Background: an optimization exercise with open tools, aiming at small area. Do not read the settings as production practice. At most, simulation tests tie the RTL to the original design; equivalence was not proved. Some runs may be left out. An edit can pass the tests and still lose a function that they never use. For run 2, only the layout was checked, not whether the RTL still works.

### flow/config.mk
export PLATFORM = sky130hd
export DESIGN_NAME = logicGateNet
export DESIGN_NICKNAME = logicGateNet
export VERILOG_FILES = /design/flow/design.v
export SDC_FILE = /design/flow/constraint.sdc
export NUM_CORES = 4
export LEC_CHECK = 0
export CAP_MARGIN = 20
export CORE_MARGIN = 2
export CORE_UTILIZATION = 40
export GPL_TIMING_DRIVEN = 0
export SLEW_MARGIN = 20
### flow/constraint.sdc
create_clock -name core_clock -period 20.0 [get_ports {clk}]
set_input_delay 4.0000 -clock core_clock [delete_from_list [all_inputs] [get_ports {clk}]]
set_output_delay 4.0000 -clock core_clock [all_outputs]
set_load 0.01 [all_outputs]
### flow/design.v
module lgn_l0(input [8:0] m, input x, input o, output reg adv, output reg v);
  always @(*) begin
    adv = 1'b0;
    if (!m[0]) begin
      v = x;
      case (m)
        9'd316: begin v = ~(o | x); end
        9'd350: begin v = ~(o | x); end
        default: ;
      endcase
    end else begin
      v = o | x;
      case (m)
        9'd3: begin adv = 1'b1; v = o | x; end
        9'd9: begin adv = 1'b1; v = o | x; end
        9'd11: begin adv = 1'b1; v = o | x; end
        9'd13: begin adv = 1'b1; v = o | x; end
        9'd15: begin adv = 1'b1; v = o; end
        9'd19: begin adv = 1'b1; v = o | x; end
        9'd21: begin adv = 1'b1; v = o | x; end
        9'd23: begin adv = 1'b1; v = o & x; end
        9'd25: begin adv = 1'b1; v = o & x; end
        9'd27: begin adv = 1'b1; v = o & x; end
        9'd29: begin adv = 1'b1; v = o | x; end
        9'd37: begin adv = 1'b1; v = o | x; end
        9'd39: begin adv = 1'b1; v = o | x; end
        9'd43: begin adv = 1'b1; v = x; end
        9'd45: begin adv = 1'b1; v = o | x; end
        9'd47: begin adv = 1'b1; v = o & x; end
        9'd49: begin adv = 1'b1; v = o | x; end
        9'd51: begin adv = 1'b1; v = o; end
        9'd53: begin adv = 1'b1; v = o; end
        9'd55: begin adv = 1'b1; v = o | x; end
        9'd57: begin adv = 1'b1; v = o | x; end
        9'd61: begin adv = 1'b1; v = o | x; end
        9'd63: begin adv = 1'b1; v = o | x; end
        9'd69: begin adv = 1'b1; v = x; end
        9'd71: begin adv = 1'b1; v = o | x; end
        9'd73: begin adv = 1'b1; v = o | x; end
        9'd75: begin adv = 1'b1; v = o | x; end
        9'd77: begin adv = 1'b1; v = o | x; end
        9'd81: begin adv = 1'b1; v = x; end
        9'd85: begin adv = 1'b1; v = ~o & x; end
        9'd87: begin adv = 1'b1; v = o | x; end
        9'd89: begin adv = 1'b1; v = o; end
        9'd91: begin adv = 1'b1; v = o; end
        9'd93: begin adv = 1'b1; v = o | x; end
        9'd95: begin adv = 1'b1; v = ~o & x; end
        9'd97: begin adv = 1'b1; v = o | x; end
        9'd99: begin adv = 1'b1; v = o | x; end
        9'd101: begin adv = 1'b1; v = o | x; end
        9'd103: begin adv = 1'b1; v = o | x; end
        9'd105: begin adv = 1'b1; v = o | x; end
        9'd107: begin adv = 1'b1; v = ~o & x; end
        9'd111: begin adv = 1'b1; v = o | x; end
        9'd113: begin adv = 1'b1; v = o | x; end
        9'd115: begin adv = 1'b1; v = o | x; end
        9'd117: begin adv = 1'b1; v = o | x; end
        9'd119: begin adv = 1'b1; v = o | x; end
        9'd121: begin adv = 1'b1; v = o; end
        9'd123: begin adv = 1'b1; v = o | x; end
        9'd125: begin adv = 1'b1; v = o | x; end
        9'd127: begin adv = 1'b1; v = o | x; end
        9'd129: begin adv = 1'b1; v = o | x; end
        9'd131: begin adv = 1'b1; v = o | x; end
        9'd135: begin adv = 1'b1; v = x; end
        9'd137: begin adv = 1'b1; v = o | x; end
        9'd143: begin adv = 1'b1; v = o | x; end
        9'd145: begin adv = 1'b1; v = o | x; end
        9'd147: begin adv = 1'b1; v = o | x; end
        9'd151: begin adv = 1'b1; v = o | x; end
        9'd153: begin adv = 1'b1; v = o | x; end
        9'd155: begin adv = 1'b1; v = o | x; end
        9'd157: begin adv = 1'b1; v = o | x; end
        9'd159: begin adv = 1'b1; v = o | x; end
        9'd161: begin adv = 1'b1; v = x; end
        9'd163: begin adv = 1'b1; v = x; end
        9'd165: begin adv = 1'b1; v = o | x; end
        9'd167: begin adv = 1'b1; v = o | x; end
        9'd169: begin adv = 1'b1; v = o | x; end
        9'd171: begin adv = 1'b1; v = o; end
        9'd175: begin adv = 1'b1; v = x; end
        9'd177: begin adv = 1'b1; v = o | x; end
        9'd179: begin adv = 1'b1; v = o | x; end
        9'd181: begin adv = 1'b1; v = x; end
        9'd183: begin adv = 1'b1; v = o | x; end
        9'd185: begin adv = 1'b1; v = x; end
        9'd191: begin adv = 1'b1; v = o | x; end
        9'd193: begin adv = 1'b1; v = x; end
        9'd195: begin adv = 1'b1; v = o | x; end
        9'd197: begin adv = 1'b1; v = o | x; end
        9'd199: begin adv = 1'b1; v = x; end
        9'd205: begin adv = 1'b1; v = o | x; end
        9'd207: begin adv = 1'b1; v = o | x; end
        9'd209: begin adv = 1'b1; v = o | x; end
        9'd211: begin adv = 1'b1; v = o | x; end
        9'd213: begin adv = 1'b1; v = o | x; end
        9'd215: begin adv = 1'b1; v = o; end
        9'd217: begin adv = 1'b1; v = o | x; end
        9'd225: begin adv = 1'b1; v = o; end
        9'd227: begin adv = 1'b1; v = o | x; end
        9'd229: begin adv = 1'b1; v = o; end
        9'd231: begin adv = 1'b1; v = o | x; end
        9'd235: begin adv = 1'b1; v = o | x; end
        9'd237: begin adv = 1'b1; v = o | x; end
        9'd239: begin adv = 1'b1; v = o | x; end
        9'd241: begin adv = 1'b1; v = o | x; end
        9'd243: begin adv = 1'b1; v = o | x; end
        9'd247: begin adv = 1'b1; v = o | x; end
        9'd251: begin adv = 1'b1; v = x; end
        9'd253: begin adv = 1'b1; v = o; end
        9'd255: begin adv = 1'b1; v = o | x; end
        9'd257: begin adv = 1'b1; v = o | x; end
        9'd259: begin adv = 1'b1; v = o; end
        9'd261: begin adv = 1'b1; v = o & ~x; end
        9'd263: begin adv = 1'b1; v = o | x; end
        9'd265: begin adv = 1'b1; v = x; end
        9'd269: begin adv = 1'b1; v = o | x; end
        9'd271: begin adv = 1'b1; v = o | x; end
        9'd277: begin adv = 1'b1; v = o | x; end
        9'd279: begin adv = 1'b1; v = o; end
        9'd281: begin adv = 1'b1; v = x; end
        9'd283: begin adv = 1'b1; v = o | x; end
        9'd285: begin adv = 1'b1; v = o | x; end
        9'd287: begin adv = 1'b1; v = o ^ x; end
        9'd289: begin adv = 1'b1; v = o | x; end
        9'd291: begin adv = 1'b1; v = o | x; end
        9'd297: begin adv = 1'b1; v = o | x; end
        9'd303: begin adv = 1'b1; v = o; end
        9'd307: begin adv = 1'b1; v = o | x; end
        9'd309: begin adv = 1'b1; v = x; end
        9'd311: begin adv = 1'b1; v = x; end
        9'd313: begin adv = 1'b1; v = o & ~x; end
        9'd315: begin v = o ^ x; end
        9'd317: begin adv = 1'b1; v = o; end
        9'd323: begin adv = 1'b1; v = o | x; end
        9'd325: begin adv = 1'b1; v = o | x; end
        9'd327: begin adv = 1'b1; v = o | x; end
        9'd331: begin adv = 1'b1; v = o | x; end
        9'd337: begin adv = 1'b1; v = o | x; end
        9'd339: begin adv = 1'b1; v = x; end
        9'd341: begin adv = 1'b1; v = x; end
        9'd345: begin adv = 1'b1; v = o; end
        9'd349: begin v = x; end
        9'd351: begin adv = 1'b1; v = ~o | x; end
        9'd355: begin adv = 1'b1; v = o & x; end
        9'd357: begin adv = 1'b1; v = o | x; end
        9'd359: begin adv = 1'b1; v = o | x; end
        9'd363: begin adv = 1'b1; v = o & x; end
        9'd365: begin adv = 1'b1; v = o | x; end
        9'd367: begin adv = 1'b1; v = o | x; end
        9'd369: begin adv = 1'b1; v = o | x; end
        9'd371: begin adv = 1'b1; v = x; end
        9'd373: begin adv = 1'b1; v = x; end
        9'd375: begin adv = 1'b1; v = o | x; end
        9'd377: begin adv = 1'b1; v = ~o & x; end
        9'd385: begin adv = 1'b1; v = ~o & x; end
        9'd391: begin adv = 1'b1; v = x; end
        9'd393: begin adv = 1'b1; v = o ^ x; end
        9'd395: begin adv = 1'b1; v = ~o & x; end
        9'd399: begin adv = 1'b1; v = o & ~x; end
        default: ;
      endcase
    end
  end
endmodule
module lgn_net(input [145:0] q, output [199:0] l3);
  wire [199:0] layer0_out, layer1_out, layer2_out, layer3_out;
  assign layer0_out[0] = ~q[15];
  assign layer0_out[1] = ~q[117];
  assign layer0_out[2] = ~q[48];
  assign layer0_out[3] = q[65];
  assign layer0_out[4] = q[19];
  assign layer0_out[5] = ~q[16];
  assign layer0_out[6] = ~q[131];
  assign layer0_out[7] = ~q[114];
  assign layer0_out[8] = 1'b0;
  assign layer0_out[9] = q[50];
  assign layer0_out[10] = q[95];
  assign layer0_out[11] = 1'b1;
  assign layer0_out[12] = ~q[130];
  assign layer0_out[13] = 1'b1;
  assign layer0_out[14] = 1'b1;
  assign layer0_out[15] = 1'b0;
  assign layer0_out[16] = 1'b0;
  assign layer0_out[17] = q[97];
  assign layer0_out[18] = 1'b1;
  assign layer0_out[19] = ~q[112];
  assign layer0_out[20] = 1'b0;
  assign layer0_out[21] = q[123];
  assign layer0_out[22] = 1'b1;
  assign layer0_out[23] = q[41];
  assign layer0_out[24] = 1'b0;
  assign layer0_out[25] = 1'b1;
  assign layer0_out[26] = q[106];
  assign layer0_out[27] = ~q[90];
  assign layer0_out[28] = ~q[113];
  assign layer0_out[29] = q[77];
  assign layer0_out[30] = 1'b1;
  assign layer0_out[31] = ~q[27];
  assign layer0_out[32] = q[60];
  assign layer0_out[33] = 1'b0;
  assign layer0_out[34] = 1'b1;
  assign layer0_out[35] = q[55];
  assign layer0_out[36] = ~q[99];
  assign layer0_out[37] = 1'b0;
  assign layer0_out[38] = q[31];
  assign layer0_out[39] = ~q[104];
  assign layer0_out[40] = q[70];
  assign layer0_out[41] = ~q[144];
  assign layer0_out[42] = q[80];
  assign layer0_out[43] = q[43];
  assign layer0_out[44] = q[122];
  assign layer0_out[45] = q[25];
  assign layer0_out[46] = 1'b0;
  assign layer0_out[47] = 1'b0;
  assign layer0_out[48] = q[8];
  assign layer0_out[49] = 1'b0;
  assign layer0_out[50] = q[96];
  assign layer0_out[51] = q[132];
  assign layer0_out[52] = q[11];
  assign layer0_out[53] = q[26];
  assign layer0_out[54] = ~q[0];
  assign layer0_out[55] = ~q[57];
  assign layer0_out[56] = ~q[86];
  assign layer0_out[57] = 1'b0;
  assign layer0_out[58] = 1'b0;
  assign layer0_out[59] = ~q[72];
  assign layer0_out[60] = 1'b0;
  assign layer0_out[61] = q[101];
  assign layer0_out[62] = q[119];
  assign layer0_out[63] = q[71];
  assign layer0_out[64] = q[137];
  assign layer0_out[65] = q[24];
  assign layer0_out[66] = q[76];
  assign layer0_out[67] = q[81];
  assign layer0_out[68] = 1'b1;
  assign layer0_out[69] = q[45];
  assign layer0_out[70] = q[110];
  assign layer0_out[71] = ~q[49];
  assign layer0_out[72] = 1'b0;
  assign layer0_out[73] = 1'b0;
  assign layer0_out[74] = ~q[141];
  assign layer0_out[75] = ~q[42];
  assign layer0_out[76] = ~q[103];
  assign layer0_out[77] = ~q[102];
  assign layer0_out[78] = 1'b0;
  assign layer0_out[79] = ~q[21];
  assign layer0_out[80] = ~q[52];
  assign layer0_out[81] = q[109];
  assign layer0_out[82] = q[127];
  assign layer0_out[83] = ~q[68];
  assign layer0_out[84] = q[38];
  assign layer0_out[85] = 1'b0;
  assign layer0_out[86] = ~q[37];
  assign layer0_out[87] = ~q[120];
  assign layer0_out[88] = ~q[53];
  assign layer0_out[89] = ~q[118];
  assign layer0_out[90] = ~q[142];
  assign layer0_out[91] = q[138];
  assign layer0_out[92] = 1'b1;
  assign layer0_out[93] = 1'b1;
  assign layer0_out[94] = ~q[115];
  assign layer0_out[95] = q[28];
  assign layer0_out[96] = 1'b0;
  assign layer0_out[97] = 1'b0;
  assign layer0_out[98] = 1'b0;
  assign layer0_out[99] = q[125];
  assign layer0_out[100] = q[4];
  assign layer0_out[101] = ~q[128];
  assign layer0_out[102] = 1'b0;
  assign layer0_out[103] = ~q[18];
  assign layer0_out[104] = ~q[75];
  assign layer0_out[105] = ~q[93];
  assign layer0_out[106] = ~q[107];
  assign layer0_out[107] = ~q[140];
  assign layer0_out[108] = q[20];
  assign layer0_out[109] = q[12];
  assign layer0_out[110] = 1'b1;
  assign layer0_out[111] = q[10];
  assign layer0_out[112] = 1'b1;
  assign layer0_out[113] = q[7];
  assign layer0_out[114] = 1'b0;
  assign layer0_out[115] = ~q[34];
  assign layer0_out[116] = q[39];
  assign layer0_out[117] = ~q[35];
  assign layer0_out[118] = ~q[83];
  assign layer0_out[119] = q[23];
  assign layer0_out[120] = q[63];
  assign layer0_out[121] = 1'b1;
  assign layer0_out[122] = q[94];
  assign layer0_out[123] = 1'b0;
  assign layer0_out[124] = 1'b0;
  assign layer0_out[125] = q[40];
  assign layer0_out[126] = ~q[116];
  assign layer0_out[127] = q[82];
  assign layer0_out[128] = ~q[1];
  assign layer0_out[129] = q[73];
  assign layer0_out[130] = ~q[64];
  assign layer0_out[131] = q[46];
  assign layer0_out[132] = ~q[6];
  assign layer0_out[133] = ~q[17];
  assign layer0_out[134] = ~q[84];
  assign layer0_out[135] = q[5];
  assign layer0_out[136] = ~q[29];
  assign layer0_out[137] = ~q[108];
  assign layer0_out[138] = 1'b1;
  assign layer0_out[139] = q[85];
  assign layer0_out[140] = q[47];
  assign layer0_out[141] = ~q[143];
  assign layer0_out[142] = ~q[135];
  assign layer0_out[143] = 1'b0;
  assign layer0_out[144] = q[32];
  assign layer0_out[145] = q[66];
  assign layer0_out[146] = ~q[2];
  assign layer0_out[147] = 1'b1;
  assign layer0_out[148] = ~q[121];
  assign layer0_out[149] = q[92];
  assign layer0_out[150] = 1'b1;
  assign layer0_out[151] = ~q[98];
  assign layer0_out[152] = q[14];
  assign layer0_out[153] = 1'b1;
  assign layer0_out[154] = 1'b1;
  assign layer0_out[155] = q[44];
  assign layer0_out[156] = 1'b0;
  assign layer0_out[157] = 1'b0;
  assign layer0_out[158] = q[88];
  assign layer0_out[159] = ~q[56];
  assign layer0_out[160] = ~q[100];
  assign layer0_out[161] = 1'b0;
  assign layer0_out[162] = 1'b0;
  assign layer0_out[163] = 1'b0;
  assign layer0_out[164] = ~q[67];
  assign layer0_out[165] = ~q[61];
  assign layer0_out[166] = ~q[89];
  assign layer0_out[167] = q[111];
  assign layer0_out[168] = ~q[79];
  assign layer0_out[169] = q[124];
  assign layer0_out[170] = q[58];
  assign layer0_out[171] = q[13];
  assign layer0_out[172] = ~q[51];
  assign layer0_out[173] = q[126];
  assign layer0_out[174] = ~q[69];
  assign layer0_out[175] = q[22];
  assign layer0_out[176] = q[30];
  assign layer0_out[177] = ~q[145];
  assign layer0_out[178] = q[134];
  assign layer0_out[179] = q[54];
  assign layer0_out[180] = ~q[62];
  assign layer0_out[181] = 1'b0;
  assign layer0_out[182] = ~q[91];
  assign layer0_out[183] = 1'b0;
  assign layer0_out[184] = q[87];
  assign layer0_out[185] = ~q[139];
  assign layer0_out[186] = 1'b1;
  assign layer0_out[187] = 1'b0;
  assign layer0_out[188] = q[74];
  assign layer0_out[189] = 1'b0;
  assign layer0_out[190] = 1'b0;
  assign layer0_out[191] = ~q[129];
  assign layer0_out[192] = q[36];
  assign layer0_out[193] = q[9];
  assign layer0_out[194] = 1'b0;
  assign layer0_out[195] = q[78];
  assign layer0_out[196] = ~q[33];
  assign layer0_out[197] = q[3];
  assign layer0_out[198] = q[133];
  assign layer0_out[199] = q[105];
  assign layer1_out[0] = layer0_out[188];
  assign layer1_out[1] = ~layer0_out[61];
  assign layer1_out[2] = layer0_out[4] & ~layer0_out[5];
  assign layer1_out[3] = q[59];
  assign layer1_out[4] = 1'b0;
  assign layer1_out[5] = layer0_out[166];
  assign layer1_out[6] = layer0_out[139];
  assign layer1_out[7] = ~(layer0_out[52] | layer0_out[53]);
  assign layer1_out[8] = ~layer0_out[116] | layer0_out[117];
  assign layer1_out[9] = layer0_out[111];
  assign layer1_out[10] = ~layer0_out[174] | layer0_out[173];
  assign layer1_out[11] = 1'b0;
  assign layer1_out[12] = ~layer0_out[45];
  assign layer1_out[13] = ~layer0_out[135];
  assign layer1_out[14] = ~layer0_out[131];
  assign layer1_out[15] = layer0_out[155];
  assign layer1_out[16] = ~(layer0_out[89] | layer0_out[90]);
  assign layer1_out[17] = layer0_out[185];
  assign layer1_out[18] = ~(layer0_out[47] | layer0_out[48]);
  assign layer1_out[19] = ~(layer0_out[141] ^ layer0_out[142]);
  assign layer1_out[20] = ~(layer0_out[79] & layer0_out[80]);
  assign layer1_out[21] = layer0_out[94];
  assign layer1_out[22] = layer0_out[67];
  assign layer1_out[23] = ~layer0_out[135] | layer0_out[136];
  assign layer1_out[24] = 1'b1;
  assign layer1_out[25] = ~layer0_out[113];
  assign layer1_out[26] = 1'b1;
  assign layer1_out[27] = ~layer0_out[86];
  assign layer1_out[28] = ~layer0_out[7];
  assign layer1_out[29] = ~(layer0_out[69] | layer0_out[70]);
  assign layer1_out[30] = ~layer0_out[146];
  assign layer1_out[31] = layer0_out[95];
  assign layer1_out[32] = layer0_out[152];
  assign layer1_out[33] = ~layer0_out[91];
  assign layer1_out[34] = layer0_out[106] & ~layer0_out[107];
  assign layer1_out[35] = layer0_out[182];
  assign layer1_out[36] = layer0_out[19];
  assign layer1_out[37] = ~(layer0_out[49] & layer0_out[50]);
  assign layer1_out[38] = ~layer0_out[164] | layer0_out[165];
  assign layer1_out[39] = layer0_out[13] | layer0_out[14];
  assign layer1_out[40] = ~layer0_out[77];
  assign layer1_out[41] = layer0_out[102] | layer0_out[103];
  assign layer1_out[42] = layer0_out[142];
  assign layer1_out[43] = 1'b1;
  assign layer1_out[44] = 1'b0;
  assign layer1_out[45] = 1'b1;
  assign layer1_out[46] = layer0_out[17];
  assign layer1_out[47] = ~layer0_out[101];
  assign layer1_out[48] = ~layer0_out[133] | layer0_out[134];
  assign layer1_out[49] = layer0_out[51] & ~layer0_out[50];
  assign layer1_out[50] = layer0_out[148] & layer0_out[149];
  assign layer1_out[51] = ~layer0_out[66];
  assign layer1_out[52] = ~(layer0_out[190] | layer0_out[191]);
  assign layer1_out[53] = layer0_out[0];
  assign layer1_out[54] = ~layer0_out[122];
  assign layer1_out[55] = ~layer0_out[151];
  assign layer1_out[56] = layer0_out[191] & ~layer0_out[192];
  assign layer1_out[57] = ~layer0_out[79];
  assign layer1_out[58] = layer0_out[160];
  assign layer1_out[59] = layer0_out[132] & layer0_out[133];
  assign layer1_out[60] = layer0_out[55] ^ layer0_out[56];
  assign layer1_out[61] = ~(layer0_out[73] ^ layer0_out[74]);
  assign layer1_out[62] = layer0_out[185];
  assign layer1_out[63] = ~layer0_out[123];
  assign layer1_out[64] = 1'b0;
  assign layer1_out[65] = layer0_out[41] & ~layer0_out[42];
  assign layer1_out[66] = ~(layer0_out[37] & layer0_out[38]);
  assign layer1_out[67] = layer0_out[19];
  assign layer1_out[68] = layer0_out[172];
  assign layer1_out[69] = layer0_out[44] & layer0_out[45];
  assign layer1_out[70] = ~(layer0_out[0] & layer0_out[2]);
  assign layer1_out[71] = layer0_out[17] & layer0_out[18];
  assign layer1_out[72] = ~layer0_out[126] | layer0_out[127];
  assign layer1_out[73] = layer0_out[35];
  assign layer1_out[74] = layer0_out[36] | layer0_out[37];
  assign layer1_out[75] = ~layer0_out[65];
  assign layer1_out[76] = layer0_out[83] & ~layer0_out[82];
  assign layer1_out[77] = layer0_out[193];
  assign layer1_out[78] = 1'b1;
  assign layer1_out[79] = layer0_out[129] & layer0_out[130];
  assign layer1_out[80] = layer0_out[109];
  assign layer1_out[81] = ~layer0_out[163] | layer0_out[164];
  assign layer1_out[82] = layer0_out[166] & ~layer0_out[167];
  assign layer1_out[83] = layer0_out[48] & ~layer0_out[49];
  assign layer1_out[84] = ~layer0_out[130] | layer0_out[131];
  assign layer1_out[85] = layer0_out[186] | layer0_out[187];
  assign layer1_out[86] = layer0_out[27] & ~layer0_out[26];
  assign layer1_out[87] = ~layer0_out[5] | layer0_out[6];
  assign layer1_out[88] = layer0_out[62];
  assign layer1_out[89] = layer0_out[117] & ~layer0_out[118];
  assign layer1_out[90] = ~layer0_out[29];
  assign layer1_out[91] = ~(layer0_out[169] | layer0_out[170]);
  assign layer1_out[92] = ~layer0_out[27] | layer0_out[28];
  assign layer1_out[93] = layer0_out[107] & ~layer0_out[108];
  assign layer1_out[94] = ~layer0_out[21];
  assign layer1_out[95] = layer0_out[125];
  assign layer1_out[96] = layer0_out[9];
  assign layer1_out[97] = layer0_out[151] & ~layer0_out[152];
  assign layer1_out[98] = ~(layer0_out[179] | layer0_out[180]);
  assign layer1_out[99] = layer0_out[32];
  assign layer1_out[100] = layer0_out[64] & ~layer0_out[65];
  assign layer1_out[101] = layer0_out[137];
  assign layer1_out[102] = 1'b0;
  assign layer1_out[103] = layer0_out[10];
  assign layer1_out[104] = layer0_out[170] | layer0_out[171];
  assign layer1_out[105] = layer0_out[178] | layer0_out[179];
  assign layer1_out[106] = layer0_out[28] & ~layer0_out[29];
  assign layer1_out[107] = layer0_out[81];
  assign layer1_out[108] = layer0_out[193];
  assign layer1_out[109] = ~layer0_out[8] | layer0_out[9];
  assign layer1_out[110] = layer0_out[85];
  assign layer1_out[111] = layer0_out[149] & layer0_out[150];
  assign layer1_out[112] = ~layer0_out[92];
  assign layer1_out[113] = layer0_out[129];
  assign layer1_out[114] = layer0_out[182];
  assign layer1_out[115] = ~layer0_out[120];
  assign layer1_out[116] = ~layer0_out[43] | layer0_out[44];
  assign layer1_out[117] = layer0_out[162];
  assign layer1_out[118] = layer0_out[22] & ~layer0_out[23];
  assign layer1_out[119] = layer0_out[69];
  assign layer1_out[120] = ~(layer0_out[140] & layer0_out[141]);
  assign layer1_out[121] = layer0_out[71] & ~layer0_out[70];
  assign layer1_out[122] = layer0_out[197];
  assign layer1_out[123] = layer0_out[195];
  assign layer1_out[124] = layer0_out[61] | layer0_out[62];
  assign layer1_out[125] = ~layer0_out[58];
  assign layer1_out[126] = layer0_out[12];
  assign layer1_out[127] = ~layer0_out[72];
  assign layer1_out[128] = layer0_out[104] & layer0_out[105];
  assign layer1_out[129] = ~layer0_out[54] | layer0_out[53];
  assign layer1_out[130] = layer0_out[155];
  assign layer1_out[131] = layer0_out[91] & ~layer0_out[92];
  assign layer1_out[132] = ~layer0_out[78];
  assign layer1_out[133] = ~layer0_out[120] | layer0_out[119];
  assign layer1_out[134] = ~(layer0_out[153] | layer0_out[154]);
  assign layer1_out[135] = layer0_out[54] & layer0_out[55];
  assign layer1_out[136] = layer0_out[196];
  assign layer1_out[137] = layer0_out[59];
  assign layer1_out[138] = ~(layer0_out[72] | layer0_out[73]);
  assign layer1_out[139] = ~layer0_out[138] | layer0_out[139];
  assign layer1_out[140] = ~layer0_out[181] | layer0_out[180];
  assign layer1_out[141] = 1'b0;
  assign layer1_out[142] = ~(layer0_out[198] | layer0_out[199]);
  assign layer1_out[143] = ~layer0_out[3];
  assign layer1_out[144] = ~(layer0_out[35] | layer0_out[36]);
  assign layer1_out[145] = ~(layer0_out[105] & layer0_out[106]);
  assign layer1_out[146] = 1'b0;
  assign layer1_out[147] = layer0_out[6] & layer0_out[7];
  assign layer1_out[148] = ~(layer0_out[127] & layer0_out[128]);
  assign layer1_out[149] = ~(layer0_out[75] & layer0_out[76]);
  assign layer1_out[150] = layer0_out[58];
  assign layer1_out[151] = ~(layer0_out[158] & layer0_out[159]);
  assign layer1_out[152] = layer0_out[43];
  assign layer1_out[153] = layer0_out[51] & ~layer0_out[52];
  assign layer1_out[154] = layer0_out[167] & layer0_out[168];
  assign layer1_out[155] = layer0_out[23];
  assign layer1_out[156] = layer0_out[74] | layer0_out[75];
  assign layer1_out[157] = layer0_out[172];
  assign layer1_out[158] = ~layer0_out[144];
  assign layer1_out[159] = ~layer0_out[24] | layer0_out[25];
  assign layer1_out[160] = layer0_out[63] | layer0_out[64];
  assign layer1_out[161] = layer0_out[125] | layer0_out[126];
  assign layer1_out[162] = layer0_out[113];
  assign layer1_out[163] = layer0_out[12] | layer0_out[13];
  assign layer1_out[164] = layer0_out[100] & ~layer0_out[99];
  assign layer1_out[165] = layer0_out[147];
  assign layer1_out[166] = 1'b1;
  assign layer1_out[167] = layer0_out[158];
  assign layer1_out[168] = layer0_out[30];
  assign layer1_out[169] = ~layer0_out[177] | layer0_out[178];
  assign layer1_out[170] = layer0_out[168] & ~layer0_out[169];
  assign layer1_out[171] = ~layer0_out[159] | layer0_out[160];
  assign layer1_out[172] = layer0_out[144] & ~layer0_out[145];
  assign layer1_out[173] = 1'b0;
  assign layer1_out[174] = layer0_out[175];
  assign layer1_out[175] = ~(layer0_out[176] | layer0_out[177]);
  assign layer1_out[176] = layer0_out[146] & ~layer0_out[145];
  assign layer1_out[177] = ~layer0_out[88];
  assign layer1_out[178] = layer0_out[138] & ~layer0_out[137];
  assign layer1_out[179] = layer0_out[88] & layer0_out[89];
  assign layer1_out[180] = layer0_out[93] | layer0_out[94];
  assign layer1_out[181] = 1'b1;
  assign layer1_out[182] = layer0_out[184];
  assign layer1_out[183] = q[136];
  assign layer1_out[184] = ~(layer0_out[196] | layer0_out[197]);
  assign layer1_out[185] = layer0_out[80] & ~layer0_out[81];
  assign layer1_out[186] = layer0_out[39] & ~layer0_out[38];
  assign layer1_out[187] = ~layer0_out[2] | layer0_out[1];
  assign layer1_out[188] = ~layer0_out[84] | layer0_out[83];
  assign layer1_out[189] = ~layer0_out[118] | layer0_out[119];
  assign layer1_out[190] = ~(layer0_out[39] & layer0_out[40]);
  assign layer1_out[191] = layer0_out[109] & layer0_out[110];
  assign layer1_out[192] = ~layer0_out[31];
  assign layer1_out[193] = ~layer0_out[115] | layer0_out[116];
  assign layer1_out[194] = ~layer0_out[87];
  assign layer1_out[195] = 1'b0;
  assign layer1_out[196] = ~layer0_out[111];
  assign layer1_out[197] = layer0_out[103] & layer0_out[104];
  assign layer1_out[198] = layer0_out[2];
  assign layer1_out[199] = 1'b1;
  assign layer2_out[0] = ~layer1_out[15];
  assign layer2_out[1] = ~layer1_out[113];
  assign layer2_out[2] = layer1_out[27];
  assign layer2_out[3] = layer1_out[25];
  assign layer2_out[4] = layer1_out[198];
  assign layer2_out[5] = ~layer1_out[198];
  assign layer2_out[6] = layer1_out[83];
  assign layer2_out[7] = ~layer1_out[120] | layer1_out[119];
  assign layer2_out[8] = layer1_out[194] & ~layer1_out[193];
  assign layer2_out[9] = layer1_out[14];
  assign layer2_out[10] = layer1_out[46];
  assign layer2_out[11] = layer1_out[167];
  assign layer2_out[12] = ~layer1_out[100];
  assign layer2_out[13] = layer1_out[17] | layer1_out[18];
  assign layer2_out[14] = layer1_out[188] & ~layer1_out[187];
  assign layer2_out[15] = 1'b1;
  assign layer2_out[16] = layer1_out[155] & ~layer1_out[154];
  assign layer2_out[17] = layer1_out[51];
  assign layer2_out[18] = layer1_out[79] | layer1_out[80];
  assign layer2_out[19] = layer1_out[96];
  assign layer2_out[20] = ~(layer1_out[108] ^ layer1_out[109]);
  assign layer2_out[21] = layer1_out[121];
  assign layer2_out[22] = layer1_out[91];
  assign layer2_out[23] = ~layer1_out[114];
  assign layer2_out[24] = layer1_out[182];
  assign layer2_out[25] = ~layer1_out[44] | layer1_out[45];
  assign layer2_out[26] = ~layer1_out[119];
  assign layer2_out[27] = ~(layer1_out[180] | layer1_out[181]);
  assign layer2_out[28] = ~layer1_out[153];
  assign layer2_out[29] = ~layer1_out[103];
  assign layer2_out[30] = ~layer1_out[41] | layer1_out[40];
  assign layer2_out[31] = ~(layer1_out[196] & layer1_out[197]);
  assign layer2_out[32] = layer1_out[186];
  assign layer2_out[33] = ~layer1_out[89];
  assign layer2_out[34] = layer1_out[126];
  assign layer2_out[35] = layer1_out[3] ^ layer1_out[4];
  assign layer2_out[36] = layer1_out[97];
  assign layer2_out[37] = ~layer1_out[20];
  assign layer2_out[38] = layer1_out[50];
  assign layer2_out[39] = layer1_out[141];
  assign layer2_out[40] = layer1_out[58];
  assign layer2_out[41] = ~(layer1_out[10] ^ layer1_out[11]);
  assign layer2_out[42] = layer1_out[12] | layer1_out[13];
  assign layer2_out[43] = ~layer1_out[109];
  assign layer2_out[44] = ~layer1_out[167];
  assign layer2_out[45] = layer1_out[156];
  assign layer2_out[46] = ~layer1_out[128];
  assign layer2_out[47] = layer1_out[7] & layer1_out[8];
  assign layer2_out[48] = layer1_out[29];
  assign layer2_out[49] = layer1_out[90] & ~layer1_out[89];
  assign layer2_out[50] = ~(layer1_out[173] & layer1_out[174]);
  assign layer2_out[51] = layer1_out[135];
  assign layer2_out[52] = 1'b0;
  assign layer2_out[53] = layer1_out[118];
  assign layer2_out[54] = layer1_out[57];
  assign layer2_out[55] = layer1_out[116];
  assign layer2_out[56] = layer1_out[121];
  assign layer2_out[57] = layer1_out[128];
  assign layer2_out[58] = layer1_out[72] | layer1_out[73];
  assign layer2_out[59] = ~layer1_out[46];
  assign layer2_out[60] = ~layer1_out[194];
  assign layer2_out[61] = ~(layer1_out[104] | layer1_out[105]);
  assign layer2_out[62] = layer1_out[151] & layer1_out[152];
  assign layer2_out[63] = ~layer1_out[6];
  assign layer2_out[64] = ~(layer1_out[150] & layer1_out[151]);
  assign layer2_out[65] = ~layer1_out[67];
  assign layer2_out[66] = layer1_out[92];
  assign layer2_out[67] = layer1_out[196];
  assign layer2_out[68] = layer1_out[154];
  assign layer2_out[69] = layer1_out[51] & ~layer1_out[50];
  assign layer2_out[70] = ~layer1_out[175];
  assign layer2_out[71] = ~layer1_out[174];
  assign layer2_out[72] = layer1_out[136] & ~layer1_out[135];
  assign layer2_out[73] = layer1_out[111];
  assign layer2_out[74] = ~layer1_out[53];
  assign layer2_out[75] = ~layer1_out[100] | layer1_out[99];
  assign layer2_out[76] = layer1_out[62];
  assign layer2_out[77] = layer1_out[64] & layer1_out[65];
  assign layer2_out[78] = layer1_out[144] & ~layer1_out[145];
  assign layer2_out[79] = layer1_out[186] & ~layer1_out[187];
  assign layer2_out[80] = layer1_out[38];
  assign layer2_out[81] = layer1_out[94] & layer1_out[95];
  assign layer2_out[82] = layer1_out[114] | layer1_out[115];
  assign layer2_out[83] = ~layer1_out[171] | layer1_out[172];
  assign layer2_out[84] = layer1_out[26] | layer1_out[27];
  assign layer2_out[85] = layer1_out[170];
  assign layer2_out[86] = ~layer1_out[111];
  assign layer2_out[87] = ~layer1_out[164];
  assign layer2_out[88] = ~(layer1_out[48] & layer1_out[49]);
  assign layer2_out[89] = layer1_out[144];
  assign layer2_out[90] = layer1_out[136] & layer1_out[137];
  assign layer2_out[91] = layer1_out[59] & layer1_out[60];
  assign layer2_out[92] = ~layer1_out[93];
  assign layer2_out[93] = ~(layer1_out[123] | layer1_out[124]);
  assign layer2_out[94] = ~layer1_out[67];
  assign layer2_out[95] = layer1_out[184] & ~layer1_out[185];
  assign layer2_out[96] = layer1_out[15] & ~layer1_out[16];
  assign layer2_out[97] = ~layer1_out[188] | layer1_out[189];
  assign layer2_out[98] = layer1_out[176] | layer1_out[177];
  assign layer2_out[99] = ~layer1_out[157];
  assign layer2_out[100] = ~layer1_out[183];
  assign layer2_out[101] = ~(layer1_out[34] | layer1_out[35]);
  assign layer2_out[102] = layer1_out[79];
  assign layer2_out[103] = layer1_out[54];
  assign layer2_out[104] = layer1_out[57];
  assign layer2_out[105] = layer1_out[88];
  assign layer2_out[106] = ~layer1_out[162];
  assign layer2_out[107] = layer1_out[98] ^ layer1_out[99];
  assign layer2_out[108] = ~layer1_out[193];
  assign layer2_out[109] = ~(layer1_out[41] & layer1_out[42]);
  assign layer2_out[110] = layer1_out[23];
  assign layer2_out[111] = layer1_out[162];
  assign layer2_out[112] = layer1_out[137];
  assign layer2_out[113] = layer1_out[179];
  assign layer2_out[114] = ~(layer1_out[158] ^ layer1_out[159]);
  assign layer2_out[115] = ~(layer1_out[190] & layer1_out[191]);
  assign layer2_out[116] = layer1_out[108] & ~layer1_out[107];
  assign layer2_out[117] = layer1_out[33] & layer1_out[34];
  assign layer2_out[118] = layer1_out[64];
  assign layer2_out[119] = ~layer1_out[65];
  assign layer2_out[120] = ~(layer1_out[18] & layer1_out[19]);
  assign layer2_out[121] = ~layer1_out[81] | layer1_out[80];
  assign layer2_out[122] = ~(layer1_out[141] & layer1_out[142]);
  assign layer2_out[123] = layer1_out[28];
  assign layer2_out[124] = ~(layer1_out[95] | layer1_out[96]);
  assign layer2_out[125] = layer1_out[139] ^ layer1_out[140];
  assign layer2_out[126] = 1'b1;
  assign layer2_out[127] = ~layer1_out[25];
  assign layer2_out[128] = 1'b0;
  assign layer2_out[129] = layer1_out[133] | layer1_out[134];
  assign layer2_out[130] = ~layer1_out[48] | layer1_out[47];
  assign layer2_out[131] = ~layer1_out[129] | layer1_out[130];
  assign layer2_out[132] = ~layer1_out[166] | layer1_out[165];
  assign layer2_out[133] = ~(layer1_out[55] | layer1_out[56]);
  assign layer2_out[134] = ~layer1_out[156];
  assign layer2_out[135] = ~layer1_out[169];
  assign layer2_out[136] = layer1_out[42] & ~layer1_out[43];
  assign layer2_out[137] = layer1_out[148] & layer1_out[149];
  assign layer2_out[138] = layer1_out[81] ^ layer1_out[82];
  assign layer2_out[139] = ~(layer1_out[147] ^ layer1_out[148]);
  assign layer2_out[140] = ~layer1_out[22] | layer1_out[21];
  assign layer2_out[141] = layer1_out[86];
  assign layer2_out[142] = ~(layer1_out[32] ^ layer1_out[33]);
  assign layer2_out[143] = ~(layer1_out[101] ^ layer1_out[102]);
  assign layer2_out[144] = ~layer1_out[178];
  assign layer2_out[145] = ~(layer1_out[142] & layer1_out[143]);
  assign layer2_out[146] = ~layer1_out[8] | layer1_out[9];
  assign layer2_out[147] = ~layer1_out[17];
  assign layer2_out[148] = layer1_out[37] & layer1_out[38];
  assign layer2_out[149] = layer1_out[76];
  assign layer2_out[150] = ~(layer1_out[70] | layer1_out[71]);
  assign layer2_out[151] = ~layer1_out[132] | layer1_out[133];
  assign layer2_out[152] = layer1_out[75];
  assign layer2_out[153] = ~layer1_out[106] | layer1_out[107];
  assign layer2_out[154] = layer1_out[105] | layer1_out[106];
  assign layer2_out[155] = layer1_out[83];
  assign layer2_out[156] = layer1_out[86];
  assign layer2_out[157] = layer1_out[61] & ~layer1_out[60];
  assign layer2_out[158] = layer1_out[11] ^ layer1_out[12];
  assign layer2_out[159] = ~layer1_out[44] | layer1_out[43];
  assign layer2_out[160] = layer1_out[70];
  assign layer2_out[161] = layer1_out[36];
  assign layer2_out[162] = ~layer1_out[0] | layer1_out[1];
  assign layer2_out[163] = layer1_out[74];
  assign layer2_out[164] = layer1_out[139];
  assign layer2_out[165] = layer1_out[7];
  assign layer2_out[166] = layer1_out[130];
  assign layer2_out[167] = ~layer1_out[93];
  assign layer2_out[168] = layer1_out[2];
  assign layer2_out[169] = layer1_out[177];
  assign layer2_out[170] = ~layer1_out[170];
  assign layer2_out[171] = ~(layer1_out[146] & layer1_out[147]);
  assign layer2_out[172] = layer1_out[10] & ~layer1_out[9];
  assign layer2_out[173] = ~layer1_out[116];
  assign layer2_out[174] = layer1_out[172] | layer1_out[173];
  assign layer2_out[175] = layer1_out[161] & ~layer1_out[160];
  assign layer2_out[176] = ~layer1_out[68];
  assign layer2_out[177] = ~layer1_out[72];
  assign layer2_out[178] = ~layer1_out[40];
  assign layer2_out[179] = layer1_out[145];
  assign layer2_out[180] = layer1_out[31] & ~layer1_out[32];
  assign layer2_out[181] = layer1_out[5];
  assign layer2_out[182] = layer1_out[124];
  assign layer2_out[183] = layer1_out[30];
  assign layer2_out[184] = layer1_out[123];
  assign layer2_out[185] = ~layer1_out[192] | layer1_out[191];
  assign layer2_out[186] = layer1_out[84] ^ layer1_out[85];
  assign layer2_out[187] = ~layer1_out[76];
  assign layer2_out[188] = ~layer1_out[20];
  assign layer2_out[189] = layer1_out[3];
  assign layer2_out[190] = layer1_out[36];
  assign layer2_out[191] = layer1_out[1] & ~layer1_out[2];
  assign layer2_out[192] = ~layer1_out[159] | layer1_out[160];
  assign layer2_out[193] = layer1_out[54] & layer1_out[55];
  assign layer2_out[194] = ~layer1_out[149] | layer1_out[150];
  assign layer2_out[195] = layer1_out[125];
  assign layer2_out[196] = ~layer1_out[23];
  assign layer2_out[197] = ~layer1_out[103];
  assign layer2_out[198] = layer1_out[61];
  assign layer2_out[199] = layer1_out[131] & ~layer1_out[132];
  assign layer3_out[0] = ~layer2_out[181] | layer2_out[180];
  assign layer3_out[1] = layer2_out[65];
  assign layer3_out[2] = layer2_out[31] & ~layer2_out[32];
  assign layer3_out[3] = layer2_out[121];
  assign layer3_out[4] = layer2_out[90] & ~layer2_out[89];
  assign layer3_out[5] = ~(layer2_out[122] ^ layer2_out[123]);
  assign layer3_out[6] = layer2_out[14];
  assign layer3_out[7] = layer2_out[144] & ~layer2_out[143];
  assign layer3_out[8] = layer2_out[68];
  assign layer3_out[9] = ~layer2_out[156];
  assign layer3_out[10] = layer2_out[111];
  assign layer3_out[11] = ~layer2_out[99];
  assign layer3_out[12] = ~layer2_out[86];
  assign layer3_out[13] = layer2_out[182];
  assign layer3_out[14] = ~layer2_out[106];
  assign layer3_out[15] = layer2_out[146];
  assign layer3_out[16] = layer2_out[127];
  assign layer3_out[17] = ~layer2_out[21];
  assign layer3_out[18] = layer2_out[164] & ~layer2_out[165];
  assign layer3_out[19] = ~(layer2_out[114] & layer2_out[115]);
  assign layer3_out[20] = layer2_out[91];
  assign layer3_out[21] = layer2_out[177];
  assign layer3_out[22] = layer2_out[78];
  assign layer3_out[23] = layer2_out[98] & ~layer2_out[97];
  assign layer3_out[24] = layer2_out[22] & layer2_out[23];
  assign layer3_out[25] = layer2_out[48];
  assign layer3_out[26] = layer2_out[143];
  assign layer3_out[27] = layer2_out[47] & layer2_out[48];
  assign layer3_out[28] = layer2_out[125];
  assign layer3_out[29] = layer2_out[194];
  assign layer3_out[30] = layer2_out[61];
  assign layer3_out[31] = layer2_out[23] & ~layer2_out[24];
  assign layer3_out[32] = layer2_out[188];
  assign layer3_out[33] = layer2_out[41] & layer2_out[42];
  assign layer3_out[34] = ~layer2_out[92];
  assign layer3_out[35] = layer2_out[21] & layer2_out[22];
  assign layer3_out[36] = layer2_out[160] & layer2_out[161];
  assign layer3_out[37] = ~layer2_out[145];
  assign layer3_out[38] = layer2_out[101];
  assign layer3_out[39] = ~layer2_out[58];
  assign layer3_out[40] = layer2_out[55] & layer2_out[56];
  assign layer3_out[41] = layer2_out[184];
  assign layer3_out[42] = layer2_out[124] & ~layer2_out[125];
  assign layer3_out[43] = ~layer2_out[158];
  assign layer3_out[44] = ~(layer2_out[102] | layer2_out[103]);
  assign layer3_out[45] = ~layer2_out[33];
  assign layer3_out[46] = layer2_out[116];
  assign layer3_out[47] = layer2_out[53];
  assign layer3_out[48] = layer2_out[66] & ~layer2_out[65];
  assign layer3_out[49] = layer2_out[117];
  assign layer3_out[50] = layer2_out[133];
  assign layer3_out[51] = ~layer2_out[137];
  assign layer3_out[52] = layer2_out[41];
  assign layer3_out[53] = ~layer2_out[175];
  assign layer3_out[54] = layer2_out[66] & ~layer2_out[67];
  assign layer3_out[55] = ~layer2_out[115] | layer2_out[116];
  assign layer3_out[56] = layer2_out[119];
  assign layer3_out[57] = ~layer2_out[178];
  assign layer3_out[58] = ~layer2_out[154];
  assign layer3_out[59] = ~(layer2_out[2] | layer2_out[3]);
  assign layer3_out[60] = layer2_out[193];
  assign layer3_out[61] = layer2_out[62];
  assign layer3_out[62] = layer2_out[0] & ~layer2_out[2];
  assign layer3_out[63] = layer2_out[50] ^ layer2_out[51];
  assign layer3_out[64] = layer2_out[71];
  assign layer3_out[65] = ~(layer2_out[10] | layer2_out[11]);
  assign layer3_out[66] = ~(layer2_out[12] & layer2_out[13]);
  assign layer3_out[67] = ~layer2_out[14];
  assign layer3_out[68] = layer2_out[167] & ~layer2_out[166];
  assign layer3_out[69] = layer2_out[193];
  assign layer3_out[70] = layer2_out[73] & ~layer2_out[74];
  assign layer3_out[71] = ~layer2_out[69];
  assign layer3_out[72] = ~layer2_out[87];
  assign layer3_out[73] = ~(layer2_out[29] | layer2_out[30]);
  assign layer3_out[74] = layer2_out[5];
  assign layer3_out[75] = layer2_out[114] & ~layer2_out[113];
  assign layer3_out[76] = ~layer2_out[140];
  assign layer3_out[77] = layer2_out[37];
  assign layer3_out[78] = layer2_out[120];
  assign layer3_out[79] = layer2_out[185];
  assign layer3_out[80] = ~layer2_out[190];
  assign layer3_out[81] = ~layer2_out[18];
  assign layer3_out[82] = layer2_out[63];
  assign layer3_out[83] = ~(layer2_out[198] ^ layer2_out[199]);
  assign layer3_out[84] = layer2_out[95] | layer2_out[96];
  assign layer3_out[85] = layer2_out[17] & ~layer2_out[18];
  assign layer3_out[86] = layer2_out[44];
  assign layer3_out[87] = layer2_out[36] & ~layer2_out[35];
  assign layer3_out[88] = layer2_out[57] & ~layer2_out[56];
  assign layer3_out[89] = ~layer2_out[0];
  assign layer3_out[90] = layer2_out[169];
  assign layer3_out[91] = layer2_out[51];
  assign layer3_out[92] = layer2_out[171] & layer2_out[172];
  assign layer3_out[93] = ~layer2_out[198];
  assign layer3_out[94] = ~layer2_out[155];
  assign layer3_out[95] = layer2_out[126] & ~layer2_out[127];
  assign layer3_out[96] = ~(layer2_out[49] ^ layer2_out[50]);
  assign layer3_out[97] = ~layer2_out[167];
  assign layer3_out[98] = layer2_out[81];
  assign layer3_out[99] = ~layer2_out[158];
  assign layer3_out[100] = ~(layer2_out[75] & layer2_out[76]);
  assign layer3_out[101] = ~layer2_out[170];
  assign layer3_out[102] = layer2_out[147];
  assign layer3_out[103] = layer2_out[185] & ~layer2_out[184];
  assign layer3_out[104] = ~layer2_out[141] | layer2_out[142];
  assign layer3_out[105] = layer2_out[103] & ~layer2_out[104];
  assign layer3_out[106] = layer2_out[32];
  assign layer3_out[107] = layer2_out[59] & ~layer2_out[60];
  assign layer3_out[108] = layer2_out[191] & ~layer2_out[190];
  assign layer3_out[109] = ~layer2_out[99];
  assign layer3_out[110] = layer2_out[72];
  assign layer3_out[111] = layer2_out[94];
  assign layer3_out[112] = layer2_out[163] & layer2_out[164];
  assign layer3_out[113] = layer2_out[36] & ~layer2_out[37];
  assign layer3_out[114] = layer2_out[130];
  assign layer3_out[115] = ~layer2_out[76];
  assign layer3_out[116] = layer2_out[96];
  assign layer3_out[117] = ~(layer2_out[105] | layer2_out[106]);
  assign layer3_out[118] = layer2_out[79];
  assign layer3_out[119] = layer2_out[9] & ~layer2_out[10];
  assign layer3_out[120] = layer2_out[100];
  assign layer3_out[121] = layer2_out[38];
  assign layer3_out[122] = ~layer2_out[1];
  assign layer3_out[123] = ~layer2_out[110];
  assign layer3_out[124] = ~layer2_out[192];
  assign layer3_out[125] = ~(layer2_out[169] | layer2_out[170]);
  assign layer3_out[126] = layer2_out[83] & layer2_out[84];
  assign layer3_out[127] = layer2_out[85];
  assign layer3_out[128] = layer2_out[129];
  assign layer3_out[129] = layer2_out[179] ^ layer2_out[180];
  assign layer3_out[130] = ~layer2_out[5];
  assign layer3_out[131] = layer2_out[113];
  assign layer3_out[132] = layer2_out[6];
  assign layer3_out[133] = ~layer2_out[42];
  assign layer3_out[134] = ~layer2_out[40];
  assign layer3_out[135] = layer2_out[174] & ~layer2_out[173];
  assign layer3_out[136] = ~layer2_out[16];
  assign layer3_out[137] = layer2_out[34] & layer2_out[35];
  assign layer3_out[138] = layer2_out[148] & layer2_out[149];
  assign layer3_out[139] = ~layer2_out[152];
  assign layer3_out[140] = ~(layer2_out[24] & layer2_out[25]);
  assign layer3_out[141] = layer2_out[107] & layer2_out[108];
  assign layer3_out[142] = layer2_out[140];
  assign layer3_out[143] = layer2_out[45];
  assign layer3_out[144] = ~layer2_out[160];
  assign layer3_out[145] = ~(layer2_out[27] | layer2_out[28]);
  assign layer3_out[146] = ~(layer2_out[137] | layer2_out[138]);
  assign layer3_out[147] = layer2_out[156] & layer2_out[157];
  assign layer3_out[148] = ~layer2_out[94];
  assign layer3_out[149] = layer2_out[178] & ~layer2_out[179];
  assign layer3_out[150] = ~(layer2_out[72] | layer2_out[73]);
  assign layer3_out[151] = ~layer2_out[88];
  assign layer3_out[152] = layer2_out[165];
  assign layer3_out[153] = layer2_out[26];
  assign layer3_out[154] = layer2_out[3] & layer2_out[4];
  assign layer3_out[155] = ~(layer2_out[128] ^ layer2_out[129]);
  assign layer3_out[156] = ~layer2_out[151] | layer2_out[150];
  assign layer3_out[157] = ~layer2_out[12];
  assign layer3_out[158] = layer2_out[152] & ~layer2_out[153];
  assign layer3_out[159] = ~layer2_out[146];
  assign layer3_out[160] = ~layer2_out[131];
  assign layer3_out[161] = layer2_out[162] ^ layer2_out[163];
  assign layer3_out[162] = ~layer2_out[135];
  assign layer3_out[163] = layer2_out[29];
  assign layer3_out[164] = layer2_out[54] & ~layer2_out[55];
  assign layer3_out[165] = ~(layer2_out[149] | layer2_out[150]);
  assign layer3_out[166] = layer2_out[108] & layer2_out[109];
  assign layer3_out[167] = ~layer2_out[110];
  assign layer3_out[168] = layer2_out[92];
  assign layer3_out[169] = layer2_out[62] & ~layer2_out[63];
  assign layer3_out[170] = ~layer2_out[26];
  assign layer3_out[171] = layer2_out[69] & ~layer2_out[70];
  assign layer3_out[172] = layer2_out[8];
  assign layer3_out[173] = layer2_out[16];
  assign layer3_out[174] = layer2_out[196] & layer2_out[197];
  assign layer3_out[175] = ~layer2_out[188];
  assign layer3_out[176] = layer2_out[104];
  assign layer3_out[177] = layer2_out[81];
  assign layer3_out[178] = layer2_out[196];
  assign layer3_out[179] = ~layer2_out[47] | layer2_out[46];
  assign layer3_out[180] = ~(layer2_out[45] | layer2_out[46]);
  assign layer3_out[181] = layer2_out[172];
  assign layer3_out[182] = ~(layer2_out[182] | layer2_out[183]);
  assign layer3_out[183] = layer2_out[134];
  assign layer3_out[184] = layer2_out[187];
  assign layer3_out[185] = ~layer2_out[85];
  assign layer3_out[186] = ~layer2_out[119];
  assign layer3_out[187] = ~layer2_out[80];
  assign layer3_out[188] = ~layer2_out[161];
  assign layer3_out[189] = ~(layer2_out[30] | layer2_out[31]);
  assign layer3_out[190] = layer2_out[134];
  assign layer3_out[191] = ~layer2_out[54];
  assign layer3_out[192] = ~layer2_out[74];
  assign layer3_out[193] = ~(layer2_out[82] | layer2_out[83]);
  assign layer3_out[194] = layer2_out[19];
  assign layer3_out[195] = layer2_out[139] & ~layer2_out[138];
  assign layer3_out[196] = layer2_out[7];
  assign layer3_out[197] = layer2_out[176];
  assign layer3_out[198] = ~layer2_out[124];
  assign layer3_out[199] = layer2_out[57] & layer2_out[58];
  assign l3 = layer3_out;
endmodule
module logicGateNet(
    input clk,
    input rst,
    input rx,
    output tx
);
    localparam NR = 2, RL = 73;
    reg [NR*RL-1:0] ring;
    reg [6:0] ph;        
    reg [2:0] E;         
    reg [8:0] n;         
    reg [7:0] s;         
    reg [1:0] st;        
    reg txm;             
    reg txq;
    localparam S_IDLE = 2'd0, S_START = 2'd1, S_DATA = 2'd2, S_STOP = 2'd3;
    assign tx = txq;
    wire [4:0] cnt = s[4:0];
    wire [NR-1:0] rout;
    genvar g;
    generate for (g = 0; g < NR; g = g + 1) begin : ro
        assign rout[g] = ring[g*RL + RL-1];
    end endgenerate
    wire l0_adv, l0_v;
    lgn_l0 l0 (.m(n), .x(rx), .o(rout[s[0]]), .adv(l0_adv), .v(l0_v));
    wire [199:0] l3;
    lgn_net nw (.q(ring), .l3(l3));
    wire [5:0] tq = {n[6:4], n[2:0]};
    wire [3:0] cc;       
    wire [2:0] pp;
    assign cc[0] = (tq == 6'd0) | (tq == 6'd1) | (tq == 6'd2) | (tq == 6'd8) | (tq == 6'd14) | (tq == 6'd15) | (tq == 6'd20) | (tq == 6'd21) | (tq == 6'd22) | (tq == 6'd23) | (tq == 6'd26) | (tq == 6'd27) | (tq == 6'd28) | (tq == 6'd29) | (tq == 6'd30) | (tq == 6'd32) | (tq == 6'd33) | (tq == 6'd34) | (tq == 6'd35) | (tq == 6'd36) | (tq == 6'd40) | (tq == 6'd41) | (tq == 6'd42) | (tq == 6'd54) | (tq == 6'd55);
    assign cc[1] = (tq == 6'd8) | (tq == 6'd9) | (tq == 6'd10) | (tq == 6'd11) | (tq == 6'd12) | (tq == 6'd13) | (tq == 6'd20) | (tq == 6'd21) | (tq == 6'd22) | (tq == 6'd23) | (tq == 6'd24) | (tq == 6'd25) | (tq == 6'd32) | (tq == 6'd33) | (tq == 6'd34) | (tq == 6'd35) | (tq == 6'd36) | (tq == 6'd37) | (tq == 6'd38) | (tq == 6'd39) | (tq == 6'd48) | (tq == 6'd49) | (tq == 6'd50) | (tq == 6'd51) | (tq == 6'd52) | (tq == 6'd53);
    assign cc[2] = (tq == 6'd16) | (tq == 6'd17) | (tq == 6'd18) | (tq == 6'd19) | (tq == 6'd24) | (tq == 6'd25) | (tq == 6'd26) | (tq == 6'd27) | (tq == 6'd28) | (tq == 6'd29) | (tq == 6'd30) | (tq == 6'd31) | (tq == 6'd32) | (tq == 6'd33) | (tq == 6'd34) | (tq == 6'd35) | (tq == 6'd36) | (tq == 6'd37) | (tq == 6'd38) | (tq == 6'd39);
    assign cc[3] = (tq == 6'd40) | (tq == 6'd41) | (tq == 6'd42) | (tq == 6'd43) | (tq == 6'd44) | (tq == 6'd45) | (tq == 6'd46) | (tq == 6'd47) | (tq == 6'd48) | (tq == 6'd49) | (tq == 6'd50) | (tq == 6'd51) | (tq == 6'd52) | (tq == 6'd53) | (tq == 6'd54) | (tq == 6'd55);
    assign pp[0] = (tq == 6'd1) | (tq == 6'd4) | (tq == 6'd6) | (tq == 6'd10) | (tq == 6'd12) | (tq == 6'd15) | (tq == 6'd16) | (tq == 6'd18) | (tq == 6'd21) | (tq == 6'd23) | (tq == 6'd24) | (tq == 6'd27) | (tq == 6'd29) | (tq == 6'd33) | (tq == 6'd35) | (tq == 6'd38) | (tq == 6'd41) | (tq == 6'd44) | (tq == 6'd46) | (tq == 6'd55);
    assign pp[1] = (tq == 6'd0) | (tq == 6'd1) | (tq == 6'd5) | (tq == 6'd6) | (tq == 6'd11) | (tq == 6'd12) | (tq == 6'd17) | (tq == 6'd18) | (tq == 6'd22) | (tq == 6'd23) | (tq == 6'd24) | (tq == 6'd28) | (tq == 6'd29) | (tq == 6'd34) | (tq == 6'd35) | (tq == 6'd39) | (tq == 6'd40) | (tq == 6'd41) | (tq == 6'd45) | (tq == 6'd46);
    assign pp[2] = (tq == 6'd2) | (tq == 6'd7) | (tq == 6'd8) | (tq == 6'd13) | (tq == 6'd19) | (tq == 6'd25) | (tq == 6'd30) | (tq == 6'd36) | (tq == 6'd42) | (tq == 6'd47);
    wire [319:0] l3p = {120'd0, l3};
    wire [19:0] cls = l3p[20*cc +: 20];
    wire [3:0] smp = cls[4*E +: 4];
    wire ev = (ph == 7'd0);
    wire [8:0] n_inc = ((txm && n[3:0] == 4'd9) ? {n[8:4], 4'hf} : n) + 9'd1;
    wire bnd = ev && (E == 3'd5);
    wire win = st[1] && !txm && (E == 3'd0);    
    wire ins = win && (ph == s[7:1]);
    integer r;
    always @(posedge clk) begin
        for (r = 0; r < NR; r = r + 1)
            ring[r*RL +: RL] <= {ring[r*RL +: RL-1],
                (ins && s[0] == r) ? l0_v : ring[r*RL + RL-1]};
    end
    always @(posedge clk) begin
        ph <= (ph == 7'd0) ? RL-1 : ph - 7'd1;
        if (ev) E <= (E == 3'd5) ? 3'd0 : E + 3'd1;
        if (ins && l0_adv) s <= s + 8'd1;
        if (win && ev) n <= n_inc;
        if (txm) begin
            if (bnd) begin
                s <= 8'd0;
                n <= n_inc;
                if (n[3:0] == 4'd9) begin
                    if (n[6:4] == 3'd6) begin
                        txm <= 1'b0;
                        n <= 9'd0;
                    end else
                        txq <= 1'b0;
                end else
                    txq <= (n[3:0] == 4'd8) | cnt[pp];
            end else if (ev) begin
                s[4:0] <= cnt + {4'd0, smp[0]} + {4'd0, smp[1]} + {4'd0, smp[2]} + {4'd0, smp[3]};
            end
        end else begin
            case (st)
                S_IDLE: begin
                    E <= 3'd3;
                    if (!rx) st <= S_START;
                end
                S_START: if (bnd) begin
                    st <= rx ? S_IDLE : S_DATA;
                    E <= 3'd1;
                end
                S_DATA: if (bnd && n[2:0] == 3'd7) st <= S_STOP;
                S_STOP: if (bnd) begin
                    st <= S_IDLE;
                    if (n == 9'd400) begin
                        txm <= 1'b1;
                        txq <= 1'b0;
                        n <= 9'd0;
                        s <= 8'd0;
                    end
                end
            endcase
        end
        if (rst) begin
            ph <= 7'd0;
            n <= 9'd0;
            s <= 8'd0;
            st <= S_IDLE;
            txm <= 1'b0;
            txq <= 1'b1;
        end
    end
endmodule
### flow/flow/run.sh
#!/bin/bash
# Layout flow: the standard synthesis, then the combinational logic is
# re-mapped for area with ABC (flip-flops untouched; three seeds of ABC's
# deepsyn, the smallest result is kept), then the standard layout with a
# smaller clock tree (no dummy loads, clkbuf_8 only).
set -euo pipefail
W=$(pwd)
R=$W/orfs/results/$FLOW_PLATFORM/logicGateNet/base
LIB=$FLOW_HOME/platforms/$FLOW_PLATFORM/lib/sky130_fd_sc_hd__tt_025C_1v80.lib

bash standard.sh synth > $W/log_1_standard_synth.log 2>&1

# re-map combinational logic of the standard netlist
cp $R/1_2_yosys.v $W/std_1_2_yosys.v
DU=$(sed -n '/DONT_USE_CELLS/,/^$/p' $FLOW_HOME/platforms/$FLOW_PLATFORM/config.mk \
     | grep -o 'sky130_fd_sc_hd__[a-z0-9_]*' | sed 's/^/-dont_use /' | tr '\n' ' ')
for k in 0 1 2; do
  sed -e "s#@SEED@#$k#" $W/flow/area.abc > $W/area_$k.abc
  sed -e "s#@LIB@#$LIB#g" -e "s#@DU@#$DU#g" -e "s#@IN@#$W/std_1_2_yosys.v#g" \
      -e "s#@OUT@#$W/remap_$k.v#g" -e "s#@ABC@#$W/area_$k.abc#g" \
      -e "s#@STAT@#$W/remap_stat_$k.txt#g" -e "s#@TOP@#$FLOW_TOP#g" $W/flow/remap.ys > $W/remap_$k.ys
  yosys -l $W/log_2_remap_$k.log $W/remap_$k.ys > /dev/null 2>&1 &
done
wait
best=""; barea=""
for k in 0 1 2; do
  a=$(grep "Chip area for module" $W/remap_stat_$k.txt | awk '{print $NF}')
  if [[ -z "$best" ]] || awk "BEGIN{exit !($a < $barea)}"; then best=$k; barea=$a; fi
done
echo "remap: seed $best, area $barea" > $W/remap_choice.txt
cp $W/remap_$best.v $R/1_2_yosys.v
rm -f $R/1_synth.odb $R/1_synth.sdc

export CTS_ARGS="-sink_clustering_enable -repair_clock_nets -dont_use_dummy_load -buf_list sky130_fd_sc_hd__clkbuf_8 -root_buf sky130_fd_sc_hd__clkbuf_8"
bash standard.sh > $W/log_3_standard_layout.log 2>&1
### flow/flow/area.abc
strash
&get -n
&deepsyn -T 240 -S @SEED@
&put
dch -f
amap
topo
### flow/flow/remap.ys
read_liberty -ignore_miss_func @LIB@
blackbox sky130_fd_sc_hd__*df* sky130_fd_sc_hd__*dl* sky130_fd_sc_hd__conb_1
read_verilog @IN@
hierarchy -top @TOP@
tee -o @STAT@.in stat -liberty @LIB@
flatten
opt_clean -purge
abc -script @ABC@ -liberty @LIB@ @DU@
opt_clean -purge
hilomap -singleton -hicell sky130_fd_sc_hd__conb_1 HI -locell sky130_fd_sc_hd__conb_1 LO
insbuf -buf sky130_fd_sc_hd__buf_4 A X
splitnets
opt_clean -purge
hierarchy -top @TOP@
tee -o @STAT@ stat -liberty @LIB@
write_verilog -noattr -nohex -nodec @OUT@
### flow/standard.sh
#!/bin/bash
# synth_recipe.tcl (not shown) runs the flow's synth.tcl, then flattens the netlist and writes it again
# the make line also repeats each setting of config.mk as NAME=value (left out here)
make -C /OpenROAD-flow-scripts/flow DESIGN_CONFIG=/design/flow/config.mk WORK_HOME=/design/flow/orfs CLKGATE_MAP_FILE= SYNTH_SCRIPT=/design/flow/synth_recipe.tcl "${@:-finish}"
==> results_dict.tcl, run 1 <==
set metrics [dict create \
    ant_nets 0 \
    drive_gt1_share_pct 2.76 \
    maxCapViolCount 0 \
    start_kind "register" \
    yosys_warnings 2 \
    crit_type "reg -> reg" \
    fp.dieH_um 140 \
    status "finished clean" \
    wl_per_cell_um 28.1 \
    core_region_area_sq_um 18100 \
    worstPathArrival_ns 9.65 \
    clk_pin_slew_ns 0.09 \
    critPathRequiredTime_ns 20.37 \
    setup_tns_ns 0 \
    dp.cells 1154 \
    worstMarginPinSlew_ns 1.10 \
    avgSynthCellArea_sq_um 8.08 \
    grt_overflow 0 \
    die_x_um 140 \
    ios 4 \
    grt_start_max_net_pins 27 \
    grt_pass1_vias 7027 \
    firstDrtPassIters 6 \
    grt_antenna_before_repair 1 \
    syn_nets 923 \
    setup_viol_count_final 0 \
    netlist_area_sq_um 7430 \
    clock_skew_ns 0.0337 \
    hold_buffers 0 \
    setup.worst_path.end_class "register" \
    post-cts-setup-buffer-count 0 \
    fin_cells 1171 \
    via_count 7758 \
    cts_tree "built" \
    hold_path_class "reg -> reg" \
    viasPerCell 6.63 \
    dp_hpwl_um 25400 \
    rsz0062_at_grt "no" \
    clock_sinks 177 \
    slew_headroom_pct 26.5 \
    place_congestion 1.07 \
    finalCritPeriodShare_pct 46.4 \
    utilization_pct 44.4 \
    initial_core_util_pct 41.1 \
    drtIter0Drc 1371 \
    numCtsBuffers 17 \
    min_period_ns 9.27 \
    io_buffer_count 3 \
    fin_nets 947 \
    post_cts_resize_count 0 \
]
## run 1: worst max-delay path, stage by stage, from the launching register on
cell	delay, ns
dfxtp_1	0.70
clkinv_1	0.52
nor2_1	0.40
clkinv_1	0.28
o22ai_2	0.70
clkinv_1	0.55
nor2_1	0.27
nor2_1	0.21
nor2_2	0.72
clkinv_1	1.06
nor2_1	0.84
clkinv_1	0.27
nor3_1	0.20
o41a_1	0.24
a31oi_1	0.06
o41ai_1	0.68
nor2_1	0.16
a21o_1	0.20
nor2_1	0.13
nor2_1	0.07
nor2_1	0.13
nor4_1	0.08
o21ai_0	0.31
nor2_1	0.11
nand2_1	0.08
o21ai_0	0.07
nor2b_1	0.12
## run 1: flip-flops by register name, indices dropped and copies added, names as in the netlist, named ones only
| signal | count |
|---|---|
| E | 3 |
| n | 9 |
| ph | 7 |
| ring | 146 |
| s | 8 |
| st | 1 |
| txm | 1 |
| txq | 1 |
## run 1: stage by stage
stage | setup WS, ns | instance area [sq um] | hold slack, ns
global placement | 9.74 | 7750 | 0.330
global route | 10.28 | 8020 | 0.340
finish | 10.73 | 8020 | 0.341
CTS | 10.85 | 8020 | 0.338
detailed placement | 10.91 | 7790 | 0.334
floorplan | 13.92 | 7430 | 0.322
## run 1: path summary, 6_finish.rpt
path                                from        to  slack [ns]  cells past startpoint
worst max-delay path                n[6]      s[4]       10.73                     26
worst min-delay path            ring[20]  ring[21]        0.34                      0
worst max register to register      n[6]      s[4]       10.73                     26
worst min register to register  ring[20]  ring[21]        0.34                      0
## run 1: cell type report
| class | count | area (sq um) |
|---|---|---|
| clock buffer | 17 | 234 |
| multi-input combinational | 643 | 3540 |
| inverter | 100 | 375 |
| fill | 1833 | 10100 |
| timing repair buffer | 5 | 48.8 |
| sequential | 177 | 3540 |
| tap | 229 | 287 |
## run 1: cells in the final DEF, fill, tap and decap left out, drive strengths merged, types with 16 or more instances in the layout
cell type	n
nor2	188
dfxtp	177
clkinv	100
nand2	62
nor3	53
o21ai	49
a21oi	43
o22ai	21
or2	18
clkbuf	17
nor4	16
## run 1: per-layer routing
metal  GRT usage (%)  vias to the layer above  share of wire (%)
met5               0                        -              0.076
met3            9.03                      135                 12
met1            49.2                     3617                 44
met4            14.1                        2                5.3
met2            46.0                      618                 39
li1                -                     3386                  -
==> run_1/layers.png <==
Only two layers are drawn.
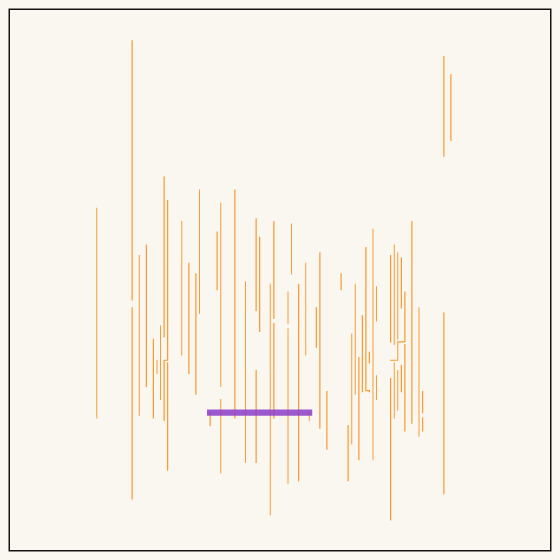
- M5: purple (wire length 25.8 um)
- M4: orange (wire length 1750 um)

==> run_1/clock_wires.png <==
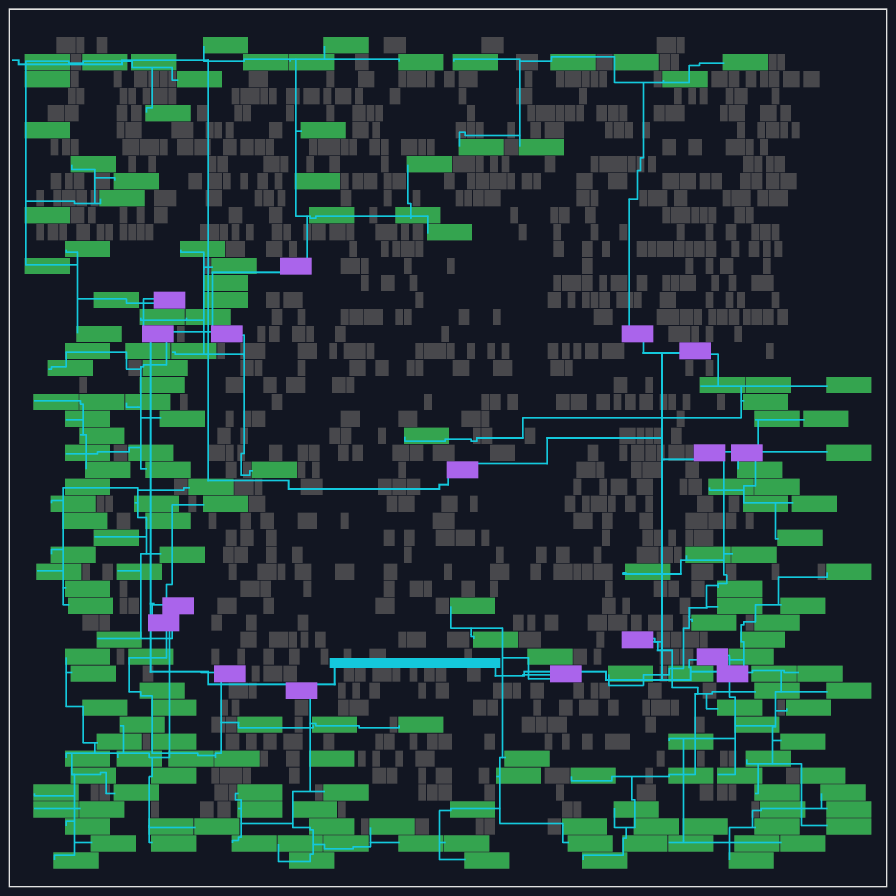
- clock-net drivers: purple (count 17)
- clock wires: cyan (length 2080 um)
- flip-flops: green (count 177)
- routed clock nets: 18

==> run_1/ff_map.png <==
Other sequential cells in the stronger gray, the rest of the logic in the fainter gray.
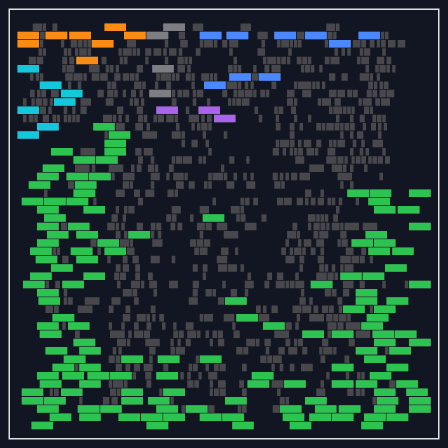
- `ph`: cyan (placed flops 7; where north-west)
- `s`: orange (placed flops 8; where north-west)
- `E`: purple (placed flops 3)
- `n`: blue (placed flops 9)
- `ring`: green (placed flops 146)

==> run_1/port_trees.png <==
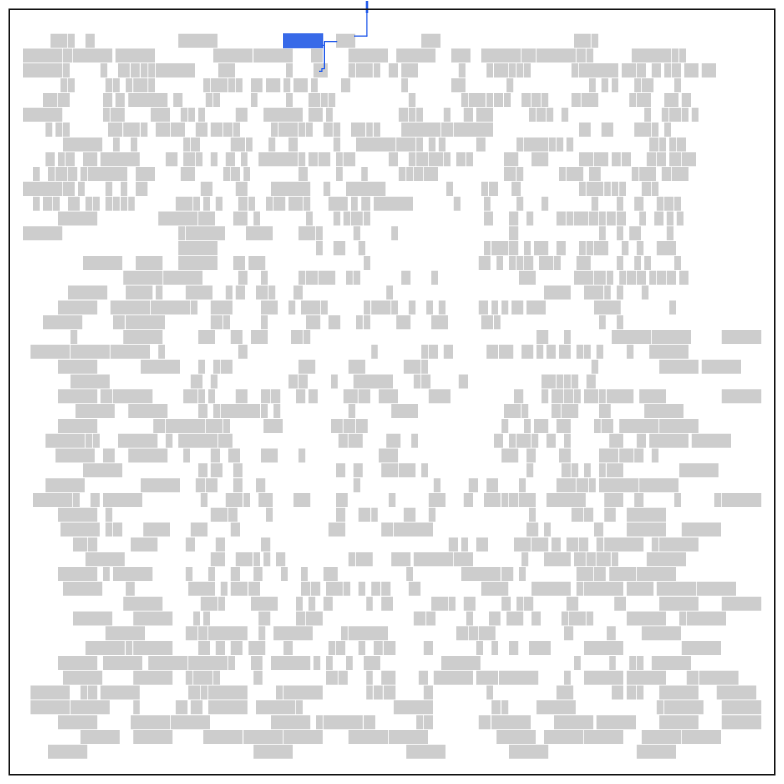

--- run 2: outline of the changes from run 1 ---
flow/design.v: 1073 -> 1215 lines; modules unchanged: 1
  lgn_l0: edited, 166 -> 304 lines
  logicGateNet: edited, 103 -> 107 lines
==> module logicGateNet as of run 2 <==
module logicGateNet(
    input clk,
    input rst,
    input rx,
    output tx
);
    localparam NR = 2, RL = 73;
    reg [NR*RL-1:0] ring;
    reg [6:0] ph;        
    reg [2:0] E;         
    reg [8:0] n;         
    reg [7:0] s;         
    reg [1:0] st;        
    reg txm;             
    reg txq;
    localparam S_IDLE = 2'd0, S_START = 2'd1, S_DATA = 2'd2, S_STOP = 2'd3;
    assign tx = txq;
    wire [4:0] cnt = s[4:0];
    wire [NR-1:0] rout;
    genvar g;
    generate for (g = 0; g < NR; g = g + 1) begin : ro
        assign rout[g] = ring[g*RL + RL-1];
    end endgenerate
    wire l0_st, l0_adv, l0_v;
    lgn_l0 l0 (.m(n), .x(rx), .o(rout[s[0]]),
               .st(l0_st), .adv(l0_adv), .v(l0_v));
    wire [199:0] l3;
    lgn_net nw (.q(ring), .l3(l3));
    wire [5:0] tq = {n[6:4], n[2:0]};
    wire [3:0] cc;
    wire [2:0] pp;
    wire vv;
    assign cc[0] = (tq == 6'd0) | (tq == 6'd1) | (tq == 6'd2) | (tq == 6'd8) | (tq == 6'd14) | (tq == 6'd15) | (tq == 6'd20) | (tq == 6'd21) | (tq == 6'd22) | (tq == 6'd23) | (tq == 6'd26) | (tq == 6'd27) | (tq == 6'd28) | (tq == 6'd29) | (tq == 6'd30) | (tq == 6'd32) | (tq == 6'd33) | (tq == 6'd34) | (tq == 6'd35) | (tq == 6'd36) | (tq == 6'd40) | (tq == 6'd41) | (tq == 6'd42) | (tq == 6'd54) | (tq == 6'd55);
    assign cc[1] = (tq == 6'd8) | (tq == 6'd9) | (tq == 6'd10) | (tq == 6'd11) | (tq == 6'd12) | (tq == 6'd13) | (tq == 6'd20) | (tq == 6'd21) | (tq == 6'd22) | (tq == 6'd23) | (tq == 6'd24) | (tq == 6'd25) | (tq == 6'd32) | (tq == 6'd33) | (tq == 6'd34) | (tq == 6'd35) | (tq == 6'd36) | (tq == 6'd37) | (tq == 6'd38) | (tq == 6'd39);
    assign cc[2] = (tq == 6'd16) | (tq == 6'd17) | (tq == 6'd18) | (tq == 6'd19) | (tq == 6'd24) | (tq == 6'd25) | (tq == 6'd26) | (tq == 6'd27) | (tq == 6'd28) | (tq == 6'd29) | (tq == 6'd30) | (tq == 6'd31) | (tq == 6'd32) | (tq == 6'd33) | (tq == 6'd34) | (tq == 6'd35) | (tq == 6'd36) | (tq == 6'd37) | (tq == 6'd38) | (tq == 6'd39);
    assign cc[3] = (tq == 6'd40) | (tq == 6'd41) | (tq == 6'd42) | (tq == 6'd43) | (tq == 6'd44) | (tq == 6'd45) | (tq == 6'd46) | (tq == 6'd47) | (tq == 6'd54) | (tq == 6'd55);
    assign pp[0] = (tq == 6'd1) | (tq == 6'd4) | (tq == 6'd6) | (tq == 6'd10) | (tq == 6'd12) | (tq == 6'd15) | (tq == 6'd16) | (tq == 6'd18) | (tq == 6'd21) | (tq == 6'd23) | (tq == 6'd24) | (tq == 6'd27) | (tq == 6'd29) | (tq == 6'd33) | (tq == 6'd35) | (tq == 6'd38) | (tq == 6'd41) | (tq == 6'd44) | (tq == 6'd46) | (tq == 6'd55);
    assign pp[1] = (tq == 6'd0) | (tq == 6'd1) | (tq == 6'd5) | (tq == 6'd6) | (tq == 6'd11) | (tq == 6'd12) | (tq == 6'd17) | (tq == 6'd18) | (tq == 6'd22) | (tq == 6'd23) | (tq == 6'd24) | (tq == 6'd28) | (tq == 6'd29) | (tq == 6'd34) | (tq == 6'd35) | (tq == 6'd39) | (tq == 6'd40) | (tq == 6'd41) | (tq == 6'd45) | (tq == 6'd46);
    assign pp[2] = (tq == 6'd2) | (tq == 6'd7) | (tq == 6'd8) | (tq == 6'd13) | (tq == 6'd19) | (tq == 6'd25) | (tq == 6'd30) | (tq == 6'd36) | (tq == 6'd42) | (tq == 6'd47);
    assign vv = ~((tq[5:3] == 3'd6) & (tq[2:0] < 3'd6));   
    wire [19:0] cls = l3[20*cc +: 20];
    wire [3:0] smp = cls[4*E +: 4];
    wire ev = (ph == 7'd0);
    wire bnd = ev && (E == 3'd5);
    wire win = st[1] && !txm && (E == 3'd0);    
    wire ins = win && l0_st && (ph == s[7:1]);
    integer r;
    always @(posedge clk) begin
        for (r = 0; r < NR; r = r + 1)
            ring[r*RL +: RL] <= {ring[r*RL +: RL-1],
                (ins && s[0] == r) ? l0_v : ring[r*RL + RL-1]};
    end
    always @(posedge clk) begin
        ph <= (ph == 7'd0) ? RL-1 : ph - 7'd1;
        if (ev) E <= (E == 3'd5) ? 3'd0 : E + 3'd1;
        if (ins && l0_adv) s <= s + 8'd1;
        if (win && ev) n <= n + 9'd1;
        if (txm) begin
            if (bnd) begin
                s <= 8'd0;
                if (n[3:0] == 4'd9) begin
                    n[3:0] <= 4'd0;
                    n[6:4] <= n[6:4] + 3'd1;
                    if (n[6:4] == 3'd6) begin
                        txm <= 1'b0;
                        n <= 9'd0;
                    end else
                        txq <= 1'b0;
                end else begin
                    n[3:0] <= n[3:0] + 4'd1;
                    txq <= (n[3:0] == 4'd8) | (vv & cnt[pp]);
                end
            end else if (ev) begin
                s[4:0] <= cnt + {4'd0, smp[0]} + {4'd0, smp[1]} + {4'd0, smp[2]} + {4'd0, smp[3]};
            end
        end else begin
            case (st)
                S_IDLE: begin
                    E <= 3'd3;
                    if (!rx) st <= S_START;
                end
                S_START: if (bnd) begin
                    st <= rx ? S_IDLE : S_DATA;
                    E <= 3'd1;
                end
                S_DATA: if (bnd && n[2:0] == 3'd7) st <= S_STOP;
                S_STOP: if (bnd) begin
                    st <= S_IDLE;
                    if (n == 9'd400) begin
                        txm <= 1'b1;
                        txq <= 1'b0;
                        n <= 9'd0;
                        s <= 8'd0;
                    end
                end
            endcase
        end
        if (rst) begin
            ph <= 7'd0;
            n <= 9'd0;
            s <= 8'd0;
            st <= S_IDLE;
            txm <= 1'b0;
            txq <= 1'b1;
        end
    end
endmodule
==> flow/flow/run.sh (replaced) <==
#!/bin/bash
# Layout flow: the standard synthesis, then the combinational logic is
# re-mapped for area with ABC (flip-flops untouched), then the standard
# layout with a smaller clock tree (no dummy loads, fewer leaf buffers).
set -euo pipefail
W=$(pwd)
R=$W/orfs/results/$FLOW_PLATFORM/logicGateNet/base
LIB=$FLOW_HOME/platforms/$FLOW_PLATFORM/lib/sky130_fd_sc_hd__tt_025C_1v80.lib

bash standard.sh synth > $W/log_1_standard_synth.log 2>&1

# re-map combinational logic of the standard netlist
cp $R/1_2_yosys.v $W/std_1_2_yosys.v
DU=$(sed -n '/DONT_USE_CELLS/,/^$/p' $FLOW_HOME/platforms/$FLOW_PLATFORM/config.mk \
     | grep -o 'sky130_fd_sc_hd__[a-z0-9_]*' | sed 's/^/-dont_use /' | tr '\n' ' ')
sed -e "s#@LIB@#$LIB#g" -e "s#@DU@#$DU#g" -e "s#@IN@#$W/std_1_2_yosys.v#g" \
    -e "s#@OUT@#$W/remap_1_2_yosys.v#g" -e "s#@ABC@#$W/flow/area.abc#g" \
    -e "s#@TOP@#$FLOW_TOP#g" $W/flow/remap.ys > $W/remap.ys
yosys -l $W/log_2_remap.log $W/remap.ys > /dev/null 2>&1
cp $W/remap_1_2_yosys.v $R/1_2_yosys.v
rm -f $R/1_synth.odb $R/1_synth.sdc

export CTS_ARGS="-sink_clustering_enable -repair_clock_nets -dont_use_dummy_load -sink_clustering_size 40 -sink_clustering_max_diameter 80 -buf_list sky130_fd_sc_hd__clkbuf_8 -root_buf sky130_fd_sc_hd__clkbuf_8"
bash standard.sh > $W/log_3_standard_layout.log 2>&1
==> flow/flow/area.abc (replaced) <==
strash
&get -n
&deepsyn -T 120
&put
dch -f
amap
topo
--- a/flow/flow/remap.ys
+++ b/flow/flow/remap.ys
@@ -3,5 +3,5 @@
 read_verilog @IN@
 hierarchy -top @TOP@
-tee -o @STAT@.in stat -liberty @LIB@
+tee -o remap_stat_in.txt stat -liberty @LIB@
 flatten
 opt_clean -purge
@@ -13,4 +13,4 @@
 opt_clean -purge
 hierarchy -top @TOP@
-tee -o @STAT@ stat -liberty @LIB@
+tee -o remap_stat_out.txt stat -liberty @LIB@
 write_verilog -noattr -nohex -nodec @OUT@
--- a/flow/config.mk
+++ b/flow/config.mk
@@ -9,4 +9,3 @@
 export CORE_MARGIN = 2
 export CORE_UTILIZATION = 40
-export GPL_TIMING_DRIVEN = 0
 export SLEW_MARGIN = 20
==> run_2/port_trees.png <==
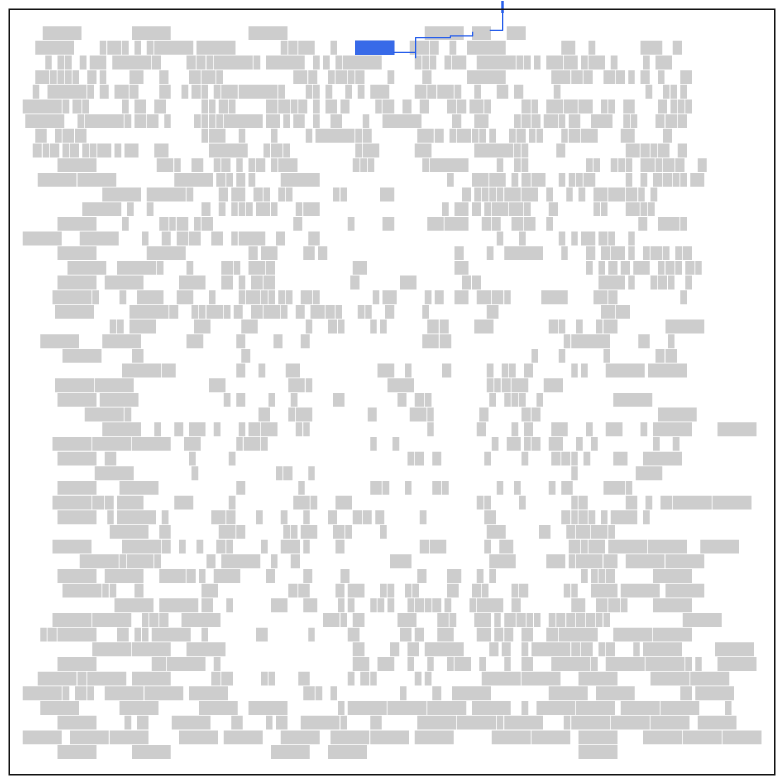
- `tx`: blue (bits 1; direction output; end cells 1; buffers 1; wire 25.3 um)

==> run_2/clock_wires.png <==
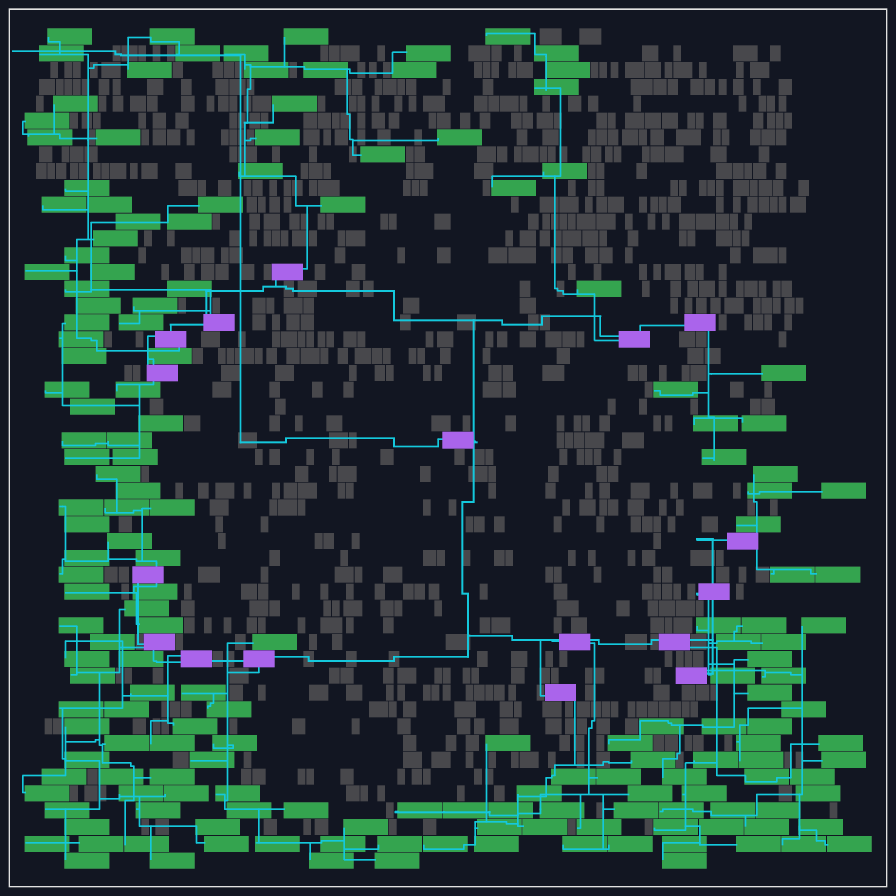
- clock-net drivers: purple (count 17)
- clock wires: cyan (length 2020 um)
- flip-flops: green (count 177)
- routed clock nets: 18

==> run_2/ff_map.png <==
Other sequential cells in the stronger gray, the rest of the logic in the fainter gray.
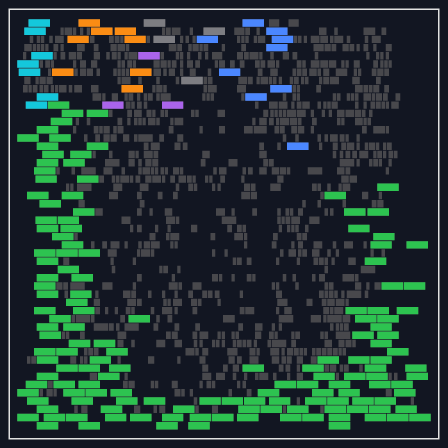
- `ring`: green (placed flops 146)
- `s`: orange (placed flops 8; where north-west)
- `n`: blue (placed flops 9)
- `ph`: cyan (placed flops 7; where north-west)
- `E`: purple (placed flops 3)
- not colored: 4

==> results_dict.tcl, run 2 <==
set metrics [dict create \
    crit_buf_inv 5 \
    htreeDepth 4 \
    path_delay_family "simple AND/OR/NAND/NOR gates" \
    clock-root-buffer "clkbuf_8" \
    hold_path_class "reg -> reg" \
    track_usage_pct 36.8 \
    clock_skew_ns 0.0445 \
    synth_cells 973 \
    status "finished clean" \
    setup_viol_count_final 0 \
    antenna_cells 0 \
    max_freq_ghz 0.121 \
    rsz0062_at_grt "no" \
    path_max_fanout 21 \
    timing.rr.start "n[6]" \
    place_congestion 1.13 \
    dp.cells 1218 \
    die_x_um 142 \
    start_kind "register" \
    largest_registers "ring x146, n x9, s x8" \
    ant_nets 0 \
    setup_tns_ns 0 \
    cp_slowest_cell "nor2_1" \
    routed_wl_um 36700 \
    die-area_sq_um 20100 \
    max_stage_delay_ns 0.82 \
    syn_nets 976 \
    r2r_cells 24 \
    largest_reg_flops 146 \
    hold_buffers 0 \
    drtIter0Drc 1463 \
    worstPathArrival_ns 8.66 \
    whs_path_depth 0 \
    avgSynthCellArea_sq_um 7.79 \
    ctsLongestPathBuffers 2 \
    cts_tree "built" \
    layout_common_cells "nor2_1 (222), dfxtp_1 (177), clkinv_1 (115)" \
    hold_ws_ns 0.311 \
    dpl_cell_area_sq_um 7970 \
    slew_violations 0 \
    netlist_area_sq_um 7580 \
    clkLatencyLatePin_ns 0.48 \
    grt_start_max_net_pins 26 \
    fin_cells 1235 \
    clock_sinks 177 \
    maxCapViolCount 0 \
    finalCritPeriodShare_pct 41.2 \
    post_cts_resize_count 0 \
    grt_overflow 0 \
    syn2layout_area_growth_pct 8.24 \
    layout_commonest_cell "nor2_1" \
    via_count 8204 \
    crit_type "reg -> reg" \
    cp_cell_sequence "clkinv_1, nor2_1, clkinv_1, o21ai_0, clkinv_1, nor2_1, clkinv_1, nor2_1, clkinv_1, a2111oi_0, nor3_1, or4_1, nor4_1, o32ai_1, nor2_1, a21o_1, nor2_1, nor2_1, nand2_1, o21ai_0, a21oi_1, nor3_1, o21ai_0, a31oi_1" \
    reg2reg_slack_ns 11.75 \
    post-cts-setup-buffer-count 0 \
    hold_path_end "ring[68]" \
    min_period_ns 8.25 \
    final_area_sq_um 8200 \
    fin_nets 1006 \
    clk_pin_slew_ns 0.11 \
    fp.dieH_um 142 \
    ios 4 \
    hp-start "ring[67]" \
    initial_core_util_pct 40.7 \
    r2r_end "s[4]" \
    grt_antenna_before_repair 2 \
    grt_pass1_vias 7567 \
    regMostFlops "ring" \
    wl_per_cell_um 29.7 \
    firstDrtPassIters 6 \
    cpMostUsedCell "nor2_1" \
    yosys_warnings 2 \
    slew_headroom_pct 30.3 \
    core_region_area_sq_um 18600 \
    fp-row-count 50 \
    dp_hpwl_um 29000 \
    drive_gt1_share_pct 2.60 \
    hold_viol_final 0 \
    worstMarginPinSlew_ns 1.03 \
    viasPerCell 6.64 \
    setup.worst_path.end_class "register" \
    io_buffer_count 3 \
    drc 0 \
    grt_pass1_wl_um 52500 \
    numCtsBuffers 17 \
    critPathRequiredTime_ns 20.41 \
]
## run 2: cell count changes in the layout (fill, tap and decap cells not counted), moves of 7 or more
cell,previous run,this run
o22ai_1,20,12
clkinv_1,100,115
nor2_1,183,222
nand3_1,11,19
o21ai_0,48,56
buf_4,1,8
a21oi_1,43,52
a31oi_1,14,21
nor3_1,52,43
a221oi_1,11,3
## run 2: area by class of cell
type | instances | area (sq um)
Inverter | 115 | 432
Fill cell | 1959 | 10400
Clock buffer | 17 | 234
Multi-Input combinational cell | 681 | 3610
Timing Repair Buffer | 11 | 90.1
Sequential cell | 177 | 3540
Tap cell | 234 | 293
## run 2: stage by stage
stage	util, %	setup slack [ns]
finish	44.0	11.75
global placement	42.7	12.25
floorplan	-	12.51
global route	44.0	11.28
CTS	44.0	12.17
detailed placement	42.7	12.16
## run 2: worst reg2reg max path, delay by kind of cell (launching register included)
kind	cells	cell delay [ns]
AND/OR/NAND/NOR	11	3.56
buffers and inverters	5	2.23
AO/OA/AOI/OAI	8	1.74
flip-flops	1	0.69
## run 2: worst max path at each step
| stage | startpoint | endpoint | slack, ns | depth (start not counted) |
|---|---|---|---|---|
| after floorplan | n[4] | s[4] | 12.51 | 23 |
| after global placement | n[6] | s[4] | 12.25 | 26 |
| after detailed placement | n[6] | s[4] | 12.16 | 24 |
| after CTS | n[6] | s[4] | 12.17 | 24 |
| after global routing | n[6] | s[4] | 11.28 | 24 |
| final | n[6] | s[4] | 11.75 | 24 |
## run 2: layer usage
metal  GRT usage [%]  vias to the layer above  share of wire, %
met4            17.8                        2               5.9
met1            51.0                     3844                43
met3            11.5                      162                12
met5               0                        -             0.035
met2            51.7                      679                39
li1                -                     3517                 -

-- afterwards: timing with drivers on the ports --
Ports are ideal in the flow. The routed layouts listed here were re-timed in OpenROAD. Step 1 (the two cells are an assumption about what drives the block):
set clk [get_ports {clk}]
set_driving_cell -lib_cell sky130_fd_sc_hd__clkbuf_16 $clk
set_driving_cell -lib_cell sky130_fd_sc_hd__buf_2 [delete_from_list [all_inputs] $clk]
Step 2 times the ports against the registers' clock, not the clock port: input delays grow and output delays shrink by t, the midpoint of the rising clock arrivals with the driver on. Slacks: ideal / step 1 / step 2; pairs: ideal / step 1.
| run | shift t [ns] | slack for setup (ns) | hold slack, ns | clock arrival spread, ns | cell pins on the clock port's net |
|---|---|---|---|---|---|
| run 1 | 0.506 | 10.725 / 10.725 / 10.725 | 0.341 / 0.341 / 0.341 | 0.044 / 0.044 | 1 |
| run 2 | 0.503 | 11.752 / 11.752 / 11.752 | 0.311 / 0.311 / 0.311 | 0.054 / 0.054 | 1 |
After both steps setup and hold are still met in every run listed.
